This is an optimization exercise on Yosys and OpenROAD, whose aim is small area, not a production implementation. At most, simulation tests tie the RTL to the original design; equivalence was not proved. Not every run is shown, and edits may drop behaviour that the tests do not exercise. The RTL of runs 2 to 4 was laid out without a check of its function. Power is estimated from default activity; no workload was simulated.

===== flow/run.sh =====
#!/bin/bash
# synth_recipe.tcl (not shown) runs the flow's synth.tcl, then flattens the netlist and writes it again
# the make line also repeats each setting of config.mk as NAME=value (left out here)
make -C /OpenROAD-flow-scripts/flow DESIGN_CONFIG=/design/flow/config.mk WORK_HOME=/design/flow/orfs CLKGATE_MAP_FILE= SYNTH_SCRIPT=/design/flow/synth_recipe.tcl finish

===== flow/config.mk =====
export PLATFORM = sky130hd
export DESIGN_NAME = PipelinedProcessor
export DESIGN_NICKNAME = PipelinedProcessor
export VERILOG_FILES = /design/flow/design.v
export SDC_FILE = /design/flow/constraint.sdc
export NUM_CORES = 4
export LEC_CHECK = 0
export CAP_MARGIN = 20
export CORE_MARGIN = 2
export CORE_UTILIZATION = 40
export SLEW_MARGIN = 20

===== flow/constraint.sdc =====
create_clock -name core_clock -period 5.0 [get_ports {clk}]
set_input_delay 1.0000 -clock core_clock [delete_from_list [all_inputs] [get_ports {clk}]]
set_output_delay 1.0000 -clock core_clock [all_outputs]
set_load 0.01 [all_outputs]

===== flow/design.v =====
module PipelinedProcessor(
    input clk, reset,
    input [31:0] instruction_in,  
    input [31:0] data_in,         
    output reg [31:0] data_out,   
    output reg [31:0] address_out  
);
    reg [31:0] IF_ID_instr, IF_ID_pc;
    reg [31:0] ID_EX_regA, ID_EX_regB, ID_EX_instr;
    reg [31:0] EX_MEM_alu_out, EX_MEM_instr;
    reg [31:0] MEM_WB_data, MEM_WB_alu_out, MEM_WB_instr;
    reg IF_ID_valid, ID_EX_valid, EX_MEM_valid, MEM_WB_valid;
    reg [31:0] register_file[0:15];  
    reg [31:0] pc;
    wire [3:0] opcode = IF_ID_instr[31:28];
    wire [3:0] rs = IF_ID_instr[27:24];
    wire [3:0] rt = IF_ID_instr[23:20];
    wire [3:0] rd = IF_ID_instr[19:16];
    wire [15:0] imm = IF_ID_instr[15:0];
    wire [3:0] ex_opcode = ID_EX_instr[31:28];
    wire [3:0] mem_opcode = EX_MEM_instr[31:28];
    wire [3:0] wb_opcode = MEM_WB_instr[31:28];
    wire [3:0] wb_rd = MEM_WB_instr[19:16];
    wire wb_write = MEM_WB_valid && (wb_opcode == 4'b0000 || wb_opcode == 4'b0001 ||
                                     wb_opcode == 4'b0010 || wb_opcode == 4'b1000);
    reg [31:0] alu_out;
    always @(posedge clk or posedge reset) begin
        if (reset) begin
            pc <= 0;
            IF_ID_instr <= 0;
            IF_ID_pc <= 0;
            IF_ID_valid <= 0;
        end else begin
            IF_ID_instr <= instruction_in;
            IF_ID_pc <= pc;
            IF_ID_valid <= 1'b1;
            pc <= pc + 4;
        end
    end
    always @(posedge clk or posedge reset) begin
        if (reset) begin
            ID_EX_instr <= 0;
            ID_EX_regA <= 0;
            ID_EX_regB <= 0;
            ID_EX_valid <= 0;
        end else begin
            ID_EX_instr <= IF_ID_instr;
            ID_EX_valid <= IF_ID_valid;
            ID_EX_regA <= register_file[rs];
            ID_EX_regB <= opcode == 4'b1000 ? {16'b0, imm} : register_file[rt];  
        end
    end
    always @(*) begin
        if (!ID_EX_valid)
            alu_out = 0;
        else
            case (ex_opcode)
                4'b0000: alu_out = ID_EX_regA + ID_EX_regB;  
                4'b0001: alu_out = ID_EX_regA - ID_EX_regB;  
                4'b0010: alu_out = ID_EX_regA & ID_EX_regB;  
                4'b1000: alu_out = ID_EX_regA + ID_EX_regB;  
                default: alu_out = 0;
            endcase
    end
    always @(posedge clk or posedge reset) begin
        if (reset) begin
            EX_MEM_alu_out <= 0;
            EX_MEM_instr <= 0;
            EX_MEM_valid <= 0;
        end else begin
            EX_MEM_alu_out <= alu_out;
            EX_MEM_instr <= ID_EX_instr;
            EX_MEM_valid <= ID_EX_valid;
        end
    end
    always @(posedge clk or posedge reset) begin
        if (reset) begin
            MEM_WB_data <= 0;
            MEM_WB_alu_out <= 0;
            MEM_WB_instr <= 0;
            MEM_WB_valid <= 0;
        end else begin
            if (EX_MEM_valid && mem_opcode == 4'b1000) begin
                MEM_WB_data <= data_in;  
            end else begin
                MEM_WB_alu_out <= EX_MEM_alu_out;  
            end
            MEM_WB_instr <= EX_MEM_instr;
            MEM_WB_valid <= EX_MEM_valid;
        end
    end
    always @(posedge clk) begin
        if (wb_write)
            register_file[wb_rd] <= (wb_opcode == 4'b1000) ? MEM_WB_data : MEM_WB_alu_out;
    end
    always @(*) begin
        data_out = MEM_WB_data;
        address_out = EX_MEM_alu_out;
    end
endmodule

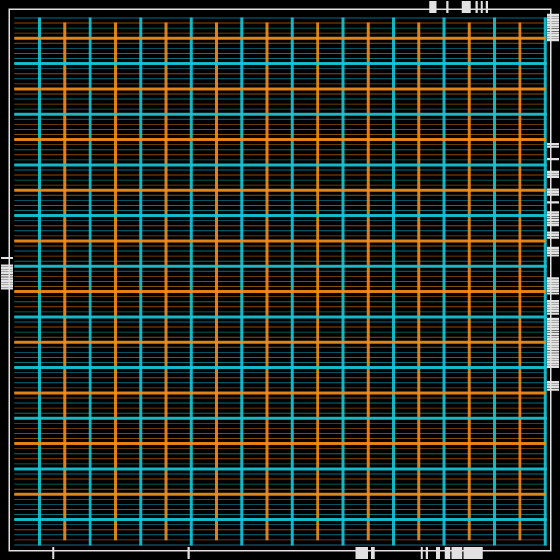
run_1/pdn.png
Pins as bars on the die edge.
Key: VSS = cyan; VDD = orange
20 straps on met5. 130 signal pins sit on the boundary. 21 straps on met4. The core has 104 rows.
chip height: 289.9 um
maximum VDD drop: 0.0002117 V
core area: 0.08068 mm2
Die X: 289.9 um

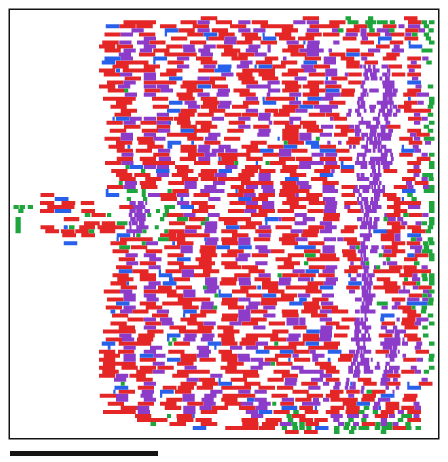
run_1/cell_classes.png
Scale bar: 100 um.
Key: all other logic = purple [cells 861, share of their area 31%]; clock drivers and dummy loads = blue [cells 148, share of their area 6.8%]; flops = red [cells 732, share of their area 57%]; other buffers and delay cells = green [cells 185, share of their area 5.0%]

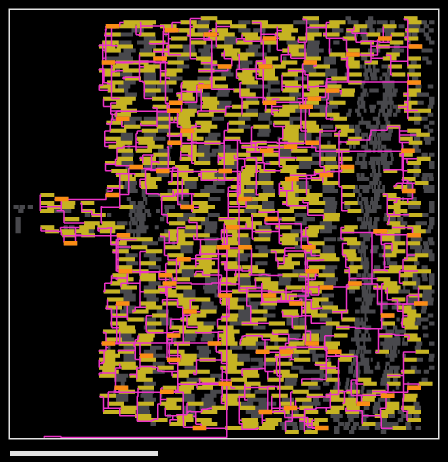
run_1/clock_map.png
Scale bar: 100 um.
Key: clock wires = magenta [length 8,980 um]; cells driving clock nets = orange [count 80]; flip-flops = yellow [count 732]
There are 81 routed clock nets. Position of the flops: all over the die.

==> reports/qor.csv, run 1 <==
metric,value,unit
main combinational cell family by area after synthesis,multiplexers,
mean post-synth cell area,19.38,um2
asr flop ratio synth,30.05,%
# IOs,130,
synthesis-to-layout area growth,16.68,%
post-layout net count,1965,
most frequent cells in the layout,"512 x edfxtp_1, 320 x mux4_2, 212 x dfrtp_1",
ANT cells,0,
Filler cells,6684,
Clock Skew,0.02831,ns
hold_buf cts,0,
Yosys top cell by area,edfxtp_1,
met2 usage,33.98,%
final wirelength,85660,um
GRT overflow,0,
WP data required,5.52,ns
Yosys warning count,1,
DP Area,0.03563,mm2
share of power burned in registers,48.5,%
Comb pwr share,12.2,%
starting density of the core,40.52,%
RD Place Congestion,0.8278,
largest net degree at the start of global routing,76,
outcome,"complete, no violations",
TritonCTS clock tree,done,
layout cells sized above 1,33.54,%
mux contribution to synthesized area,26.00,%
Routed WL per cell,28.69,um
PortBufs,129,
number of synthesized register bits,732,
Psw,3.484,mW
Total GRT Usage,20.55,%
vias in the first global route,18770,
Post-synth EDFFs,512,
WP data arrival,4.73,ns
TNS Setup,0,ns
syn_nets,1792,
run 1: logic make-up after synthesis:
logic type / after synthesis
compound gates: 139
xor+xnor: 54
fa+ha+maj: 40
buf+inv: 109
flops: 732
mux: 435
other cells: 1
simple gates: 177
run 1: flip-flops by register name, summed over array words and instances, names as in the netlist:
signal / cells
ID_EX_instr: 8
MEM_WB_valid: 1
ID_EX_regB: 32
MEM_WB_alu_out: 32
MEM_WB_instr: 8
IF_ID_valid: 1
EX_MEM_alu_out: 32
MEM_WB_data: 32
register_file: 512
EX_MEM_instr: 8
IF_ID_instr: 32
EX_MEM_valid: 1
ID_EX_regA: 32
ID_EX_valid: 1
run 1: per-layer routing:
metal	vias to the layer above	share of wire [%]
li1	7331	-
met2	642	50
met4	4	2.4
met5	-	0.030
met3	144	6.0
met1	9549	42
run 1: synth_stat cells, types with 3 or more instances:
cell type and number:
o21a_1 5, xnor2_1 33, nand2_1 41, nand4_1 3, o211ai_1 3, nor3_1 10, buf_2 18, nor2b_1 28
a31oi_1 4, mux2_2 113, edfxtp_1 512, o31ai_1 12, mux4_2 320, a21oi_2 3, buf_1 15, xor2_1 21
and3_1 4, a21oi_1 36, ha_1 38, nor2_1 36, a32oi_1 12, nor4b_1 3, o21bai_1 6, or3_1 3
o21ai_0 24, inv_1 15, a211oi_1 3, nand3_1 21, a21o_1 10, clkbuf_1 61, dfrtp_1 220, nand2b_1 5
run 1: final timing paths:
check,cells past startpoint,to,slack [ns],from
worst max register to register,14,EX_MEM_alu_out[23]$_DFF_PP0_,0.79,ID_EX_regB[12]$_DFF_PP0_
max in group asynchronous,3,ID_EX_regB[30]$_DFF_PP0_,3.07,reset
worst max-delay path,14,EX_MEM_alu_out[23]$_DFF_PP0_,0.79,ID_EX_regB[12]$_DFF_PP0_
min in group asynchronous,2,EX_MEM_alu_out[1]$_DFF_PP0_,0.91,reset
worst min register to register,0,EX_MEM_instr[17]$_DFF_PP0_,0.34,ID_EX_instr[17]$_DFF_PP0_
worst min-delay path,0,EX_MEM_instr[17]$_DFF_PP0_,0.34,ID_EX_instr[17]$_DFF_PP0_
run 1: power by group through the flow:
stage | sequential [mW] | combinational (mW) | clock (mW)
after floorplan | 7.03 | 1.14 | 0
after global placement | 7.11 | 1.73 | 0
after detailed placement | 7.12 | 1.75 | 0
after CTS | 7.00 | 1.76 | 5.80
after global routing | 7.02 | 1.88 | 6.05
final | 6.99 | 1.75 | 5.66
run 1: final cells by class:
cell class	instances	area [um2]	share of cell area [%]
inverters	15	60.06	0.1574
well taps	1060	1326	3.477
flip-flops and latches	732	20900	54.79
repair buffers	185	1824	4.783
clock inverters	34	286.5	0.7512
clock buffers	114	2226	5.835
multi-input cells	846	11520	30.20
run 1: stage by stage:
| step | worst slack (ns) | utilization, % | total power, mW | hold WS, ns | instances |
|---|---|---|---|---|---|
| final | 0.7895 | 47.28 | 14.41 | 0.3426 | 2986 |
| after global routing | 0.5400 | 47.28 | 14.96 | 0.3544 | 2986 |
| after detailed placement | 0.8776 | 44.17 | 8.871 | 0.3355 | 2838 |
| after CTS | 0.8154 | 47.28 | 14.56 | 0.3474 | 2986 |
| after floorplan | 0.7886 | - | 8.170 | 0.3312 | 1687 |
| after global placement | 0.8763 | 44.17 | 8.841 | 0.3379 | 2838 |
run 1: worst max-delay path, stage by stage (launching register included):
cell and delay, ns:
dfrtp_1 0.41, or3_4 0.42, nor3_2 0.18, nor3b_2 0.31, nand2_1 0.14, o31ai_1 0.25
xnor2_1 0.10, ha_1 0.38, nand2_1 0.12, nor4_1 0.57, nand3_2 0.25, a21boi_0 0.44
a21oi_1 0.15, xor2_1 0.16, o21ai_0 0.21
==> run 2: changes to the inputs <==
==> flow/design.v (replaced) <==
module PipelinedProcessor(
    input clk, reset,
    input [31:0] instruction_in,  
    input [31:0] data_in,         
    output reg [31:0] data_out,   
    output reg [31:0] address_out  
);
    reg [31:0] register_file[0:15];
    wire [3:0] opcode = instruction_in[31:28];
    wire [3:0] rs = instruction_in[27:24];
    wire [3:0] rt = instruction_in[23:20];
    wire [3:0] rd = instruction_in[19:16];
    wire [15:0] imm = instruction_in[15:0];
    wire op_add  = opcode == 4'b0000;
    wire op_sub  = opcode == 4'b0001;
    wire op_and  = opcode == 4'b0010;
    wire op_load = opcode == 4'b1000;
    wire [15:0] sel_a = 16'b1 << rs;
    wire [15:0] sel_b = 16'b1 << rt;
    reg [31:0] a, rb;
    integer i;
    always @(*) begin
        a = 0;
        rb = 0;
        for (i = 0; i < 16; i = i + 1) begin
            a = a | ({32{sel_a[i]}} & register_file[i]);
            rb = rb | ({32{sel_b[i]}} & register_file[i]);
        end
    end
    wire [31:0] b = op_load ? {16'b0, imm} : rb;
    reg [31:0] alu_out;
    always @(*) begin
        if (op_add || op_load)
            alu_out = a + b;
        else if (op_sub)
            alu_out = a - b;
        else if (op_and)
            alu_out = a & b;
        else
            alu_out = 0;
    end
    reg [31:0] s1_res, s2_res;
    reg s1_wr, s2_wr, s3_wr;        
    reg s1_ld, s2_ld, s3_ld;        
    reg [3:0] s1_rd, s2_rd, s3_rd;
    always @(posedge clk or posedge reset) begin
        if (reset) begin
            s1_res <= 0; s2_res <= 0; address_out <= 0;
            s1_wr <= 0; s2_wr <= 0; s3_wr <= 0;
            s1_ld <= 0; s2_ld <= 0; s3_ld <= 0;
            data_out <= 0;
        end else begin
            s1_res <= alu_out;
            s2_res <= s1_res;
            address_out <= s2_res;
            s1_wr <= op_add | op_sub | op_and | op_load;
            s2_wr <= s1_wr;
            s3_wr <= s2_wr;
            s1_ld <= op_load;
            s2_ld <= s1_ld;
            s3_ld <= s2_ld;
            if (s3_ld)
                data_out <= data_in;
        end
    end
    always @(posedge clk) begin
        s1_rd <= rd;
        s2_rd <= s1_rd;
        s3_rd <= s2_rd;
    end
    always @(posedge clk) begin
        if (s3_wr)
            register_file[s3_rd] <= s3_ld ? data_in : address_out;
    end
endmodule
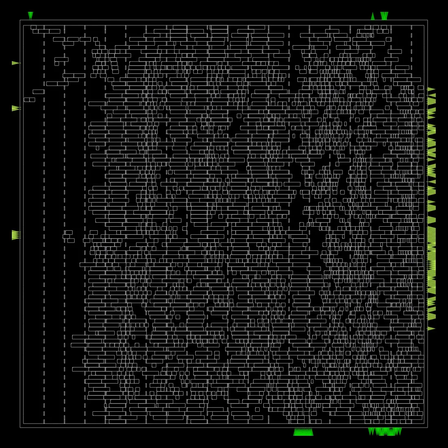
run_2/final_placement.png
Seq cells: 658
row cnt: 99
core area: 0.07296 mm2
Cell Count, Final, Fillers Out: 3,830
well tap count: 959

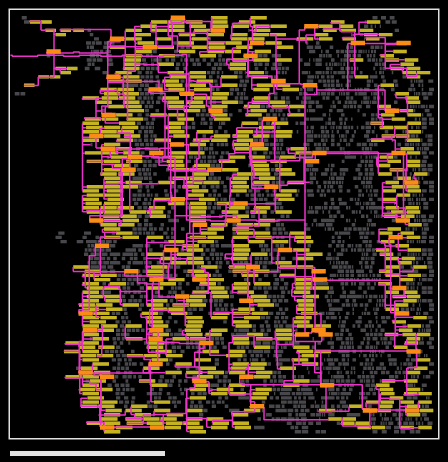
run_2/clock_map.png
Scale bar: 100 um.
Key: clock wires = magenta [length 8,010 um]; cells driving clock nets = orange [count 72]; flip-flops = yellow [count 658]
Position of the flops: all over the die. There are 73 routed clock nets.

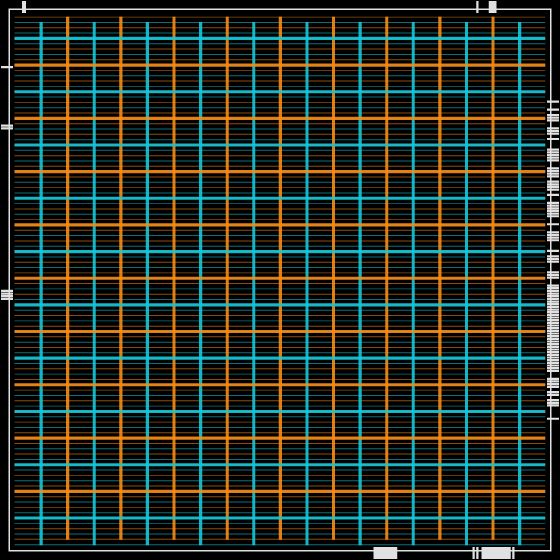
run_2/pdn.png
Pins as bars on the die edge.
Key: VDD = orange; VSS = cyan
The core has 99 rows. 19 straps on met5. 100 met1 rails follow the rows. 130 signal pins sit on the boundary. 19 straps on met4.

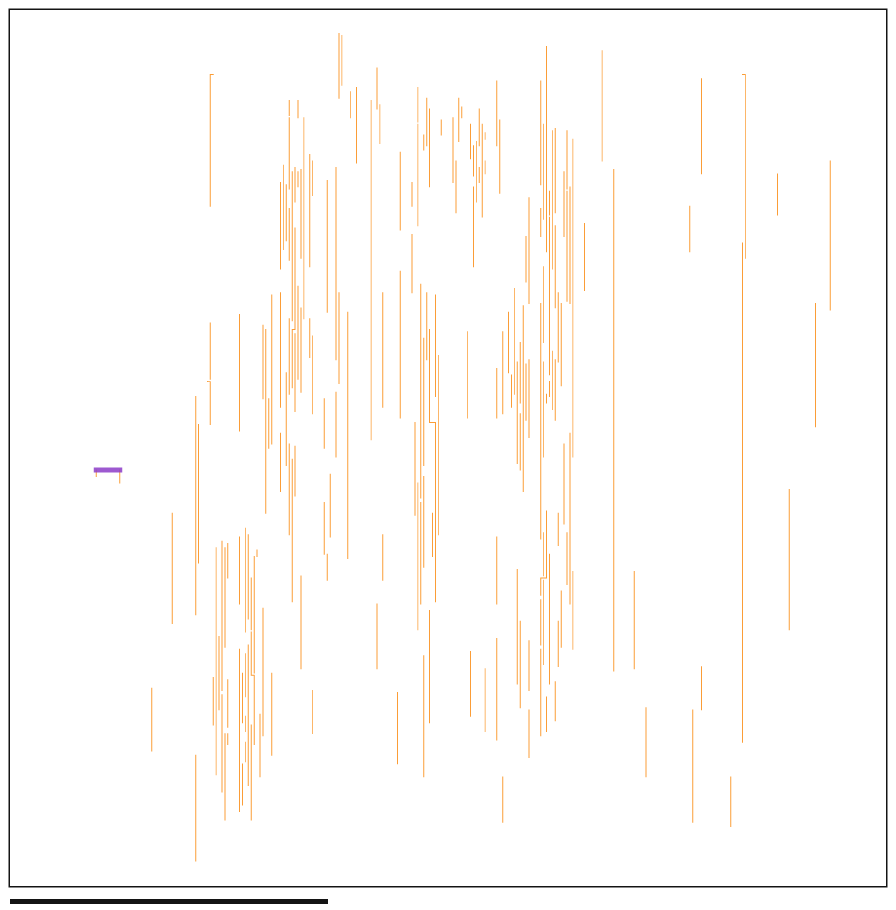
run_2/metal_stack.png
Scale bar: 100 um. Only two layers are drawn.
Key: met5 = purple [wire length 7.40 um]; met4 = orange [wire length 5,750 um]

==> reports/qor.csv, run 2 <==
metric,value,unit
outcome,"complete, no violations",
Commonest cells post-synth,"512 x edfxtp_1, 185 x a22o_1, 179 x a221oi_1, 179 x a22oi_1, 134 x dfrtp_1",
hold_buf cts,0,
final wirelength,115100,um
maximum VDD drop,0.0003853,V
Post-synth EDFFs,512,
# IOs,130,
RD Place Congestion,1.003,
number of synthesized register bits,658,
Finished Core Util,52.76,%
Routed WL per cell,30.06,um
layout cells sized above 1,25.80,%
largest net degree at the start of global routing,104,
starting density of the core,40.45,%
Largest Register,register_file,
Tot Pwr,15.22,mW
vias in the first global route,24180,
WP data arrival,5.26,ns
asr flop ratio synth,20.36,%
post-layout net count,2944,
chip height,275.6,um
synthesis-to-layout area growth,30.43,%
"count leader, synth",edfxtp_1,
Largest register FFs,512,
GRT overflow,0,
Die X,275.6,um
Total GRT Usage,29.86,%
WP data required,5.45,ns
[run 2: cell count changes in the layout (fill, tap and decap cells not counted), sizes merged, moves of 31 or more]
cell,before,now
a22o,1,185
inv,16,130
a22oi,1,179
a221oi,0,179
nand4,3,63
mux4,320,0
nand2,41,88
dfrtp,220,134
nor2,36,115
mux2,113,0
o21ai,25,110
buf,56,498
xnor2,33,2
[run 2: cell families (layout without fill, tap and decap cells)]
logic type	Yosys count	in the layout	share of synthesized area [%]
AOI/OAI and AO/OA	841	841	22.13
xor gates and xnor gates	5	5	0.1484
adders and majority gates	65	65	2.807
buffers and inverters	275	881	3.714
DFF	658	658	64.27
muxes	2	2	0.06784
other	0	3	0
and+or+nand+nor	415	416	6.860
[run 2: repair_timing]
action | 4_1_cts | 5_1_grt
pin swaps | 11 | 18
gates cloned | 1 | 0
endpoints found under the hold margin | 0 | 0
buffers inserted | 8 | 6
gates resized for setup | 32 | 47
endpoints found under the setup margin | 14 | 21
[run 2: final timing paths]
kind                                                from  slack, ns  depth (start not counted)                         to
setup / recovery                      instruction_in[20]       0.19                         22       s1_res[31]$_DFF_PP0_
hold / removal                          s2_rd[0]$_DFF_P_       0.33                          0           s3_rd[0]$_DFF_P_
hold reg to reg                         s2_rd[0]$_DFF_P_       0.33                          0           s3_rd[0]$_DFF_P_
min in group asynchronous                          reset       0.92                          2       s2_res[22]$_DFF_PP0_
setup reg to reg           register_file[0][0]$_DFFE_PP_       0.65                         19       s1_res[18]$_DFF_PP0_
max in group asynchronous                          reset       3.25                          3  address_out[19]$_DFF_PP0_
[run 2: per-layer routing]
layer  global-route usage [%]  up-vias  wire length, um  part of all wire, %
li1                         -    10270                -                    -
met1                    39.73    12080            43640                   38
met2                    45.92     2078            50360                   44
met3                    8.430      474            15370                   13
met4                    12.49        2             5747                  5.0
met5                        0        -                7               0.0061
[run 2: final cells by class]
class | instances | area (um2) | area share, %
Sequential cell | 658 | 18970 | 49.29
Multi-Input combinational cell | 1329 | 10090 | 26.20
Inverter | 125 | 474.2 | 1.232
Clock inverter | 41 | 365.4 | 0.9491
Antenna cell | 3 | 7.507 | 0.01950
Clock buffer | 88 | 1926 | 5.002
Timing Repair Buffer | 627 | 5463 | 14.19
Tap cell | 959 | 1200 | 3.117
[run 2: stage by stage]
| stage | std cells | hold WS (ns) | setup TNS [ns] | worst slack, ns | instance area [um2] |
|---|---|---|---|---|---|
| floorplan | 2261 | 0.3096 | 0 | 0.01123 | 29510 |
| global placement | 3683 | 0.3202 | -16.22 | -1.213 | 35690 |
| detailed placement | 3683 | 0.3121 | -16.56 | -1.270 | 35710 |
| CTS | 3821 | 0.3271 | -0.01608 | -0.01608 | 38210 |
| global route | 3827 | 0.3308 | 0 | 0.01131 | 38490 |
| finish | 3830 | 0.3260 | 0 | 0.1919 | 38490 |
[run 2: worst max-delay path, cell delays in order]
cell and delay (ns):
dlymetal6s2s_1 0.17, nand2b_1 0.19, buf_4 0.18, nor2_4 0.10, buf_4 0.15, a221oi_1 0.29, and3_1 0.21, nand4_1 0.31
o21a_1 0.27, ha_4 0.28, inv_1 0.07, a21oi_2 0.07, o31ai_2 0.26, a221oi_1 0.12, buf_4 0.16, o41ai_4 0.32
buf_6 0.18, a21oi_4 0.07, o31ai_4 0.34, a41oi_2 0.16, xnor2_1 0.18, o221ai_1 0.14
[run 2: power by group]
part	total, mW	switching, mW	internal (mW)
clock	5.22	2.21	3.01
combinational	3.33	1.87	1.45
sequential	6.67	0.143	6.53
total	15.2	4.22	11.0
==> run 3: changes to the inputs <==
--- a/flow/design.v
+++ b/flow/design.v
@@ -6,4 +6,6 @@
     output reg [31:0] address_out  
 );
+    localparam K = 16;
+    localparam H = 32 - K;
     reg [31:0] register_file[0:15];
     wire [3:0] opcode = instruction_in[31:28];
@@ -29,29 +31,41 @@
     end
     wire [31:0] b = op_load ? {16'b0, imm} : rb;
-    reg [31:0] alu_out;
-    always @(*) begin
-        if (op_add || op_load)
-            alu_out = a + b;
-        else if (op_sub)
-            alu_out = a - b;
-        else if (op_and)
-            alu_out = a & b;
-        else
-            alu_out = 0;
-    end
-    reg [31:0] s1_res, s2_res;
+    wire [K-1:0] b_lo = op_sub ? ~b[K-1:0] : b[K-1:0];
+    wire [K:0] sum_lo = {1'b0, a[K-1:0]} + {1'b0, b_lo} + {{K{1'b0}}, op_sub};
+    wire [K-1:0] res_lo = op_and ? (a[K-1:0] & b[K-1:0]) : sum_lo[K-1:0];
+    reg [K-1:0] s1_lo;
+    reg [H-1:0] s1_ahi, s1_bhi;
+    reg s1_c;
+    reg s1_arith, s1_sub, s1_and;   
     reg s1_wr, s2_wr, s3_wr;        
     reg s1_ld, s2_ld, s3_ld;        
     reg [3:0] s1_rd, s2_rd, s3_rd;
+    reg [31:0] s2_res;
+    reg s2_alu;
+    wire [H-1:0] bhi = s1_sub ? ~s1_bhi : s1_bhi;
+    wire [H-1:0] sum_hi = s1_ahi + bhi + {{(H-1){1'b0}}, s1_c};
+    wire [H-1:0] res_hi = s1_and ? (s1_ahi & s1_bhi) : sum_hi;
+    always @(posedge clk) begin
+        s1_lo <= res_lo;
+        s1_c <= sum_lo[K];
+        s1_ahi <= a[31:K];
+        s1_bhi <= b[31:K];
+        s1_rd <= rd;
+        s2_rd <= s1_rd;
+        s3_rd <= s2_rd;
+        s2_res <= {res_hi, s1_lo};
+    end
     always @(posedge clk or posedge reset) begin
         if (reset) begin
-            s1_res <= 0; s2_res <= 0; address_out <= 0;
+            s1_arith <= 0; s1_sub <= 0; s1_and <= 0;
             s1_wr <= 0; s2_wr <= 0; s3_wr <= 0;
             s1_ld <= 0; s2_ld <= 0; s3_ld <= 0;
+            s2_alu <= 0;
+            address_out <= 0;
             data_out <= 0;
         end else begin
-            s1_res <= alu_out;
-            s2_res <= s1_res;
-            address_out <= s2_res;
+            s1_arith <= op_add | op_load;
+            s1_sub <= op_sub;
+            s1_and <= op_and;
             s1_wr <= op_add | op_sub | op_and | op_load;
             s2_wr <= s1_wr;
@@ -60,12 +74,9 @@
             s2_ld <= s1_ld;
             s3_ld <= s2_ld;
+            s2_alu <= s1_arith | s1_sub | s1_and;
+            address_out <= s2_alu ? s2_res : 32'b0;
             if (s3_ld)
                 data_out <= data_in;
         end
-    end
-    always @(posedge clk) begin
-        s1_rd <= rd;
-        s2_rd <= s1_rd;
-        s3_rd <= s2_rd;
     end
     always @(posedge clk) begin
==> flow/flow/run.sh (new file) <==
#!/bin/bash
# The standard layout (standard.sh) with three changes to how it is made:
#  - port buffers use the smallest buffer, sky130_fd_sc_hd__buf_1;
#  - clock tree synthesis inserts no dummy loads and builds the tree from
#    clkbuf_8 cells with larger sink clusters.
# Everything else, synthesis included, is the standard flow.
set -euo pipefail
export BUFFER_PORTS_ARGS="-buffer_cell sky130_fd_sc_hd__buf_1"
export CTS_ARGS="-sink_clustering_enable -repair_clock_nets -dont_use_dummy_load -buf_list sky130_fd_sc_hd__clkbuf_8 -sink_clustering_size 16 -sink_clustering_max_diameter 60"
bash standard.sh > standard_make.log 2>&1
==> flow/standard.sh (new file) <==
#!/bin/bash
# synth_recipe.tcl (not shown) runs the flow's synth.tcl, then flattens the netlist and writes it again
# the make line also repeats each setting of config.mk as NAME=value (left out here)
make -C /OpenROAD-flow-scripts/flow DESIGN_CONFIG=/design/flow/config.mk WORK_HOME=/design/flow/orfs CLKGATE_MAP_FILE= SYNTH_SCRIPT=/design/flow/synth_recipe.tcl "${@:-finish}"
--- a/flow/config.mk
+++ b/flow/config.mk
@@ -6,6 +6,7 @@
 export NUM_CORES = 4
 export LEC_CHECK = 0
-export CAP_MARGIN = 20
+export CAP_MARGIN = 0
 export CORE_MARGIN = 2
-export CORE_UTILIZATION = 40
-export SLEW_MARGIN = 20
+export CORE_UTILIZATION = 65
+export GPL_TIMING_DRIVEN = 0
+export SLEW_MARGIN = 0
removed: flow/run.sh
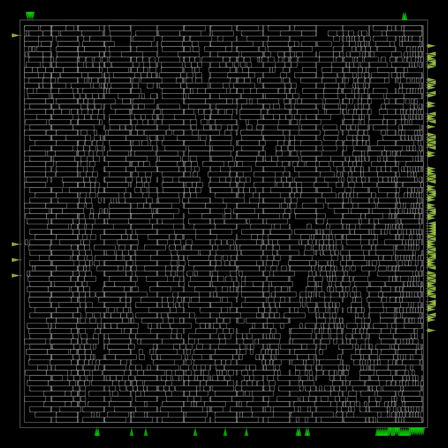
run_3/final_placement.png
well tap count: 585
Cell Count, Final, Fillers Out: 2,871
Seq cells: 679

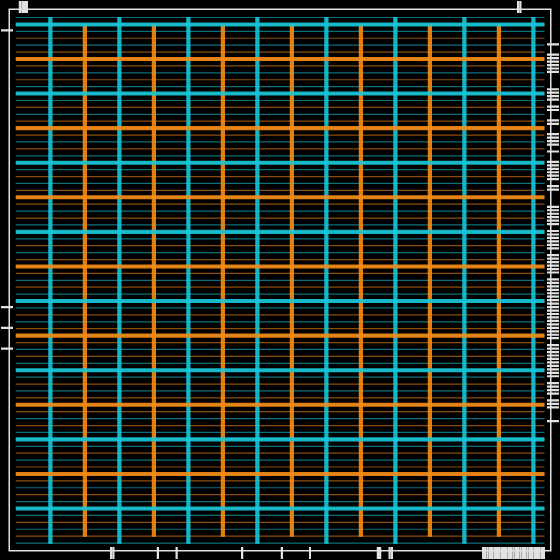
run_3/pdn.png
Pins as bars on the die edge.
Key: VSS = cyan; VDD = orange
The core has 76 rows. 77 met1 rails follow the rows. 15 straps on met4.
maximum VDD drop: 0.0003445 V
chip height: 212.4 um
Die X: 212.4 um
core area: 0.04298 mm2

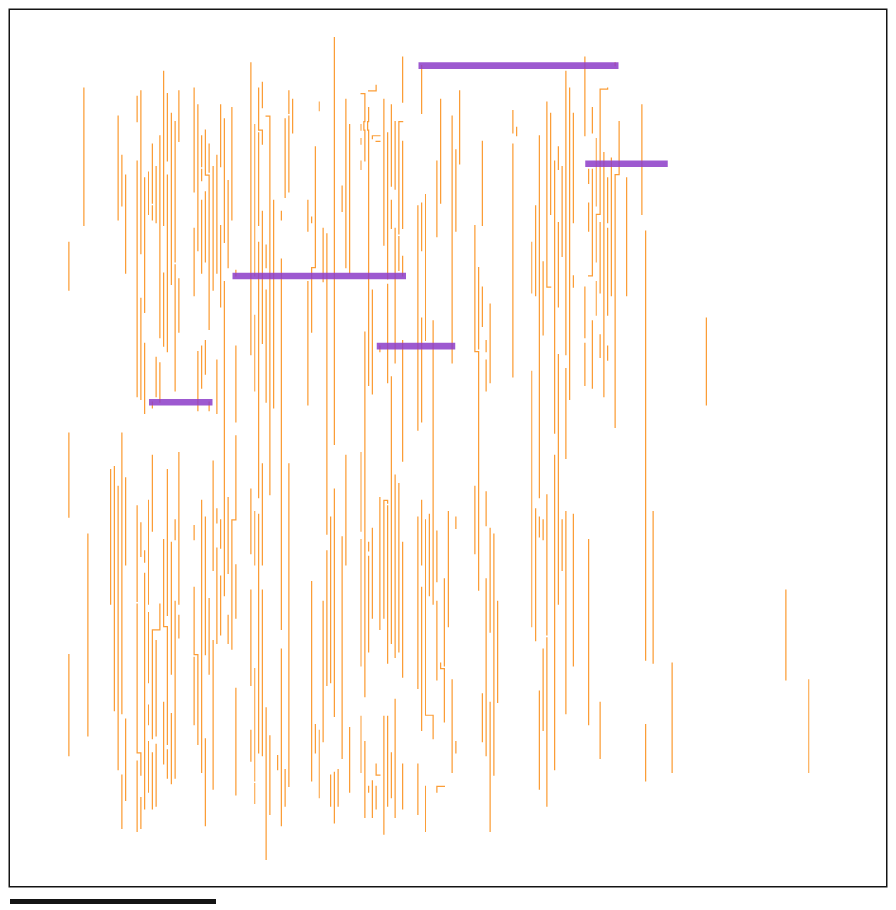
run_3/metal_stack.png
Scale bar: 50 um. Only two layers are drawn.
Key: met4 = orange [wire length 8,050 um]; met5 = purple [wire length 137 um]
Total GRT Usage: 46.87%
final wirelength: 105,800 um
Routed WL per cell: 36.86 um

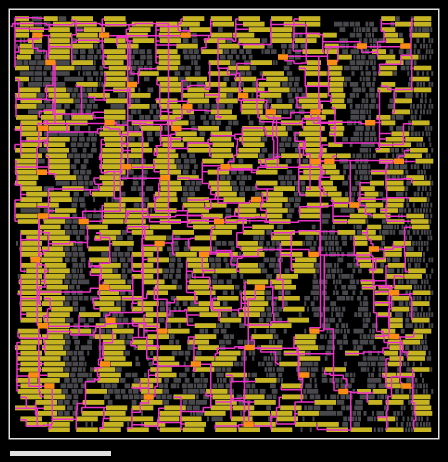
run_3/clock_map.png
Scale bar: 50 um.
Key: flip-flops = yellow [count 679]; cells driving clock nets = orange [count 52]; clock wires = magenta [length 7,040 um]
Position of the flops: all over the die. There are 53 routed clock nets.
Clock Skew: 0.05628 ns
clock-net power: 2.66 mW

==> reports/qor.csv, run 3 <==
metric,value,unit
CP bufs+invs,4,
dpl hpwl,68100,um
post-layout net count,2382,
PortBufs,127,
Setup crit start,instruction_in[22],
Largest Register,register_file,
Largest register FFs,512,
Yosys warning count,1,
RR Startpoint,s1_sub$_DFF_PP0_,
GRT overflow,0,
1st-pass router iterations,8,
Post-synth EDFFs,512,
CP Cell Sequence,buf_1 > buf_2 > nand2b_2 > nor2_1 > buf_2 > buf_4 > a221oi_1 > a41oi_2 > xnor2_1 > ha_1 > a21o_1 > a21o_1 > a21o_1 > a21oi_1 > o211ai_1 > a31oi_1 > a21oi_2 > xnor2_1 > o21ai_1,
asr flop ratio synth,10.90,%
number of synthesized register bits,679,
RD Place Congestion,0.9988,
Main synth FF type,edfxtp_1,
starting density of the core,65.67,%
Worst-Skew Late Latency,0.72,ns
post-route setup slack,-0.005427,ns
TNS Setup,-0.005427,ns
WP data required,5.59,ns
Final Setup Violations,1,
Yosys top cell by area,edfxtp_1,
synthesis-to-layout area growth,11.53,%
Worst path slowest cell,a41oi_2,
outcome,failed layout checks,
largest net degree at the start of global routing,75,
WP data arrival,5.59,ns
CP top delay family,compound AO/OA/AOI/OAI gates,
Tot Pwr,11.16,mW
vias in the first global route,21010,
syn_nets,2133,
Commonest cells post-synth,"512 x edfxtp_1, 200 x a221oi_1, 200 x a22o_1",
Most Frequent Cell on Critical Path,a21o_1,
Filler cells,2835,
layout cells sized above 1,11.22,%
most frequent cells in the layout,"512 x edfxtp_1, 200 x a22o_1, 200 x a221oi_1",
TritonCTS clock tree,done,
"count leader, synth",edfxtp_1,
# IOs,130,
mean post-synth cell area,13.87,um2
Setup WS pre-CTS,-2.315,ns
SO Viols,negative setup slack,
"slowest stage delay, CP",0.51,ns
row cnt,76,
[run 3: cell types whose count changed in the layout (fill, tap and decap cells not counted), sizes merged, moves of 46 or more]
cell / previous run / this run
dfrtp: 134 / 74
clkbuf: 88 / 159
nor2: 115 / 66
buf: 498 / 221
dfxtp: 12 / 93
a22oi: 179 / 98
clkdlybuf4s50: 121 / 0
inv: 130 / 84
[run 3: where the power goes]
part | switching [mW] | internal [mW]
clock network | 1.74 | 0.928
registers | 0.136 | 6.56
logic | 1.18 | 0.613
[run 3: path summary, 6_finish.rpt]
kind	end	slack, ns	cells after the start
setup reg to reg	s2_res[28]$_DFF_P_	0.88	15
min in group asynchronous	data_out[16]$_DFFE_PP0P_	0.47	2
max in group asynchronous	address_out[8]$_DFF_PP0_	3.95	2
hold / removal	s2_res[5]$_DFF_P_	0.32	0
hold reg to reg	s2_res[5]$_DFF_P_	0.32	0
setup / recovery	s1_lo[13]$_DFF_P_	-0.005	19
[run 3: metrics by stage]
step           instance area (um2)  hold WS [ns]  cells  util (%)
5_1_grt                      31470        0.3273   2867     73.22
2_1_floorplan                28230        0.3096   2035         -
4_1_cts                      31290        0.3229   2862     72.80
3_5_place_dp                 30370        0.3121   2810     70.67
3_3_place_gp                 29440        0.3114   2747     68.49
6_report                     31480        0.3168   2871     73.24
[run 3: per-layer routing]
layer | vias up | track usage [%] | part of all wire, %
met5 | - | 0 | 0.13
met1 | 10620 | 59.69 | 33
li1 | 8711 | - | -
met3 | 713 | 25.13 | 20
met2 | 2622 | 64.11 | 39
met4 | 10 | 25.80 | 7.6
[run 3: area by class of cell]
class	instances	area (um2)	share of cell area, %
sequential	679	19090	60.63
tap	585	732.0	2.325
timing repair buffer	196	1346	4.276
inverter	85	321.6	1.021
clock buffer	52	715.7	2.273
multi-input combinational	1138	8602	27.32
buffer	132	665.6	2.114
antenna	4	10.01	0.03180
[run 3: cell families (layout without fill, tap and decap cells)]
| logic type | after synthesis | after routing | share of synthesized area (%) |
|---|---|---|---|
| AOI/OAI and AO/OA | 704 | 704 | 19.51 |
| xor gates and xnor gates | 49 | 49 | 1.520 |
| adders and majority gates | 32 | 32 | 1.498 |
| buffers and inverters | 218 | 465 | 2.943 |
| DFF | 679 | 679 | 67.62 |
| muxes | 10 | 10 | 0.4211 |
| other | 0 | 4 | 0 |
| and+or+nand+nor | 343 | 343 | 6.485 |
[run 3: what timing repair did]
action | CTS | global route
gates resized for setup | 90 | 93
setup buffers | 1 | 5
hold buffers | 0 | 0
pin swaps | 1 | 5
setup endpoints to repair | 15 | 8
gates cloned | 0 | 0
==> run 4: changes to the inputs <==
==> flow/design.v (replaced) <==
module PipelinedProcessor(
    input clk, reset,
    input [31:0] instruction_in,  
    input [31:0] data_in,         
    output reg [31:0] data_out,   
    output reg [31:0] address_out  
);
    reg [31:0] register_file[0:15];
    reg [3:0] d_rs, d_rt, d_rd;
    reg [15:0] d_imm;
    reg d_sub, d_and, d_ld;         
    reg d_wr;                       
    wire [3:0] opcode = instruction_in[31:28];
    always @(posedge clk) begin
        d_rs <= instruction_in[27:24];
        d_rt <= instruction_in[23:20];
        d_rd <= instruction_in[19:16];
        d_imm <= instruction_in[15:0];
        d_sub <= opcode == 4'b0001;
        d_and <= opcode == 4'b0010;
    end
    always @(posedge clk or posedge reset) begin
        if (reset) begin
            d_wr <= 0;
            d_ld <= 0;
        end else begin
            d_wr <= opcode == 4'b0000 || opcode == 4'b0001 ||
                    opcode == 4'b0010 || opcode == 4'b1000;
            d_ld <= opcode == 4'b1000;
        end
    end
    wire [15:0] sel_a = 16'b1 << d_rs;
    wire [15:0] sel_b = 16'b1 << d_rt;
    reg [31:0] a, rb;
    integer i;
    always @(*) begin
        a = 0;
        rb = 0;
        for (i = 0; i < 16; i = i + 1) begin
            a = a | ({32{sel_a[i]}} & register_file[i]);
            rb = rb | ({32{sel_b[i]}} & register_file[i]);
        end
    end
    wire [31:0] b = d_ld ? {16'b0, d_imm} : rb;
    localparam K = 12;
    localparam H = 32 - K;
    wire [K-1:0] b_lo = d_sub ? ~b[K-1:0] : b[K-1:0];
    wire [K:0] sum_lo = {1'b0, a[K-1:0]} + {1'b0, b_lo} + {{K{1'b0}}, d_sub};
    wire [K-1:0] res_lo = d_and ? (a[K-1:0] & b[K-1:0]) : sum_lo[K-1:0];
    reg [K-1:0] e_lo;
    reg [H-1:0] e_ahi, e_bhi;
    reg e_c, e_sub, e_and;
    reg [31:0] w_res;
    reg [3:0] e_rd, m_rd, w_rd;
    reg e_wr, m_wr, w_wr;
    reg e_ld, m_ld, w_ld;
    wire [H-1:0] bhi = e_sub ? ~e_bhi : e_bhi;
    wire [H-1:0] sum_hi = e_ahi + bhi + {{(H-1){1'b0}}, e_c};
    wire [H-1:0] res_hi = e_and ? (e_ahi & e_bhi) : sum_hi;
    always @(posedge clk) begin
        e_lo <= res_lo;
        e_c <= sum_lo[K];
        e_ahi <= a[31:K];
        e_bhi <= b[31:K];
        e_sub <= d_sub;
        e_and <= d_and;
        w_res <= address_out;
        e_rd <= d_rd;
        m_rd <= e_rd;
        w_rd <= m_rd;
    end
    always @(posedge clk or posedge reset) begin
        if (reset) begin
            e_wr <= 0; m_wr <= 0; w_wr <= 0;
            e_ld <= 0; m_ld <= 0; w_ld <= 0;
            address_out <= 0;
            data_out <= 0;
        end else begin
            e_wr <= d_wr;
            m_wr <= e_wr;
            w_wr <= m_wr;
            e_ld <= d_ld;
            m_ld <= e_ld;
            w_ld <= m_ld;
            address_out <= e_wr ? {res_hi, e_lo} : 32'b0;
            if (m_ld)
                data_out <= data_in;
        end
    end
    always @(posedge clk) begin
        if (w_wr)
            register_file[w_rd] <= w_ld ? data_out : w_res;
    end
endmodule
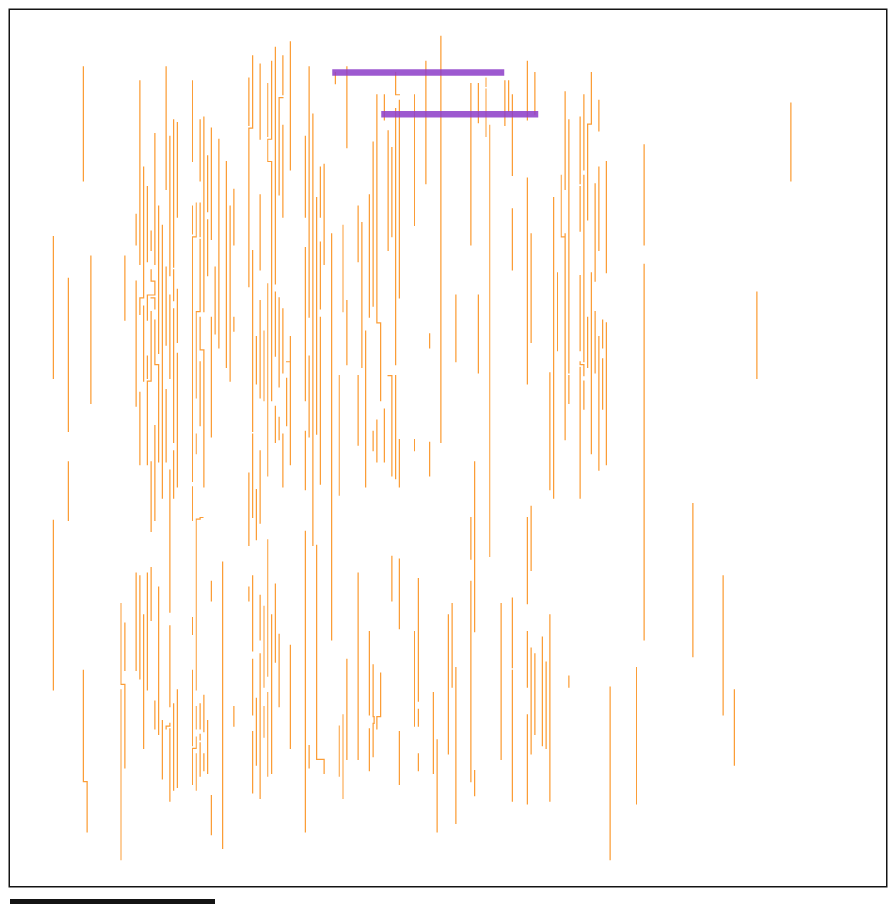
run_4/metal_stack.png
Scale bar: 50 um. Only two layers are drawn.
Key: met5 = purple [wire length 77.3 um]; met4 = orange [wire length 6,730 um]

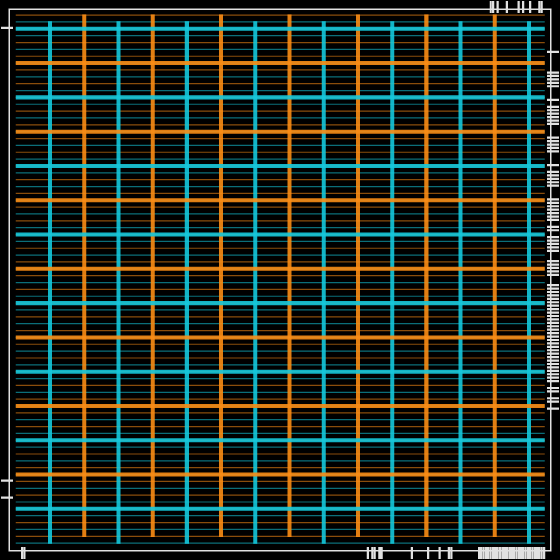
run_4/pdn.png
Pins as bars on the die edge.
Key: VSS = cyan; VDD = orange
130 signal pins sit on the boundary. 15 straps on met4. 15 straps on met5. The core has 77 rows.
Die X: 214.2 um
maximum VDD drop: 0.0003649 V
core area: 0.04393 mm2
chip height: 214.2 um

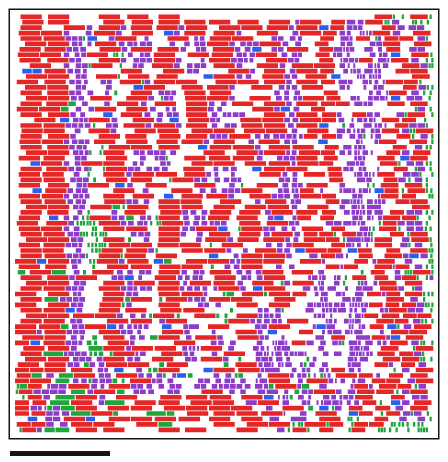
run_4/cell_classes.png
Scale bar: 50 um.
Key: all other logic = purple [cells 1,091, share of their area 28%]; other buffers and delay cells = green [cells 291, share of their area 5.2%]; flops = red [cells 713, share of their area 64%]; cells driving clock nets = blue [cells 53, share of their area 2.4%]
Finished Cell Area: 0.03157 mm2
Seq/total area: 62.60%

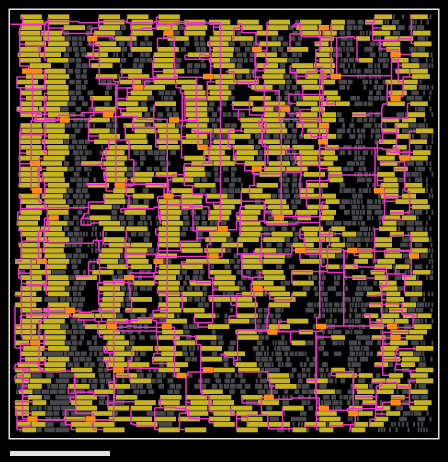
run_4/clock_map.png
Scale bar: 50 um.
Key: clock wires = magenta [length 7,190 um]; flip-flops = yellow [count 713]; cells driving clock nets = orange [count 53]
There are 54 routed clock nets. Position of the flops: all over the die.
Clock Skew: 0.08599 ns
clock-net power: 2.72 mW
Worst-Skew Late Latency: 0.73 ns
clock power share: 24.0%

==> reports/qor.csv, run 4 <==
metric,value,unit
Yosys warning count,1,
layout cells sized above 1,12.15,%
RD Place Congestion,0.9968,
mean post-synth cell area,14.85,um2
GRT overflow,0,
Most Frequent Cell on Critical Path,o21ai_0,
worst setup path end,e_lo[10]$_DFF_P_,
post-layout net count,2248,
# IOs,130,
Comb pwr share,14.8,%
Worst path slowest cell,nor2_1,
Total GRT Usage,44.39,%
post-route setup slack,-0.05428,ns
WP data required,5.56,ns
FF-to-FF End,e_lo[10]$_DFF_P_,
WP data arrival,5.62,ns
largest net degree at the start of global routing,73,
Final Setup Violations,1,
asr flop ratio synth,10.10,%
RR Startpoint,d_rs[2]$_DFF_P_,
DP Area,0.03058,mm2
Largest register FFs,512,
"slowest stage delay, CP",0.57,ns
R2R cell count,18,
dpl hpwl,66830,um
Largest Register,register_file,
flop2flop setup slack,-0.05,ns
vias in the first global route,20390,
starting density of the core,65.36,%
Main synth FF type,edfxtp_1,
CP Cell Sequence,clkbuf_1 > clkbuf_2 > nand2b_1 > nor2_1 > clkbuf_2 > a221oi_1 > nand4_1 > ha_1 > nor2b_1 > o21ai_0 > a21oi_1 > o21ai_0 > a21boi_1 > o21ai_0 > a21oi_1 > o21ai_0 > a211oi_1 > a221o_1,
Psw,3.037,mW
1st-pass router iterations,12,
hold_buf cts,0,
"Cell Count, Final, Fillers Out",2746,
TNS Setup,-0.05428,ns
Final Hold Slack,0.3126,ns
dpl cells,2685,
final wirelength,102600,um
Routed WL per cell,37.36,um
outcome,failed layout checks,
Commonest cells post-synth,"512 x edfxtp_1, 214 x a221oi_1, 214 x a22o_1",
synthesis-to-layout area growth,9.940,%
internal power,8.306,mW
"count leader, synth",edfxtp_1,
SO Viols,negative setup slack,
Setup crit start,d_rs[2]$_DFF_P_,
-- run 4: logic make-up (layout without fill, tap and decap cells) --
group | Yosys count | after routing | share of synthesized area (%)
DFF | 713 | 713 | 68.81
xor gates and xnor gates | 52 | 52 | 1.586
other | 0 | 6 | 0
AOI/OAI and AO/OA | 630 | 630 | 17.76
buffers and inverters | 153 | 368 | 2.044
muxes | 80 | 80 | 3.168
adders and majority gates | 33 | 33 | 1.508
and+or+nand+nor | 272 | 272 | 5.124
-- run 4: area by class of cell --
type,count,area (um2)
timing repair buffer,162,1025
buffer,129,579.3
antenna,6,15.01
sequential,713,19760
multi-input combinational,1067,8623
inverter,24,93.84
tap,592,740.7
clock buffer,53,729.5
fill,2928,12360
-- run 4: power groups by stage --
stage	registers [mW]	clock network (mW)	logic [mW]
4_1_cts	6.94	2.69	1.59
5_1_grt	6.98	2.88	1.78
3_5_place_dp	7.08	0	1.58
3_3_place_gp	7.07	0	1.52
6_report	6.94	2.72	1.67
2_1_floorplan	7.07	0	0.961
-- run 4: worst min-delay path by stage --
stage | end | slack, ns | start | cells after the start
after floorplan | e_rd[0]$_DFF_P_ | 0.31 | d_rd[0]$_DFF_P_ | 0
after global placement | w_rd[3]$_DFF_P_ | 0.31 | m_rd[3]$_DFF_P_ | 0
after detailed placement | w_rd[2]$_DFF_P_ | 0.31 | m_rd[2]$_DFF_P_ | 0
after CTS | w_rd[3]$_DFF_P_ | 0.32 | m_rd[3]$_DFF_P_ | 0
after global routing | w_rd[3]$_DFF_P_ | 0.31 | m_rd[3]$_DFF_P_ | 0
final | w_rd[3]$_DFF_P_ | 0.31 | m_rd[3]$_DFF_P_ | 0
-- run 4: through the flow --
stage	utilization [%]	worst slack [ns]
global route	71.82	-0.1259
CTS	71.62	0.01009
finish	71.86	-0.05428
detailed placement	69.60	-0.6717
global placement	68.15	-1.827
floorplan	-	0.9079
-- run 4: metal layers --
layer | vias to the layer above | share of wire [%] | global-route usage (%)
met5 | - | 0.075 | 0
met4 | 4 | 6.6 | 21.57
met3 | 618 | 20 | 22.21
met2 | 2453 | 40 | 61.37
met1 | 10320 | 33 | 58.46
li1 | 8368 | - | -
-- run 4: worst max-delay path: cells and delay by family, from the launching register on --
| kind | cells | cell delay (ns) |
|---|---|---|
| adder cells (fa/ha/maj) | 1 | 0.35 |
| buffers and inverters | 3 | 1.20 |
| AO/OA/AOI/OAI | 10 | 1.88 |
| AND/OR/NAND/NOR | 4 | 1.23 |
| flip-flops | 1 | 0.31 |
-- run 4: repair_timing --
item                                    in CTS  in global routing
buffers inserted                             0                  2
gates resized for setup                     61                 48
endpoints found under the setup margin       6                  7
pin swaps                                    2                  4
==> run 5: changes to the inputs <==
--- a/flow/design.v
+++ b/flow/design.v
@@ -7,5 +7,6 @@
 );
     reg [31:0] register_file[0:15];
-    reg [3:0] d_rs, d_rt, d_rd;
+    reg [3:0] d_rd;
+    reg [3:0] d_rs_lo, d_rs_hi, d_rt_lo, d_rt_hi;
     reg [15:0] d_imm;
     reg d_sub, d_and, d_ld;         
@@ -13,6 +14,8 @@
     wire [3:0] opcode = instruction_in[31:28];
     always @(posedge clk) begin
-        d_rs <= instruction_in[27:24];
-        d_rt <= instruction_in[23:20];
+        d_rs_lo <= 4'b1 << instruction_in[25:24];
+        d_rs_hi <= 4'b1 << instruction_in[27:26];
+        d_rt_lo <= 4'b1 << instruction_in[21:20];
+        d_rt_hi <= 4'b1 << instruction_in[23:22];
         d_rd <= instruction_in[19:16];
         d_imm <= instruction_in[15:0];
@@ -30,6 +33,11 @@
         end
     end
-    wire [15:0] sel_a = 16'b1 << d_rs;
-    wire [15:0] sel_b = 16'b1 << d_rt;
+    reg [15:0] sel_a, sel_b;
+    integer k;
+    always @(*)
+        for (k = 0; k < 16; k = k + 1) begin
+            sel_a[k] = d_rs_hi[k / 4] & d_rs_lo[k % 4];
+            sel_b[k] = d_rt_hi[k / 4] & d_rt_lo[k % 4];
+        end
     reg [31:0] a, rb;
     integer i;
@@ -43,27 +51,17 @@
     end
     wire [31:0] b = d_ld ? {16'b0, d_imm} : rb;
-    localparam K = 12;
-    localparam H = 32 - K;
-    wire [K-1:0] b_lo = d_sub ? ~b[K-1:0] : b[K-1:0];
-    wire [K:0] sum_lo = {1'b0, a[K-1:0]} + {1'b0, b_lo} + {{K{1'b0}}, d_sub};
-    wire [K-1:0] res_lo = d_and ? (a[K-1:0] & b[K-1:0]) : sum_lo[K-1:0];
-    reg [K-1:0] e_lo;
-    reg [H-1:0] e_ahi, e_bhi;
-    reg e_c, e_sub, e_and;
+    reg [31:0] e_a, e_b;
+    reg e_c;
     reg [31:0] w_res;
     reg [3:0] e_rd, m_rd, w_rd;
     reg e_wr, m_wr, w_wr;
     reg e_ld, m_ld, w_ld;
-    wire [H-1:0] bhi = e_sub ? ~e_bhi : e_bhi;
-    wire [H-1:0] sum_hi = e_ahi + bhi + {{(H-1){1'b0}}, e_c};
-    wire [H-1:0] res_hi = e_and ? (e_ahi & e_bhi) : sum_hi;
+    wire [31:0] res = e_a + e_b + {31'b0, e_c};
     always @(posedge clk) begin
-        e_lo <= res_lo;
-        e_c <= sum_lo[K];
-        e_ahi <= a[31:K];
-        e_bhi <= b[31:K];
-        e_sub <= d_sub;
-        e_and <= d_and;
+        e_a <= d_and ? (a & b) : a;
+        e_b <= d_and ? 32'b0 : d_sub ? ~b : b;
+        e_c <= d_sub;
         w_res <= address_out;
+        address_out <= e_wr ? res : 32'b0;
         e_rd <= d_rd;
         m_rd <= e_rd;
@@ -74,5 +72,4 @@
             e_wr <= 0; m_wr <= 0; w_wr <= 0;
             e_ld <= 0; m_ld <= 0; w_ld <= 0;
-            address_out <= 0;
             data_out <= 0;
         end else begin
@@ -83,5 +80,4 @@
             m_ld <= e_ld;
             w_ld <= m_ld;
-            address_out <= e_wr ? {res_hi, e_lo} : 32'b0;
             if (m_ld)
                 data_out <= data_in;
==> flow/flow/run.sh (replaced) <==
#!/bin/bash
# The standard layout (standard.sh, synthesis included) with these changes to
# how it is made:
#  - port buffers use the smallest buffer, sky130_fd_sc_hd__buf_1;
#  - clock tree synthesis inserts no dummy loads and builds the tree from
#    clkbuf_8 cells with sink clusters of up to 16 flip-flops;
#  - after global routing, cells on paths with slack are downsized
#    (repair_timing -recover_power).
# The make output goes to standard_make.log; each step's log is under orfs/logs.
set -euo pipefail
export BUFFER_PORTS_ARGS="-buffer_cell sky130_fd_sc_hd__buf_1"
export CTS_ARGS="-sink_clustering_enable -repair_clock_nets -dont_use_dummy_load -buf_list sky130_fd_sc_hd__clkbuf_8 -sink_clustering_size 16 -sink_clustering_max_diameter 60"
export RECOVER_POWER=100
bash standard.sh > standard_make.log 2>&1
--- a/flow/config.mk
+++ b/flow/config.mk
@@ -6,7 +6,8 @@
 export NUM_CORES = 4
 export LEC_CHECK = 0
-export CAP_MARGIN = 0
+export CAP_MARGIN = 20
 export CORE_MARGIN = 2
-export CORE_UTILIZATION = 65
+export CORE_UTILIZATION = 55
 export GPL_TIMING_DRIVEN = 0
-export SLEW_MARGIN = 0
+export SETUP_SLACK_MARGIN = 0
+export SLEW_MARGIN = 20
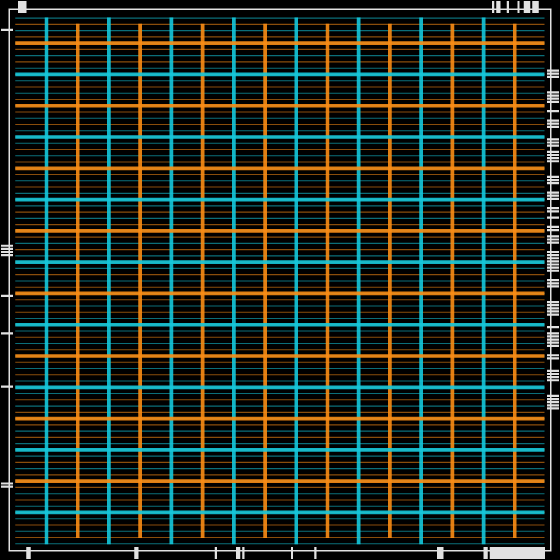
run_5/pdn.png
Pins as bars on the die edge.
Key: VDD = orange; VSS = cyan
16 straps on met5. 85 met1 rails follow the rows. The core has 84 rows. 130 signal pins sit on the boundary.
chip height: 234.7 um
core area: 0.05255 mm2

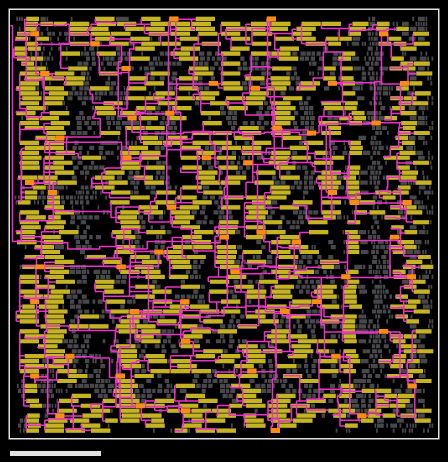
run_5/clock_map.png
Scale bar: 50 um.
Key: flip-flops = yellow [count 731]; clock wires = magenta [length 8,010 um]; cells driving clock nets = orange [count 54]
There are 55 routed clock nets. Position of the flops: all over the die.

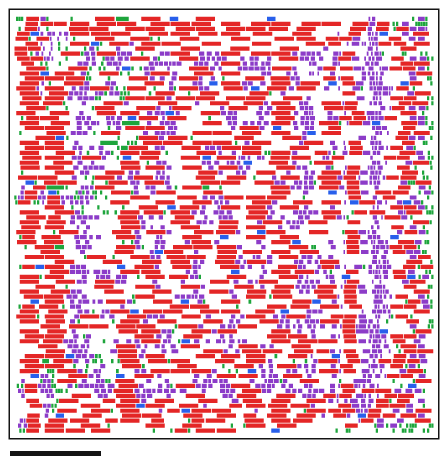
run_5/cell_classes.png
Scale bar: 50 um.
Key: all other logic = purple [cells 1,163, share of their area 28%]; other buffers and delay cells = green [cells 339, share of their area 4.8%]; flops = red [cells 731, share of their area 65%]; cells driving clock nets = blue [cells 54, share of their area 2.4%]
Finished Cell Area: 0.03173 mm2
row cnt: 84

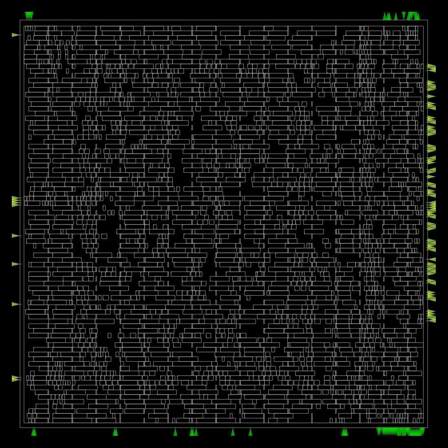
run_5/final_placement.png
Finished Core Util: 60.38%
Seq cells: 731
Cell Count, Final, Fillers Out: 2,981
Filler cells: 4,189

==> reports/qor.csv, run 5 <==
metric,value,unit
outcome,failed layout checks,
SO Viols,"max-capacitance violations, max-slew violations",
Yosys top cell by area,edfxtp_1,
GRT overflow,0,
Yosys warning count,1,
vias in the first global route,21270,
final wirelength,123500,um
Setup Buffers After CTS,0,
"Slew Viols, Final",199,
WP data arrival,5.40,ns
most frequent cells in the layout,"512 x edfxtp_1, 268 x a22oi_1, 179 x dfxtp_1",
Commonest cells post-synth,"512 x edfxtp_1, 268 x a22oi_1, 179 x dfxtp_1",
"slowest stage delay, CP",1.21,ns
mean post-synth cell area,14.29,um2
DP Area,0.03172,mm2
hold_buf cts,0,
"count leader, synth",edfxtp_1,
largest net degree at the start of global routing,35,
WP data required,5.59,ns
CTS resizes,0,
CP Cell Sequence,and2_1 > clkbuf_1 > clkbuf_1 > clkbuf_1 > a22o_1 > a221oi_1 > a31oi_1 > o22a_1,
TritonCTS clock tree,done,
starting density of the core,55.72,%
1st-pass router iterations,9,
post-layout net count,2387,
number of synthesized register bits,731,
Largest Register,register_file,
met3 usage,22.17,%
Worst path slowest cell,clkbuf_1,
Clock Skew,0.05637,ns
met1 Use GR,53.78,%
Final Setup Violations,0,
Most Frequent Cell on Critical Path,clkbuf_1,
layout cells sized above 1,6.909,%
Largest register FFs,512,
Total GRT Usage,43.69,%
Max-Cap Viols,16,
busiest grt layer,met2,
Main synth FF type,edfxtp_1,
CP bufs+invs,3,
synthesis-to-layout area growth,8.371,%
Post-synth EDFFs,512,
maximum VDD drop,0.0002531,V
dpl hpwl,82560,um
## run 5: kinds of logic after synthesis
group	count (synthesis)	synth area share [%]
compound gates	659	17.78
fa+ha+maj	33	1.453
buf+inv	174	2.337
xor+xnor	48	1.436
mux	76	2.906
flops	731	68.17
simple gates	328	5.923
## run 5: path summary, 6_finish.rpt
kind,startpoint,endpoint,slack [ns],cells past startpoint
setup / recovery,d_rt_hi[0]$_SDFF_PP0_,e_a[20]$_DFF_P_,0.19,8
hold / removal,reset,w_wr$_DFF_PP0_,0.20,2
setup reg to reg,d_rt_hi[0]$_SDFF_PP0_,e_a[20]$_DFF_P_,0.19,8
hold reg to reg,m_rd[1]$_DFF_P_,w_rd[1]$_DFF_P_,0.33,0
max in group asynchronous,reset,data_out[7]$_DFFE_PP0P_,2.67,3
min in group core_clock,m_rd[1]$_DFF_P_,w_rd[1]$_DFF_P_,0.33,0
## run 5: metal layers
| layer | routed length [um] | part of all wire, % |
|---|---|---|
| met2 | 48810 | 40 |
| met5 | 122 | 0.099 |
| met3 | 22130 | 18 |
| met1 | 41080 | 33 |
| met4 | 11410 | 9.2 |
## run 5: worst reg2reg max path: cells and delay by family (launching register included)
family | cells | cell delay, ns
compound gates | 4 | 1.58
flops | 1 | 0.37
buf+inv | 3 | 2.60
simple gates | 1 | 0.14
## run 5: power breakdown
part           internal (mW)  switching (mW)
clock network          0.963            1.90
logic                  0.554            1.21
registers               6.94           0.140
total                   8.46            3.25
## run 5: metrics by stage
step	power (mW)	worst slack, ns	std cells	setup TNS, ns
3_5_place_dp	8.936	1.331	2920	0
6_report	11.71	0.1925	2981	0
5_1_grt	11.99	0.6451	2976	0
3_3_place_gp	8.874	-2.301	2866	-291.35
2_1_floorplan	8.224	1.481	2049	0
4_1_cts	11.63	1.325	2974	0
## run 5: layout make-up
class | count | area (um2)
sequential | 731 | 19960
antenna | 6 | 15.01
inverter | 19 | 71.32
timing repair buffer | 184 | 812.0
tap | 688 | 860.8
multi-input combinational | 1144 | 8616
fill | 4189 | 20820
buffer | 155 | 654.4
clock buffer | 54 | 743.2
==> run 6: changes to the inputs <==
==> flow/flow/run.sh (replaced) <==
#!/bin/bash
# The standard layout (standard.sh, synthesis included) with two changes to
# how it is made:
#  - port buffers use the smallest buffer, sky130_fd_sc_hd__buf_1;
#  - clock tree synthesis inserts no dummy loads and builds the tree from
#    clkbuf_8 cells with sink clusters of up to 16 flip-flops.
# The make output goes to standard_make.log; each step's log is under orfs/logs.
set -euo pipefail
export BUFFER_PORTS_ARGS="-buffer_cell sky130_fd_sc_hd__buf_1"
export CTS_ARGS="-sink_clustering_enable -repair_clock_nets -dont_use_dummy_load -buf_list sky130_fd_sc_hd__clkbuf_8 -sink_clustering_size 16 -sink_clustering_max_diameter 60"
bash standard.sh > standard_make.log 2>&1
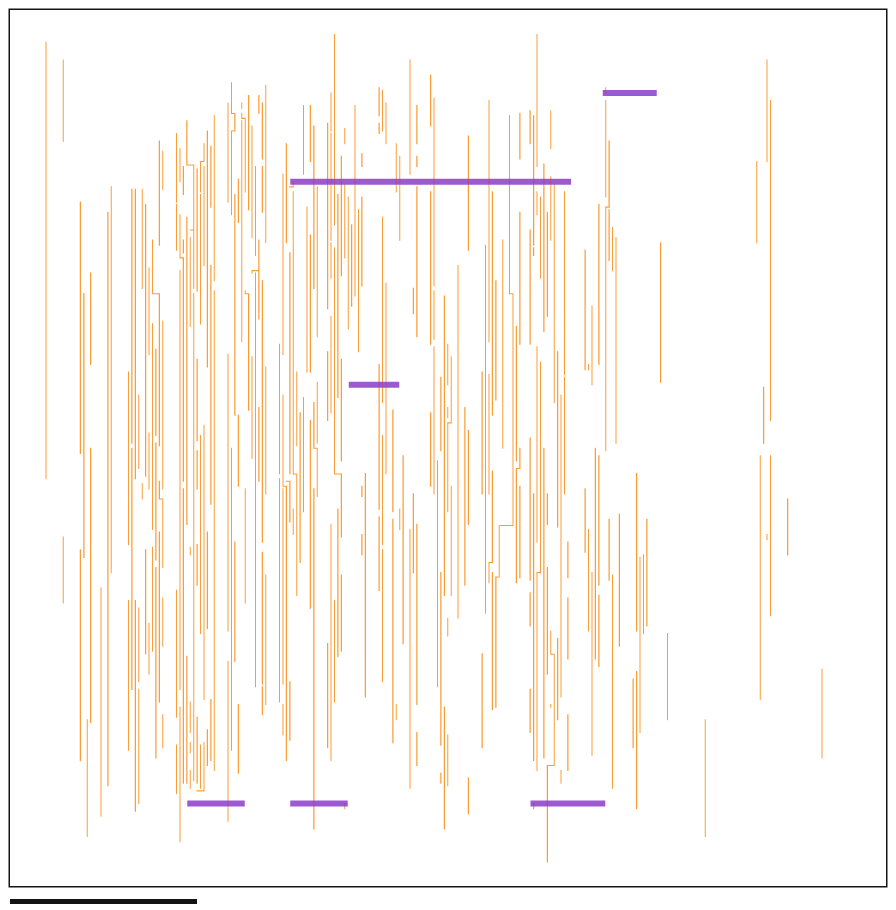
run_6/metal_stack.png
Scale bar: 50 um. Only two layers are drawn.
Key: met4 = orange [wire length 10,600 um]; met5 = purple [wire length 144 um]
via count: 23,030
Routed WL per cell: 41.47 um
final wirelength: 123,600 um
Total GRT Usage: 43.69%

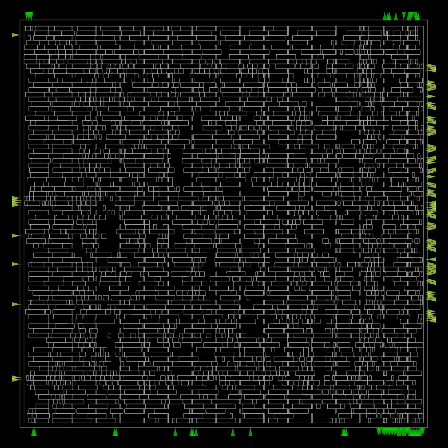
run_6/final_placement.png
Seq/total area: 61.40%
Finished Core Util: 61.86%
Cell Count, Final, Fillers Out: 2,982

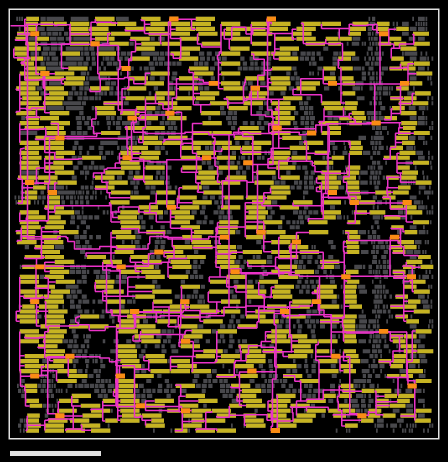
run_6/clock_map.png
Scale bar: 50 um.
Key: flip-flops = yellow [count 731]; clock wires = magenta [length 8,050 um]; cells driving clock nets = orange [count 54]
There are 55 routed clock nets. Position of the flops: all over the die.

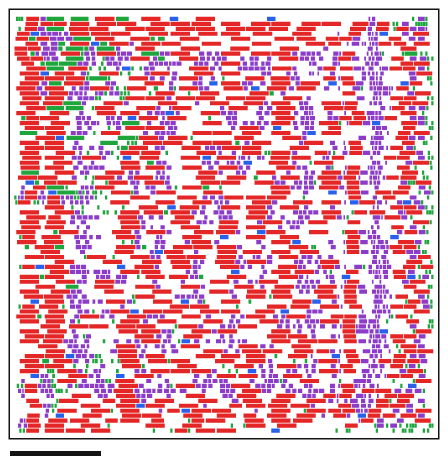
run_6/cell_classes.png
Scale bar: 50 um.
Key: all other logic = purple [cells 1,163, share of their area 28%]; cells driving clock nets = blue [cells 54, share of their area 2.3%]; other buffers and delay cells = green [cells 339, share of their area 6.7%]; flops = red [cells 731, share of their area 63%]

==> reports/qor.csv, run 6 <==
metric,value,unit
largest net degree at the start of global routing,35,
Final Setup Violations,0,
mux contribution to synthesized area,2.906,%
GRT overflow,0,
Worst-Skew Late Latency,0.75,ns
Largest register FFs,512,
outcome,"complete, no violations",
row cnt,84,
synthesis-to-layout area growth,11.02,%
Vias/cell,7.722,
Max-Cap Viols,0,
busiest grt layer,met2,
Final Hold Slack,0.1667,ns
"count leader, synth",edfxtp_1,
Compound-Gate Fraction of Synth Area,17.78,%
Setup Buffers After CTS,0,
dpl hpwl,82560,um
vias in the first global route,21270,
Commonest cells post-synth,"512 x edfxtp_1, 268 x a22oi_1, 179 x dfxtp_1",
chip height,234.7,um
most frequent cells in the layout,"512 x edfxtp_1, 268 x a22oi_1, 179 x dfxtp_1",
Tot Pwr,11.77,mW
layout cells sized above 1,11.98,%
maximum VDD drop,0.0002546,V
hold_buf cts,0,
mean post-synth cell area,14.29,um2
post-layout net count,2387,
PortBufs,129,
"Slew Viols, Final",0,
WP data arrival,4.85,ns
core area,0.05255,mm2
starting density of the core,55.72,%
Yosys top cell by area,edfxtp_1,
met3 usage,22.17,%
met1 Use GR,53.78,%
Largest Register,register_file,
Yosys warning count,1,
TritonCTS clock tree,done,
Die X,234.7,um
syn_nets,2147,
Main synth FF type,edfxtp_1,
Post-Synth Simple-Gate Area,5.923,%
Filler cells,4056,
Clock Skew,0.05456,ns
asr flop ratio synth,5.472,%
CTS resizes,0,
# IOs,130,
Post-synth EDFFs,512,
met2 usage,60.88,%
1st-pass router iterations,9,
first-pass GRT wire length,166200,um
WP data required,5.60,ns
RD Place Congestion,1.027,
==> run 6: cell counts after synthesis <==
Identical to the previous run, type by type.
==> run 6: cells by family after synthesis <==
logic type                 count (synthesis)
AOI/OAI and AO/OA                        659
xor gates and xnor gates                  48
adders and majority gates                 33
buffers and inverters                    174
DFF                                      731
muxes                                     76
and+or+nand+nor                          328
==> run 6: layout make-up <==
| class | count | area (um2) | area share [%] |
|---|---|---|---|
| antenna | 7 | 17.52 | 0.05389 |
| buffer | 155 | 665.6 | 2.048 |
| clock buffer | 54 | 743.2 | 2.286 |
| inverter | 19 | 71.32 | 0.2194 |
| multi-input combinational | 1144 | 8747 | 26.91 |
| sequential | 731 | 19960 | 61.40 |
| tap | 688 | 860.8 | 2.648 |
| timing repair buffer | 184 | 1441 | 4.434 |
==> run 6: through the flow <==
step                      area, um2  setup TNS (ns)  cells  setup slack, ns
final                         32510               0   2982           0.7491
after global placement        30630         -291.35   2866           -2.301
after global routing          32490               0   2976            1.163
after floorplan               29280               0   2049            1.481
after detailed placement      31720               0   2920            1.331
after CTS                     32460               0   2974            1.325
==> run 6: final timing paths <==
path                                            endpoint  slack [ns]  depth (start not counted)
worst min-delay path            data_out[26]$_DFFE_PP0P_        0.17                          2
worst max-delay path                     e_a[22]$_DFF_P_        0.75                          7
min in group core_clock                  w_rd[3]$_DFF_P_        0.33                          0
max in group asynchronous        data_out[1]$_DFFE_PP0P_        4.38                          3
worst max register to register           e_a[22]$_DFF_P_        0.75                          7
worst min register to register           w_rd[3]$_DFF_P_        0.33                          0
==> run 6: routing by layer <==
layer  vias to the layer above  share of wire [%]
met1                     11090                 33
li1                       8727                  -
met5                         -               0.12
met3                       691                 18
met4                        12                8.5
met2                      2508                 40
==> run 6: power breakdown <==
group	internal [mW]	switching [mW]	total, mW
Sequential	6.94	0.141	7.08
Combinational	0.586	1.22	1.81
Clock	0.964	1.92	2.88
==> run 6: worst max-delay path, stage by stage (launching register included) <==
cell and delay, ns:
dfxtp_1 0.38, and2_1 0.14, clkbuf_1 0.39, buf_2 0.60, buf_1 1.01, a221oi_1 0.29
a31oi_1 0.84, o22a_1 0.46
==> run 7: changes to the inputs <==
==> flow/flow/run.sh (replaced) <==
#!/bin/bash
# The standard layout (standard.sh, synthesis included) with these changes to
# how it is made:
#  - before global placement the buffers synthesis inserted are removed
#    (pre_gpl.tcl), so that the resizer buffers those nets itself;
#  - the resizer may swap a cell for one of another footprint
#    (MATCH_CELL_FOOTPRINT=0);
#  - port buffers use the smallest buffer, sky130_fd_sc_hd__buf_1;
#  - clock tree synthesis inserts no dummy loads and builds the tree from
#    clkbuf_8 cells with sink clusters of up to 16 flip-flops.
# The make output goes to standard_make.log; each step's log is under orfs/logs.
set -euo pipefail
here=$(cd "$(dirname "$0")" && pwd)
export PRE_GLOBAL_PLACE_TCL="$here/pre_gpl.tcl"
export BUFFER_PORTS_ARGS="-buffer_cell sky130_fd_sc_hd__buf_1"
export CTS_ARGS="-sink_clustering_enable -repair_clock_nets -dont_use_dummy_load -buf_list sky130_fd_sc_hd__clkbuf_8 -sink_clustering_size 16 -sink_clustering_max_diameter 60"
bash standard.sh MATCH_CELL_FOOTPRINT=0 finish > standard_make.log 2>&1
==> flow/flow/pre_gpl.tcl (new file) <==
remove_buffers
--- a/flow/config.mk
+++ b/flow/config.mk
@@ -10,4 +10,3 @@
 export CORE_UTILIZATION = 55
 export GPL_TIMING_DRIVEN = 0
-export SETUP_SLACK_MARGIN = 0
 export SLEW_MARGIN = 20
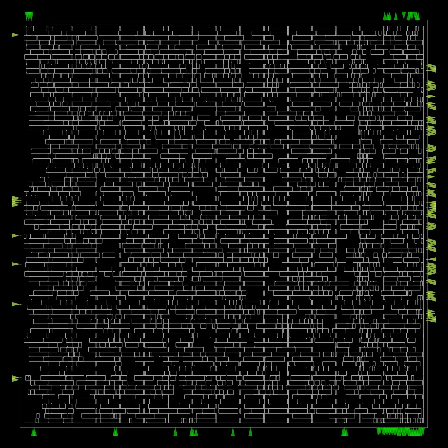
run_7/final_placement.png
Seq/total area: 62.74%
Cell Count, Final, Fillers Out: 2,819
Filler cells: 4,075

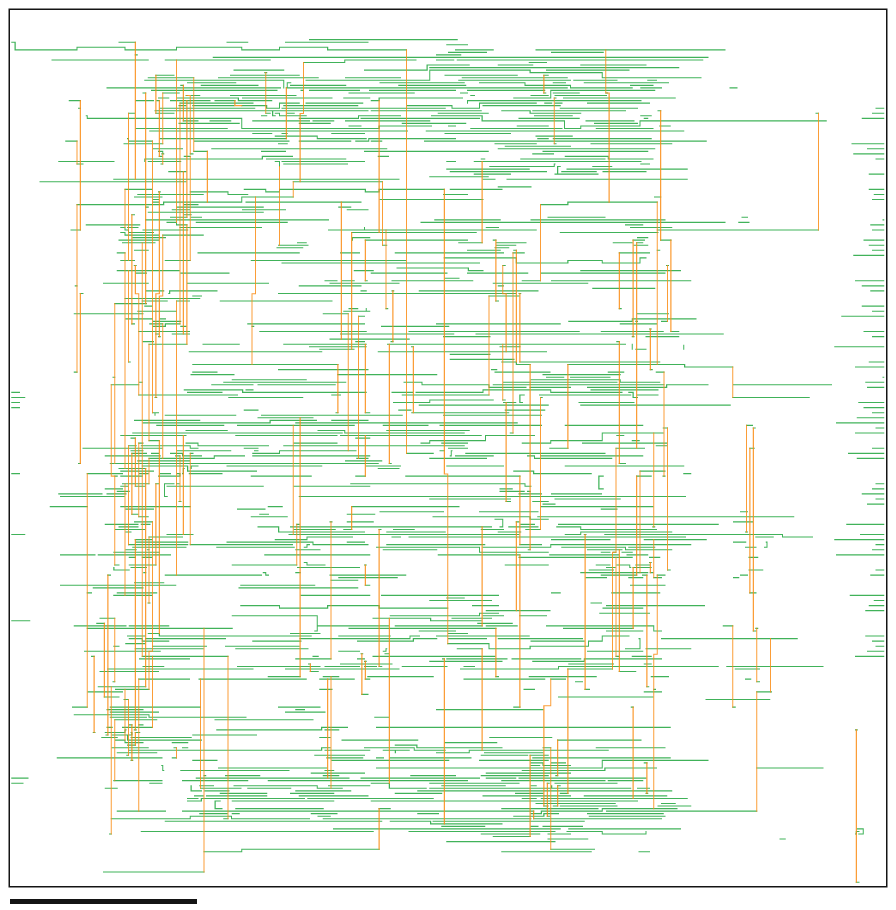
run_7/metal_stack.png
Scale bar: 50 um. Only two layers are drawn.
Key: met4 = orange [wire length 4,900 um]; met3 = green [wire length 16,200 um]

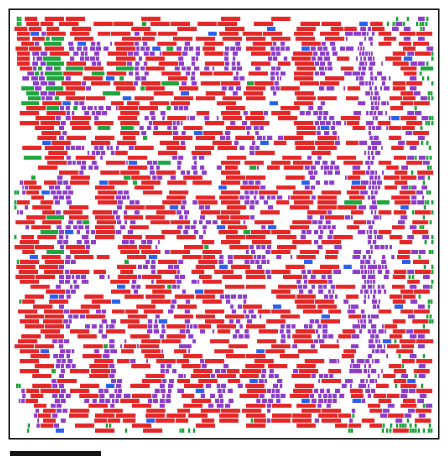
run_7/cell_classes.png
Scale bar: 50 um.
Key: cells driving clock nets = blue [cells 54, share of their area 2.4%]; all other logic = purple [cells 1,163, share of their area 29%]; flops = red [cells 731, share of their area 64%]; other buffers and delay cells = green [cells 180, share of their area 4.4%]
Finished Core Util: 60.58%
Finished Cell Area: 0.03183 mm2

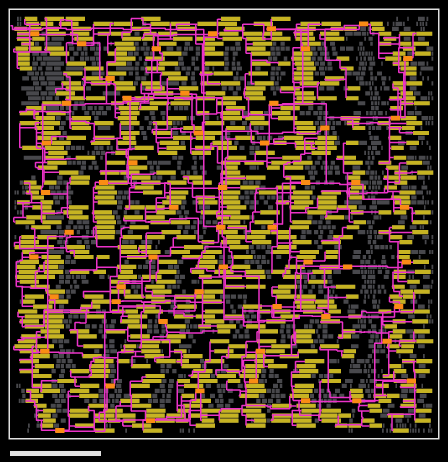
run_7/clock_map.png
Scale bar: 50 um.
Key: clock wires = magenta [length 8,170 um]; flip-flops = yellow [count 731]; cells driving clock nets = orange [count 54]
There are 55 routed clock nets.

==> reports/qor.csv, run 7 <==
metric,value,unit
row cnt,84,
Post-synth EDFFs,512,
TNS Setup,0,ns
mean post-synth cell area,14.29,um2
CTS resizes,0,
DRC violations left,0,
post-synth top area share,52.51,%
syn_nets,2147,
Max-Cap Viols,0,
1st-pass router iterations,7,
WP data required,5.58,ns
Largest Register,register_file,
"most common cell after layout, fill and taps aside",edfxtp_1,
TritonCTS clock tree,done,
total die area,0.05510,mm2
CP Cell Sequence,inv_1 > fa_1 > inv_1 > fa_1 > a21oi_1 > o21bai_1 > nand4_1 > a211oi_1 > nor3_1 > o22ai_1 > mux2i_1 > a31oi_1,
Routed WL per cell,36.50,um
Setup Buffers After CTS,0,
core area,0.05255,mm2
asr flop ratio synth,5.472,%
Final Setup Violations,0,
Worst-Skew Late Latency,0.74,ns
Commonest cells post-synth,"512 x edfxtp_1, 268 x a22oi_1, 179 x dfxtp_1",
Largest register FFs,512,
Die X,234.7,um
largest net degree at the start of global routing,38,
Main synth FF type,edfxtp_1,
layout cells sized above 1,11.28,%
RD Place Congestion,0.8936,
number of synthesized register bits,731,
Vias/cell,7.536,
final wirelength,102900,um
Worst path slowest cell,fa_1,
dpl hpwl,57660,um
Yosys warning count,1,
GRT overflow,0,
Clock Skew,0.06035,ns
cts bufs inserted,54,
first-pass GRT wire length,145100,um
"slowest stage delay, CP",0.54,ns
maximum VDD drop,0.0002851,V
synthesis-to-layout area growth,8.722,%
busiest grt layer,met2,
"Distinct cells, synth",60,
PortBufs,129,
met1 Use GR,51.21,%
# IOs,130,
most frequent cells in the layout,"512 x edfxtp_1, 268 x a22oi_1, 177 x dfxtp_1",
WP data arrival,3.84,ns
via count,21240,
Tot Pwr,11.62,mW
vias in the first global route,20700,
outcome,"complete, no violations",
"Slew Viols, Final",0,
hold_buf cts,0,
starting density of the core,55.72,%
chip height,234.7,um
met2 usage,52.01,%
met3 usage,13.22,%
## run 7: cell count changes in the layout (fill, tap and decap cells not counted), moves of 3 or more
cell and change:
and2_4 +32, buf_16 -6, diode_2 -4, clkbuf_1 -70
clkbuf_2 -38, dfrtp_1 -3, buf_1 -18, and2_1 -32
buf_2 -29, buf_12 +6
## run 7: metal layers
metal / vias up / routed length, um
li1: 8378 / -
met1: 10440 / 39200
met2: 2028 / 42610
met3: 403 / 16170
met4: 0 / 4902
met5: - / 0
## run 7: worst max-delay path: cells and delay by family (launching register included)
family / cells / cell delay (ns)
buffers and inverters: 2 / 0.17
muxes: 1 / 0.24
DFF: 1 / 0.32
and+or+nand+nor: 2 / 0.42
AOI/OAI and AO/OA: 5 / 1.24
adders and majority gates: 2 / 0.75
## run 7: path summary, 6_finish.rpt
check                                              to  slack (ns)            start  depth (start not counted)
max                        address_out[28]$_SDFF_PN0_        1.74   e_a[0]$_DFF_P_                         12
max in group asynchronous              w_ld$_DFF_PP0_        4.39            reset                          3
max reg2reg                address_out[28]$_SDFF_PN0_        1.74   e_a[0]$_DFF_P_                         12
min in group core_clock               w_rd[3]$_DFF_P_        0.33  m_rd[3]$_DFF_P_                          0
min reg2reg                           w_rd[3]$_DFF_P_        0.33  m_rd[3]$_DFF_P_                          0
min                                    m_wr$_DFF_PP0_        0.16            reset                          2
## run 7: report_power, final
group          leakage (nW)  total, mW  switching [mW]  internal (mW)
clock network         0.388       2.84            1.88          0.964
logic                  3.43       1.63            1.06          0.575
registers              6.69       7.15           0.208           6.94
## run 7: cell families (layout without fill, tap and decap cells)
| family | Yosys count | count (layout) | share of synthesized area (%) |
|---|---|---|---|
| flip-flops | 731 | 731 | 68.17 |
| AO/OA/AOI/OAI | 659 | 659 | 17.78 |
| AND/OR/NAND/NOR | 328 | 328 | 5.923 |
| buffers and inverters | 174 | 253 | 2.337 |
| multiplexers | 76 | 76 | 2.906 |
| XOR/XNOR | 48 | 48 | 1.436 |
| adder cells (fa/ha/maj) | 33 | 33 | 1.453 |
| other | 0 | 3 | 0 |
## run 7: metrics by stage
step / cell area, um2 / setup WS (ns) / hold slack (ns)
after floorplan: 29280 / 1.481 / 0.3096
after global placement: 30010 / -2.471 / 0.3096
after detailed placement: 31080 / 1.823 / 0.3121
after CTS: 31830 / 1.786 / 0.1282
after global routing: 31830 / 1.623 / 0.1438
final: 31830 / 1.737 / 0.1616
## run 7: layout make-up
| type | count | area (um2) | share of cell area (%) |
|---|---|---|---|
| Sequential cell | 731 | 19970 | 62.74 |
| Multi-Input combinational cell | 1144 | 8827 | 27.73 |
| Timing Repair Buffer | 180 | 1351 | 4.245 |
| Tap cell | 688 | 860.8 | 2.704 |
| Clock buffer | 54 | 743.2 | 2.335 |
| Inverter | 19 | 71.32 | 0.2240 |
| Antenna cell | 3 | 7.507 | 0.02358 |
==> run 8: changes to the inputs <==
--- a/flow/design.v
+++ b/flow/design.v
@@ -51,5 +51,11 @@
     end
     wire [31:0] b = d_ld ? {16'b0, d_imm} : rb;
-    reg [31:0] e_a, e_b;
+    localparam K = 12;
+    localparam H = 32 - K;
+    wire [K-1:0] b_lo = d_sub ? ~b[K-1:0] : b[K-1:0];
+    wire [K:0] sum_lo = {1'b0, a[K-1:0]} + {1'b0, b_lo} + {{K{1'b0}}, d_sub};
+    wire [K-1:0] res_lo = d_and ? (a[K-1:0] & b[K-1:0]) : sum_lo[K-1:0];
+    reg [K-1:0] e_lo;
+    reg [H-1:0] e_ahi, e_bhi;
     reg e_c;
     reg [31:0] w_res;
@@ -57,11 +63,12 @@
     reg e_wr, m_wr, w_wr;
     reg e_ld, m_ld, w_ld;
-    wire [31:0] res = e_a + e_b + {31'b0, e_c};
+    wire [H-1:0] res_hi = e_ahi + e_bhi + {{(H-1){1'b0}}, e_c};
     always @(posedge clk) begin
-        e_a <= d_and ? (a & b) : a;
-        e_b <= d_and ? 32'b0 : d_sub ? ~b : b;
-        e_c <= d_sub;
+        e_lo <= res_lo;
+        e_c <= sum_lo[K] & ~d_and;
+        e_ahi <= d_and ? (a[31:K] & b[31:K]) : a[31:K];
+        e_bhi <= d_and ? {H{1'b0}} : d_sub ? ~b[31:K] : b[31:K];
         w_res <= address_out;
-        address_out <= e_wr ? res : 32'b0;
+        address_out <= e_wr ? {res_hi, e_lo} : 32'b0;
         e_rd <= d_rd;
         m_rd <= e_rd;
--- a/flow/config.mk
+++ b/flow/config.mk
@@ -10,3 +10,4 @@
 export CORE_UTILIZATION = 55
 export GPL_TIMING_DRIVEN = 0
+export SETUP_SLACK_MARGIN = 0.4
 export SLEW_MARGIN = 20
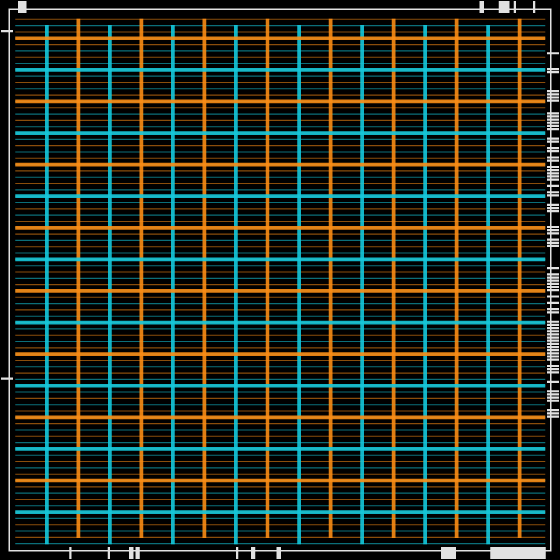
run_8/pdn.png
Pins as bars on the die edge.
Key: VSS = cyan; VDD = orange
130 signal pins sit on the boundary. The core has 83 rows. 16 straps on met4. 16 straps on met5.
core area: 0.05151 mm2
Die X: 232.5 um

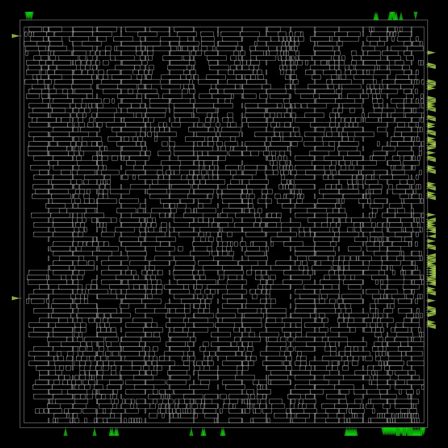
run_8/final_placement.png
row cnt: 83
Seq/total area: 62.08%
well tap count: 680

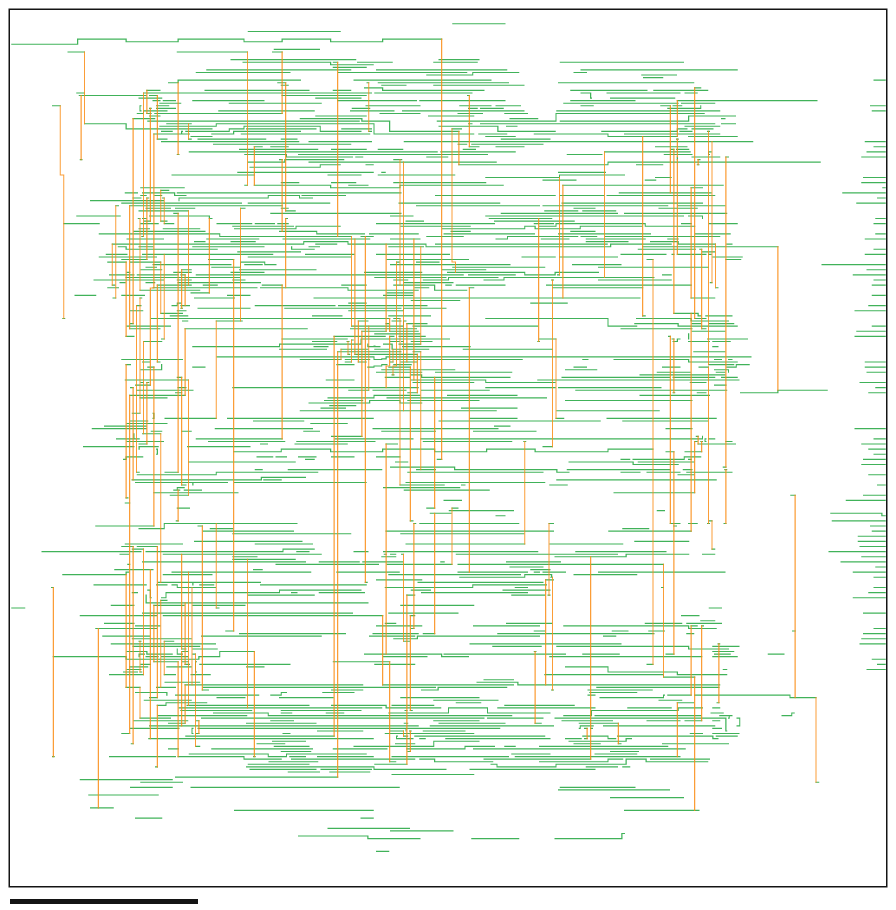
run_8/metal_stack.png
Scale bar: 50 um. Only two layers are drawn.
Key: met3 = green [wire length 15,900 um]; met4 = orange [wire length 4,970 um]

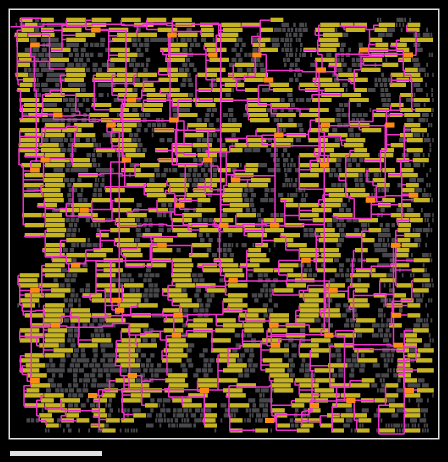
run_8/clock_map.png
Scale bar: 50 um.
Key: flip-flops = yellow [count 719]; clock wires = magenta [length 7,630 um]; cells driving clock nets = orange [count 53]
There are 54 routed clock nets. Position of the flops: all over the die.

==> reports/qor.csv, run 8 <==
metric,value,unit
Tot Pwr,11.38,mW
Largest Register,register_file,
Worst path slowest cell,dfxtp_2,
GRT overflow,0,
Most Frequent Cell on Critical Path,buf_16,
cts bufs inserted,53,
Worst-Skew Late Latency,0.73,ns
PortBufs,129,
Filler cells,3890,
Routed WL per cell,37.24,um
"most common cell after layout, fill and taps aside",edfxtp_1,
Mapped Area,0.02871,mm2
CP Cell Sequence,and2_4 > buf_16 > buf_16 > a22o_1 > a221oi_1 > nand4_1 > mux2_2 > xor2_1 > ha_1 > nor2b_1 > o21ai_0 > a21boi_0 > o21ai_1 > a21boi_1 > o21ai_2 > a21oi_1 > o21a_1 > o31a_1,
vias in the first global route,20000,
# IOs,130,
most frequent cells in the layout,"512 x edfxtp_1, 207 x a22oi_1, 157 x dfxtp_1",
number of synthesized register bits,719,
layout cells sized above 1,13.14,%
dpl hpwl,59050,um
TNS Setup,0,ns
Commonest cells post-synth,"512 x edfxtp_1, 207 x a22oi_1, 167 x dfxtp_1",
largest net degree at the start of global routing,53,
1st-pass router iterations,7,
first-pass GRT wire length,140100,um
Worst slew margin,22.55,%
"slowest stage delay, CP",0.43,ns
Total GRT Usage,36.77,%
mean post-synth cell area,14.60,um2
WP data arrival,5.02,ns
Final Setup Violations,0,
CP top delay family,compound AO/OA/AOI/OAI gates,
asr flop ratio synth,5.563,%
starting density of the core,55.74,%
post-synth top area share,53.55,%
final hold vios,0,
DP Area,0.03087,mm2
Largest register FFs,512,
Cell Pwr Density,357.8,mW/mm2
hold_buf cts,0,
Vias/cell,7.492,
TritonCTS clock tree,done,
Clock Skew,0.07296,ns
via count,20920,
final wirelength,104000,um
CP bufs+invs,2,
total die area,0.05405,mm2
Yosys top cell by area,edfxtp_1,
outcome,"complete, no violations",
post-layout net count,2208,
maximum VDD drop,0.0002288,V
"Slew Viols, Final",0,
Yosys warning count,1,
"Distinct cells, synth",64,
RD Place Congestion,0.8764,
DRC violations left,0,
synthesis-to-layout area growth,10.76,%
Finished Cell Area,0.03180,mm2
WP data required,5.57,ns
Main synth FF type,edfxtp_1,
run 8: cell types whose count changed in the layout (fill, tap and decap cells not counted), moves of 12 or more:
cell | before | now
a221oi_1 | 123 | 146
a22o_1 | 122 | 155
a22oi_1 | 268 | 207
and2_1 | 9 | 22
and2_2 | 0 | 17
buf_4 | 17 | 29
dfxtp_1 | 177 | 157
nand3_1 | 54 | 42
nor2_1 | 71 | 52
o22a_1 | 29 | 15
run 8: cell type report:
class / instances / area [um2] / area share (%)
flip-flops and latches: 719 / 19740 / 62.08
multi-input cells: 1107 / 8696 / 27.34
well taps: 680 / 850.8 / 2.675
diodes: 4 / 10.01 / 0.03147
clock buffers: 53 / 729.5 / 2.294
repair buffers: 202 / 1672 / 5.256
inverters: 27 / 101.3 / 0.3187
run 8: metal layers:
| metal | track usage [%] | vias up | share of wire [%] |
|---|---|---|---|
| met5 | 0 | - | 0 |
| met4 | 16.18 | 0 | 4.8 |
| met3 | 9.387 | 399 | 15 |
| met2 | 52.96 | 2039 | 42 |
| met1 | 52.83 | 10200 | 38 |
| li1 | - | 8285 | - |
run 8: timing repair:
action / CTS / global route
pin swaps: 0 / 11
setup buffers: 0 / 11
setup endpoints to repair: 3 / 3
gates resized for setup: 3 / 14
cloned: 0 / 12
run 8: through the flow:
step,cells,setup WS (ns)
final,2792,0.5486
after global placement,2650,-2.367
after detailed placement,2712,0.1366
after floorplan,1966,1.350
after global routing,2789,0.4322
after CTS,2765,0.4229
run 8: final timing paths:
kind,start,endpoint,slack [ns],cells after the start
max,d_rt_hi[3]$_SDFF_PN0_,e_c$_DFF_P_,0.55,18
min,reset,data_out[0]$_DFFE_PP0P_,0.18,2
max reg2reg,d_rt_hi[3]$_SDFF_PN0_,e_c$_DFF_P_,0.55,18
min reg2reg,e_rd[2]$_DFF_P_,m_rd[2]$_DFF_P_,0.34,0
max in group asynchronous,reset,d_ld$_DFF_PP0_,4.37,3
min in group core_clock,e_rd[2]$_DFF_P_,m_rd[2]$_DFF_P_,0.34,0
run 8: logic make-up after synthesis:
logic type	after synthesis	synth area share, %
AOI/OAI and AO/OA	636	17.74
xor gates and xnor gates	45	1.373
adders and majority gates	33	1.508
buffers and inverters	152	2.013
DFF	719	68.68
muxes	72	2.815
and+or+nand+nor	309	5.879
run 8: where the power goes:
group	internal, mW	switching [mW]	leakage, nW	total, mW
logic	0.558	1.04	3.59	1.60
registers	6.84	0.190	6.59	7.03
clock network	0.947	1.80	0.381	2.75
==> run 9: changes to the inputs <==
--- a/flow/config.mk
+++ b/flow/config.mk
@@ -10,4 +10,4 @@
 export CORE_UTILIZATION = 55
 export GPL_TIMING_DRIVEN = 0
-export SETUP_SLACK_MARGIN = 0.4
+export SETUP_SLACK_MARGIN = 0.15
 export SLEW_MARGIN = 20
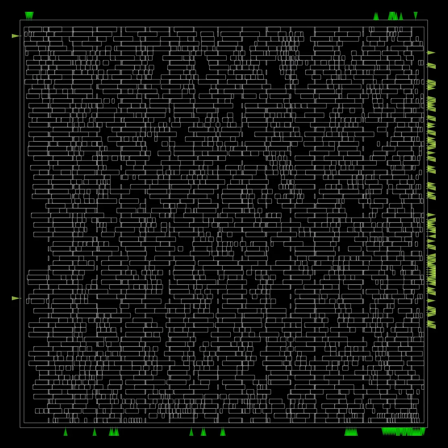
run_9/final_placement.png
Seq/total area: 62.43%
Seq cells: 719
Cell Count, Final, Fillers Out: 2,767

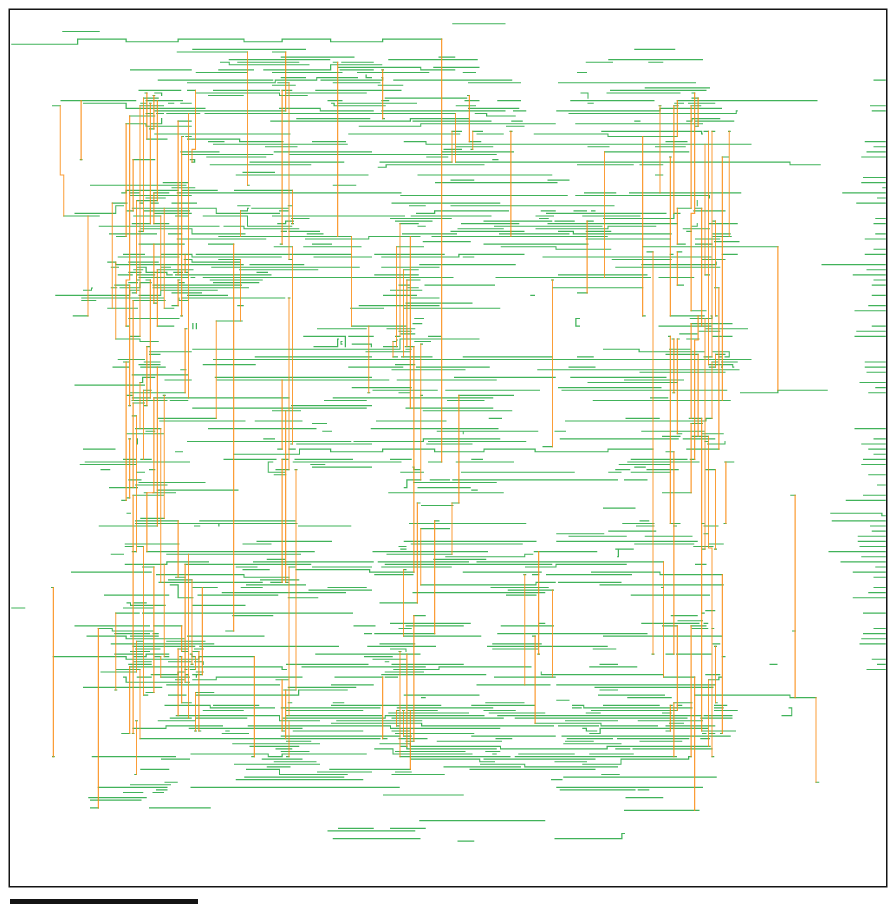
run_9/metal_stack.png
Scale bar: 50 um. Only two layers are drawn.
Key: met3 = green [wire length 13,700 um]; met4 = orange [wire length 4,890 um]
final wirelength: 99,930 um
Total GRT Usage: 36.75%
via count: 20,640

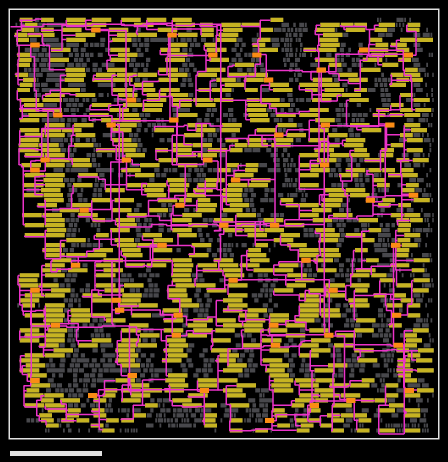
run_9/clock_map.png
Scale bar: 50 um.
Key: clock wires = magenta [length 7,650 um]; cells driving clock nets = orange [count 53]; flip-flops = yellow [count 719]
There are 54 routed clock nets. Position of the flops: all over the die.
Clock Skew: 0.07748 ns
clock power share: 24.2%

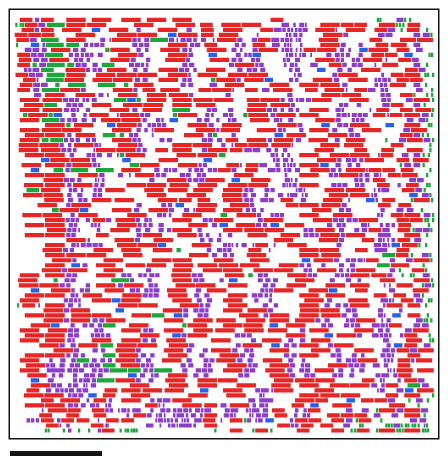
run_9/cell_classes.png
Scale bar: 50 um.
Key: cells driving clock nets = blue [cells 53, share of their area 2.4%]; flops = red [cells 719, share of their area 64%]; other buffers and delay cells = green [cells 191, share of their area 5.2%]; all other logic = purple [cells 1,122, share of their area 28%]
Finished Cell Area: 0.03161 mm2
Finished Core Util: 61.37%

==> reports/qor.csv, run 9 <==
metric,value,unit
outcome,"complete, no violations",
maximum VDD drop,0.0002281,V
Routed WL per cell,36.11,um
TritonCTS clock tree,done,
Yosys top cell by area,edfxtp_1,
largest net degree at the start of global routing,53,
DRC violations left,0,
layout cells sized above 1,11.80,%
final hold vios,0,
vias in the first global route,19980,
R2R cell count,17,
Post-synth EDFFs,512,
DP Area,0.03087,mm2
TNS Setup,0,ns
Max-Cap Viols,0,
Setup crit start,d_rt_hi[0]$_SDFF_PP0_,
post-layout net count,2185,
RR Startpoint,d_rt_hi[0]$_SDFF_PP0_,
Setup WS pre-CTS,0.1366,ns
syn_nets,2064,
worst setup path end,e_c$_DFF_P_,
Main synth FF type,edfxtp_1,
Synth Instances,1966,
"count leader, synth",edfxtp_1,
Final Setup Violations,0,
chip height,232.5,um
"Slew Viols, Final",0,
row cnt,83,
Vias/cell,7.461,
WP data arrival,5.15,ns
Worst-Skew Late Latency,0.74,ns
Largest register FFs,512,
asr flop ratio synth,5.563,%
GRT overflow,0,
PortBufs,129,
post-synth top area share,53.55,%
RD Place Congestion,0.8764,
cts bufs inserted,53,
dpl hpwl,59050,um
starting density of the core,55.74,%
hold_buf cts,0,
flop2flop setup slack,0.42,ns
1st-pass router iterations,8,
Final Hold Slack,0.1862,ns
"Distinct cells, synth",64,
FF-to-FF End,e_c$_DFF_P_,
# IOs,130,
"most common cell after layout, fill and taps aside",edfxtp_1,
most frequent cells in the layout,"512 x edfxtp_1, 207 x a22oi_1, 165 x dfxtp_1",
post-route setup slack,0.4218,ns
synthesis-to-layout area growth,10.09,%
number of synthesized register bits,719,
Mapped Area,0.02871,mm2
Largest Register,register_file,
Commonest cells post-synth,"512 x edfxtp_1, 207 x a22oi_1, 167 x dfxtp_1",
mean post-synth cell area,14.60,um2
first-pass GRT wire length,140100,um
==> run 9: stage by stage <==
step           cells  total power, mW
6_report        2767            11.35
5_1_grt         2766            11.71
4_1_cts         2765            11.32
3_5_place_dp    2712            8.687
3_3_place_gp    2650            8.621
2_1_floorplan   1966            8.045
==> run 9: cell families (layout without fill, tap and decap cells) <==
kind of cell,count (synthesis),in the layout,synth area share [%]
other,0,2,0
AND/OR/NAND/NOR,309,309,5.879
flip-flops,719,719,68.68
adder cells (fa/ha/maj),33,33,1.508
AO/OA/AOI/OAI,636,636,17.74
buffers and inverters,152,271,2.013
multiplexers,72,72,2.815
XOR/XNOR,45,45,1.373
==> run 9: routing by layer <==
metal  global-route usage [%]  vias to the layer above  routed length (um)
li1                         -                     8223                   -
met1                    53.03                    10120               39580
met3                    9.216                      399               13700
met5                        0                        -                   0
met2                    52.93                     1907               41760
met4                    15.94                        0                4886
==> run 9: power breakdown <==
group | internal (mW) | leakage, nW | switching [mW]
logic | 0.553 | 3.48 | 1.03
registers | 6.84 | 6.59 | 0.178
clock network | 0.947 | 0.381 | 1.80
==> run 9: what timing repair did <==
action / in CTS / in global routing
pin swaps: 0 / 0
setup buffers: 0 / 0
resized for setup: 1 / 3
setup endpoints to repair: 1 / 2
gates cloned: 0 / 0
==> run 9: cell type report <==
cell class              count  area [um2]
fillers                  3901       19900
inverters                  27       101.3
flip-flops and latches    719       19730
well taps                 680       850.8
diodes                      2       5.005
repair buffers            191        1589
multi-input cells        1095        8601
clock buffers              53       729.5
==> run 9: worst min-delay path by stage <==
| stage | slack, ns | to | depth (start not counted) |
|---|---|---|---|
| 6_report | 0.19 | data_out[0]$_DFFE_PP0P_ | 2 |
| 5_1_grt | 0.18 | data_out[1]$_DFFE_PP0P_ | 2 |
| 4_1_cts | 0.14 | data_out[0]$_DFFE_PP0P_ | 2 |
| 3_5_place_dp | 0.31 | m_rd[2]$_DFF_P_ | 0 |
| 3_3_place_gp | 0.31 | e_rd[3]$_DFF_P_ | 0 |
| 2_1_floorplan | 0.31 | e_rd[0]$_DFF_P_ | 0 |
==> run 9: worst max-delay path, stage by stage, from the launching register on <==
cell and delay (ns):
dfxtp_1 0.42, and2_2 0.43, buf_12 0.26, a22o_1 0.25, a221oi_1 0.21, nand4_1 0.19
mux2_2 0.33, xor2_1 0.15, ha_1 0.37, nor2b_1 0.15, o21ai_0 0.21, a21boi_0 0.17
o21ai_1 0.27, a21boi_0 0.21, o21ai_2 0.25, a21oi_1 0.15, o21a_1 0.20, o31a_1 0.23
==> run 10: changes to the inputs <==
--- a/flow/config.mk
+++ b/flow/config.mk
@@ -9,5 +9,5 @@
 export CORE_MARGIN = 2
 export CORE_UTILIZATION = 55
-export GPL_TIMING_DRIVEN = 0
+export GPL_TIMING_DRIVEN = 1
 export SETUP_SLACK_MARGIN = 0.15
 export SLEW_MARGIN = 20
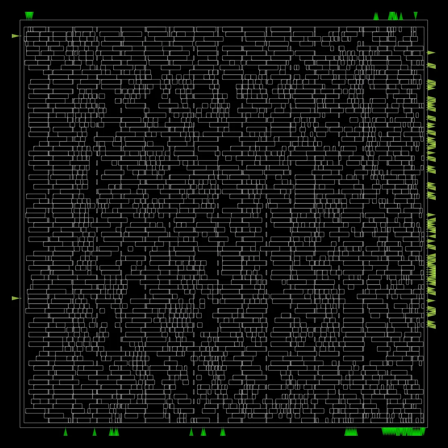
run_10/final_placement.png
Filler cells: 3,993
Seq/total area: 63.39%
Finished Core Util: 60.41%

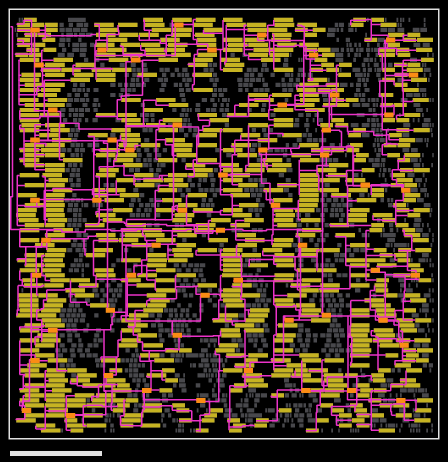
run_10/clock_map.png
Scale bar: 50 um.
Key: cells driving clock nets = orange [count 55]; flip-flops = yellow [count 719]; clock wires = magenta [length 7,770 um]
Position of the flops: all over the die.

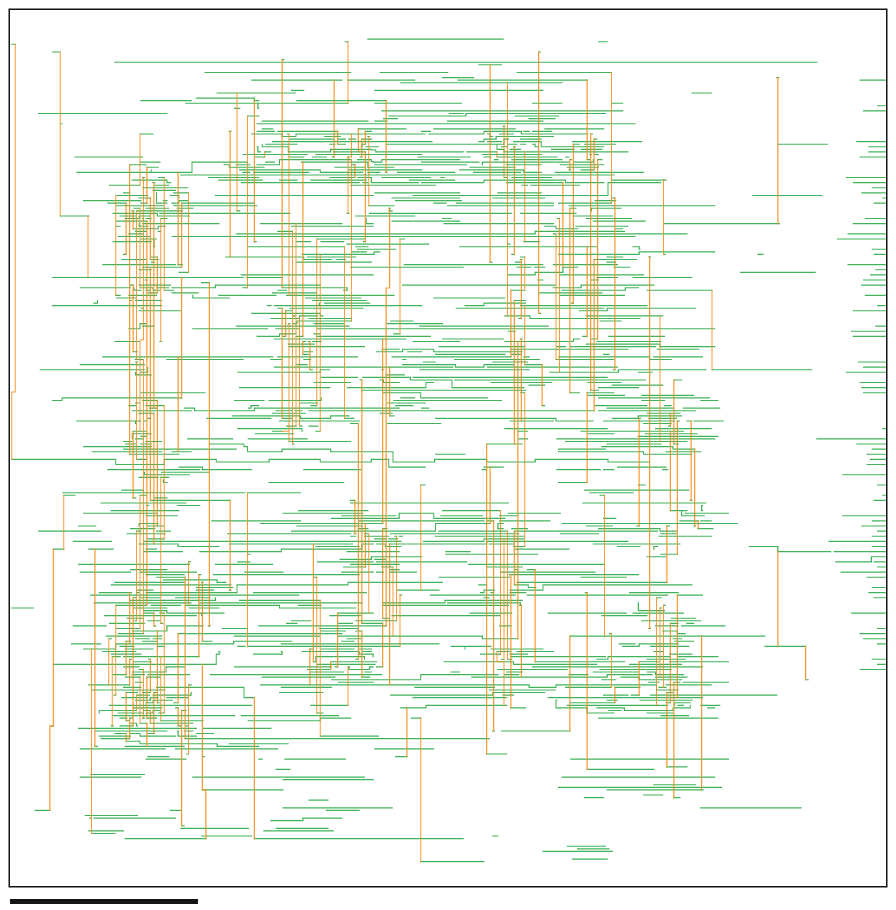
run_10/metal_stack.png
Scale bar: 50 um. Only two layers are drawn.
Key: met3 = green [wire length 14,700 um]; met4 = orange [wire length 5,750 um]
final wirelength: 101,300 um
via count: 20,690
Routed WL per cell: 36.27 um

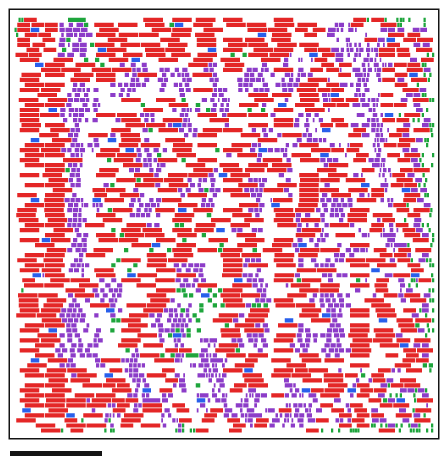
run_10/cell_classes.png
Scale bar: 50 um.
Key: cells driving clock nets = blue [cells 55, share of their area 2.5%]; all other logic = purple [cells 1,122, share of their area 29%]; other buffers and delay cells = green [cells 213, share of their area 3.8%]; flops = red [cells 719, share of their area 65%]
Finished Cell Area: 0.03111 mm2

==> reports/qor.csv, run 10 <==
metric,value,unit
met1 Use GR,51.88,%
share of power burned in registers,61.7,%
Setup Buffers After CTS,0,
Commonest cells post-synth,"512 x edfxtp_1, 207 x a22oi_1, 167 x dfxtp_1",
Largest register FFs,512,
outcome,"complete, no violations",
met3 usage,9.816,%
dpl hpwl,63160,um
CTS resizes,0,
dpl cells,2733,
flop2flop setup slack,0.45,ns
"Cell Count, Final, Fillers Out",2793,
Multi-input gate area,0.008526,mm2
Comb pwr share,13.8,%
hold_buf cts,0,
layout cells sized above 1,11.14,%
total die area,0.05405,mm2
Switching Share,26.50,%
Worst slew margin,19.96,%
syn_nets,2064,
RR Startpoint,d_rt_lo[0]$_SDFF_PP0_,
met2 usage,55.45,%
hold path start,m_rd[1]$_DFF_P_,
TritonCTS clock tree,done,
busiest grt layer,met2,
Yosys warning count,1,
Synth Instances,1966,
Worst Hold Depth,0,
row cnt,83,
Psw,3.016,mW
internal power,8.367,mW
clock power share,24.5,%
WHS Endpoint,w_rd[1]$_DFF_P_,
1st-pass router iterations,9,
R2R cell count,14,
Main synth FF type,edfxtp_1,
Final Setup Violations,0,
post-route setup slack,0.4490,ns
core area,0.05151,mm2
starting density of the core,55.74,%
"slowest stage delay, CP",0.73,ns
Clock Skew,0.04533,ns
run 10: changes by cell type in the layout (fill, tap and decap cells not counted), sizes merged:
| cell | change |
|---|---|
| clkbuf | +2 |
| buf | +22 |
| diode | +2 |
run 10: final cells by class:
| class | count | area share [%] |
|---|---|---|
| Multi-Input combinational cell | 1095 | 27.40 |
| Tap cell | 680 | 2.734 |
| Inverter | 27 | 0.3257 |
| Clock buffer | 55 | 2.433 |
| Sequential cell | 719 | 63.39 |
| Timing Repair Buffer | 213 | 3.687 |
| Antenna cell | 4 | 0.03217 |
run 10: worst max-delay path: cells and delay by family (launching register included):
kind / cells / cell delay, ns
AO/OA/AOI/OAI: 9 / 2.44
AND/OR/NAND/NOR: 2 / 0.66
buffers and inverters: 1 / 0.39
flip-flops: 1 / 0.38
adder cells (fa/ha/maj): 1 / 0.37
XOR/XNOR: 1 / 0.17
run 10: logic make-up after synthesis:
logic type / share of synthesized area, %
multiplexers: 2.815
buffers and inverters: 2.013
AND/OR/NAND/NOR: 5.879
XOR/XNOR: 1.373
adder cells (fa/ha/maj): 1.508
AO/OA/AOI/OAI: 17.74
flip-flops: 68.68
run 10: stage by stage:
stage,total power [mW],area [um2]
final,11.38,31110
after CTS,11.38,31080
after floorplan,8.045,28710
after global routing,11.77,31110
after global placement,8.665,30320
after detailed placement,8.692,30320
run 10: metal layers:
layer / wire length (um) / vias to the layer above
li1: - / 8274
met1: 37560 / 9928
met5: 0 / -
met2: 43270 / 2006
met3: 14730 / 482
met4: 5754 / 0
run 10: worst max-delay path by stage:
stage                                startpoint          end  slack (ns)  cells after the start
after floorplan           d_rt_hi[2]$_SDFF_PN0_  e_c$_DFF_P_        1.35                     17
after global placement    d_rt_lo[0]$_SDFF_PP0_  e_c$_DFF_P_        0.75                     14
after detailed placement  d_rt_lo[0]$_SDFF_PP0_  e_c$_DFF_P_        0.58                     14
after CTS                 d_rt_lo[0]$_SDFF_PP0_  e_c$_DFF_P_        0.55                     14
after global routing      d_rt_lo[0]$_SDFF_PP0_  e_c$_DFF_P_        0.24                     14
final                     d_rt_lo[0]$_SDFF_PP0_  e_c$_DFF_P_        0.45                     14
run 10: power by group through the flow:
| stage | clock (mW) | combinational [mW] | sequential [mW] |
|---|---|---|---|
| floorplan | 0 | 0.922 | 7.12 |
| global placement | 0 | 1.51 | 7.15 |
| detailed placement | 0 | 1.53 | 7.16 |
| CTS | 2.82 | 1.54 | 7.02 |
| global route | 3.02 | 1.70 | 7.05 |
| finish | 2.78 | 1.57 | 7.02 |
==> run 11: changes to the inputs <==
--- a/flow/config.mk
+++ b/flow/config.mk
@@ -10,4 +10,5 @@
 export CORE_UTILIZATION = 55
 export GPL_TIMING_DRIVEN = 1
+export PLACE_DENSITY = 0.75
 export SETUP_SLACK_MARGIN = 0.15
 export SLEW_MARGIN = 20
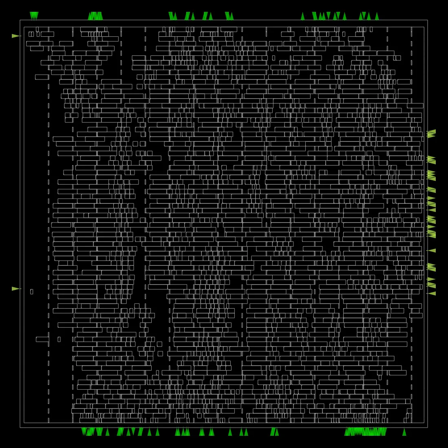
run_11/final_placement.png
Seq/total area: 63.79%
Cell Count, Final, Fillers Out: 2,771

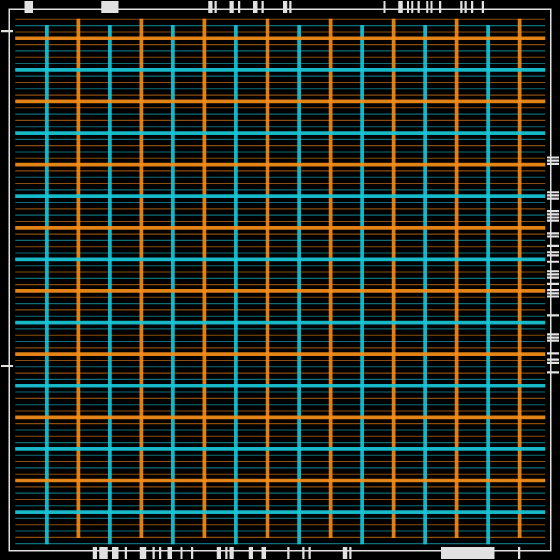
run_11/pdn.png
Pins as bars on the die edge.
Key: VDD = orange; VSS = cyan
16 straps on met5. 16 straps on met4.

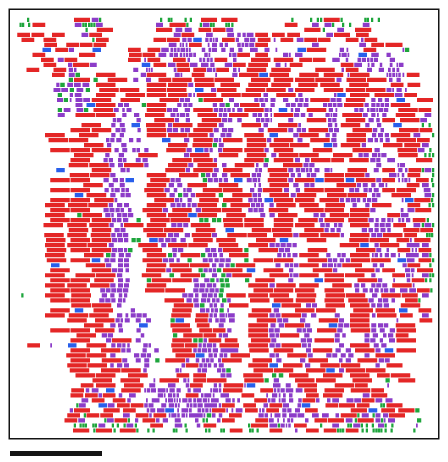
run_11/cell_classes.png
Scale bar: 50 um.
Key: all other logic = purple [cells 1,122, share of their area 29%]; other buffers and delay cells = green [cells 196, share of their area 3.3%]; flops = red [cells 719, share of their area 66%]; cells driving clock nets = blue [cells 53, share of their area 2.4%]
Finished Cell Area: 0.03092 mm2
Finished Core Util: 60.03%

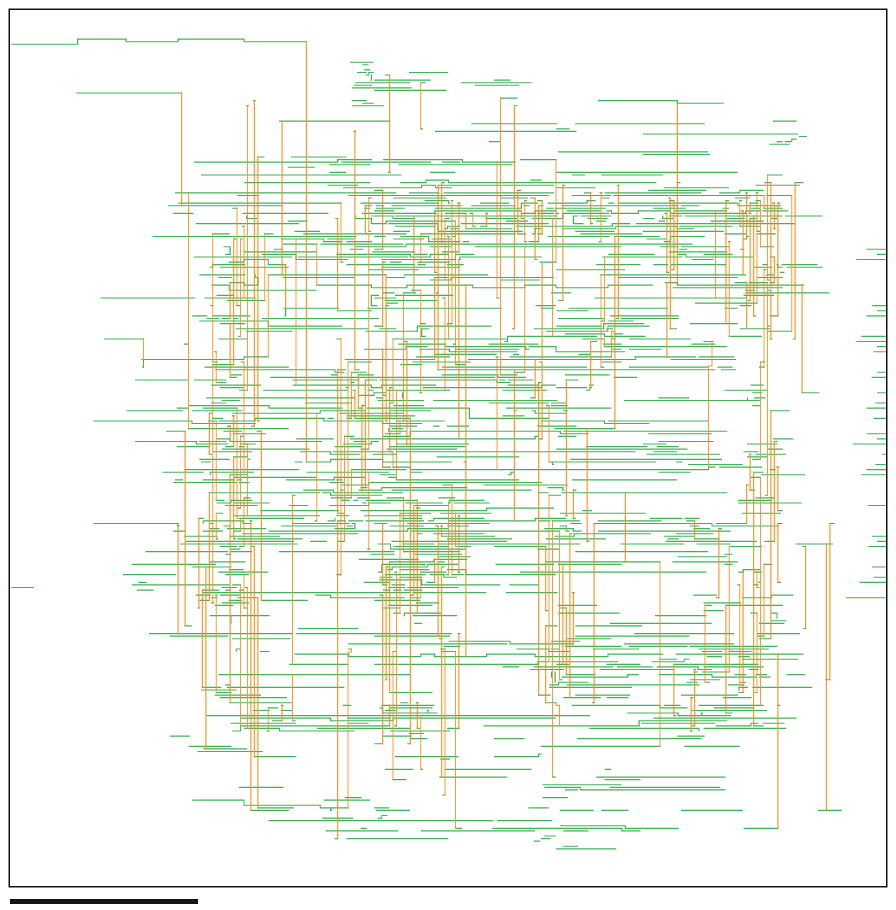
run_11/metal_stack.png
Scale bar: 50 um. Only two layers are drawn.
Key: met4 = orange [wire length 6,340 um]; met3 = green [wire length 13,000 um]
via count: 20,770
Total GRT Usage: 34.63%
final wirelength: 93,840 um
Routed WL per cell: 33.87 um

==> reports/qor.csv, run 11 <==
metric,value,unit
total die area,0.05405,mm2
CP top delay family,compound AO/OA/AOI/OAI gates,
largest net degree at the start of global routing,41,
Clock Skew,0.07617,ns
outcome,"complete, no violations",
post-synth top area share,53.55,%
Setup Buffers After CTS,0,
synthesis-to-layout area growth,7.696,%
"count leader, synth",edfxtp_1,
final hold vios,0,
Psw,2.888,mW
CP Cell Sequence,and2_1 > a22o_1 > a221oi_1 > nand4_1 > mux2_2 > xor2_1 > ha_1 > nor2b_1 > o21ai_0 > a21boi_0 > o21ai_0 > a21boi_0 > o21ai_0 > a21oi_1 > o21a_1 > o31a_1,
Setup WS pre-CTS,0.8315,ns
vias in the first global route,20310,
Most Frequent Cell on Critical Path,o21ai_0,
"Distinct cells, synth",64,
mean post-synth cell area,14.60,um2
asr flop ratio synth,5.563,%
Mapped Area,0.02871,mm2
Largest register FFs,512,
number of synthesized register bits,719,
post-route setup slack,0.5546,ns
GRT overflow,0,
Comb pwr share,13.4,%
Multi-input gate area,0.008526,mm2
1st-pass router iterations,6,
CTS resizes,0,
Filler cells,3893,
Worst slew margin,22.58,%
WP data required,5.60,ns
core area,0.05151,mm2
Main synth FF type,edfxtp_1,
Worst path slowest cell,o21ai_0,
Yosys warning count,1,
Post-synth EDFFs,512,
"most common cell after layout, fill and taps aside",edfxtp_1,
Die X,232.5,um
Final Setup Violations,0,
Commonest cells post-synth,"512 x edfxtp_1, 207 x a22oi_1, 167 x dfxtp_1",
most frequent cells in the layout,"512 x edfxtp_1, 207 x a22oi_1, 165 x dfxtp_1",
PortBufs,129,
TritonCTS clock tree,done,
# IOs,130,
share of power burned in registers,62.5,%
first-pass GRT wire length,134900,um
Worst-Skew Late Latency,0.71,ns
hold_buf cts,0,
chip height,232.5,um
DRC violations left,0,
Largest Register,register_file,
CP bufs+invs,0,
RD Place Congestion,1.012,
post-layout net count,2190,
Synth Instances,1966,
clock power share,24.1,%
-- run 11: changes by cell type in the layout (fill, tap and decap cells not counted), sizes merged --
cell    previous run  this run
clkbuf            55        53
diode              4         1
buf              213       196
-- run 11: routing by layer --
| layer | track usage [%] | up-vias | routed length, um |
|---|---|---|---|
| li1 | - | 8227 | - |
| met1 | 45.89 | 9965 | 33500 |
| met2 | 52.60 | 2037 | 41050 |
| met3 | 9.179 | 537 | 12950 |
| met4 | 18.13 | 0 | 6343 |
| met5 | 0 | - | 0 |
-- run 11: final timing paths --
kind	start	to	slack [ns]	cells past startpoint
max in group asynchronous	reset	w_ld$_DFF_PP0_	4.05	3
hold / removal	address_out[2]$_SDFF_PN0_	w_res[2]$_DFF_P_	0.31	0
setup / recovery	d_rt_hi[1]$_SDFF_PP0_	e_c$_DFF_P_	0.55	16
min in group asynchronous	reset	e_wr$_DFF_PP0_	0.42	3
setup reg to reg	d_rt_hi[1]$_SDFF_PP0_	e_c$_DFF_P_	0.55	16
hold reg to reg	address_out[2]$_SDFF_PN0_	w_res[2]$_DFF_P_	0.31	0
-- run 11: cell families (layout without fill, tap and decap cells) --
family,count (synthesis),in the layout,share of synthesized area [%]
DFF,719,719,68.68
AOI/OAI and AO/OA,636,636,17.74
and+or+nand+nor,309,309,5.879
buffers and inverters,152,276,2.013
muxes,72,72,2.815
xor gates and xnor gates,45,45,1.373
adders and majority gates,33,33,1.508
other,0,1,0
-- run 11: final cells by class --
type / instances / share of cell area [%]
Tap cell: 680 / 2.751
Clock buffer: 53 / 2.359
Timing Repair Buffer: 196 / 3.193
Multi-Input combinational cell: 1095 / 27.57
Antenna cell: 1 / 0.008093
Inverter: 27 / 0.3277
Sequential cell: 719 / 63.79
-- run 11: worst register-to-register path, stage by stage, from the launching register on --
cell and delay [ns]:
dfxtp_1 0.39, and2_1 0.37, a22o_1 0.26, a221oi_1 0.25
nand4_1 0.26, mux2_2 0.35, xor2_1 0.15, ha_1 0.37
nor2b_1 0.15, o21ai_0 0.23, a21boi_0 0.16, o21ai_0 0.23
a21boi_0 0.17, o21ai_0 0.40, a21oi_1 0.16, o21a_1 0.21
o31a_1 0.23
-- run 11: power by group through the flow --
stage               clock (mW)  combinational (mW)  sequential [mW]
detailed placement           0                1.46             7.14
finish                    2.70                1.50             7.01
CTS                       2.71                1.47             7.01
floorplan                    0               0.922             7.12
global route              2.91                1.62             7.04
global placement             0                1.43             7.13
-- run 11: through the flow --
stage          cell area [um2]  total power, mW  std cells
6_report                 30920            11.22       2771
5_1_grt                  30920            11.58       2771
4_1_cts                  30920            11.20       2770
3_5_place_dp             30190            8.607       2717
3_3_place_gp             30190            8.557       2717
2_1_floorplan            28710            8.045       1966

## Gallery

Placed cells, one color a class.
panel A
Scale bar: 100 um.
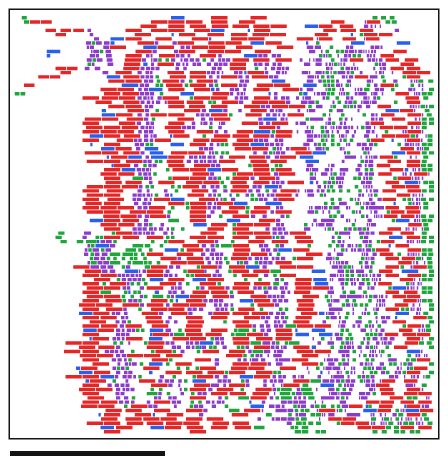
panel B
Scale bar: 50 um.
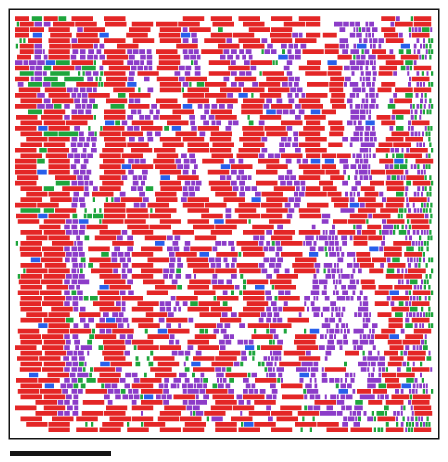
panel C
Scale bar: 50 um.
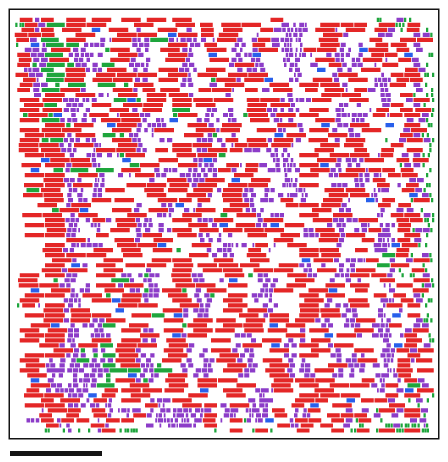
run 8: panel C
run 3: panel B
run 2: panel A
- smallest die: panel B
- largest die: panel A

[separate check: timing with driven ports]
No port has a modelled driver above. Below, the same layouts with a new extraction and two added sets of constraints. Step 1: set_driving_cell puts a clkbuf_16 on clk and a buf_2 on each other input, an assumption about the parent block. Step 2, shift: input delay + t, output delay - t, t = (earliest + latest rising clock arrival at the registers) / 2. This alone moves slack from input paths to output paths. Three values: ideal, step 1, step 2; two values: the first two.
| run | t (ns) | slack for setup (ns) | worst data-port slew with drivers (ns) |
|---|---|---|---|
| run 1 | 0.671 | 0.789 / 0.789 / 0.789 | 0.06 |
| run 2 | 0.673 | 0.192 / 0.223 / -0.450 | 0.09 |
| run 3 | 0.747 | -0.005 / 0.016 / -0.731 | 0.05 |
| run 4 | 0.745 | -0.054 / -0.054 / -0.054 | 0.07 |
| run 5 | 0.776 | 0.192 / 0.192 / 0.192 | 0.05 |
| run 6 | 0.788 | 0.749 / 0.749 / 0.749 | 0.05 |
| run 7 | 0.773 | 1.737 / 1.737 / 1.737 | 0.06 |
| run 8 | 0.760 | 0.549 / 0.549 / 0.549 | 0.08 |
| run 9 | 0.764 | 0.422 / 0.422 / 0.422 | 0.10 |
| run 10 | 0.740 | 0.449 / 0.449 / 0.449 | 0.04 |
| run 11 | 0.728 | 0.555 / 0.555 / 0.555 | 0.04 |
With both steps, setup timing fails in run 2, where it was met with ideal ports. For run 3, which loses most, drivers alone change the setup slack by +0.021 ns; drivers and shift together by -0.726 ns.
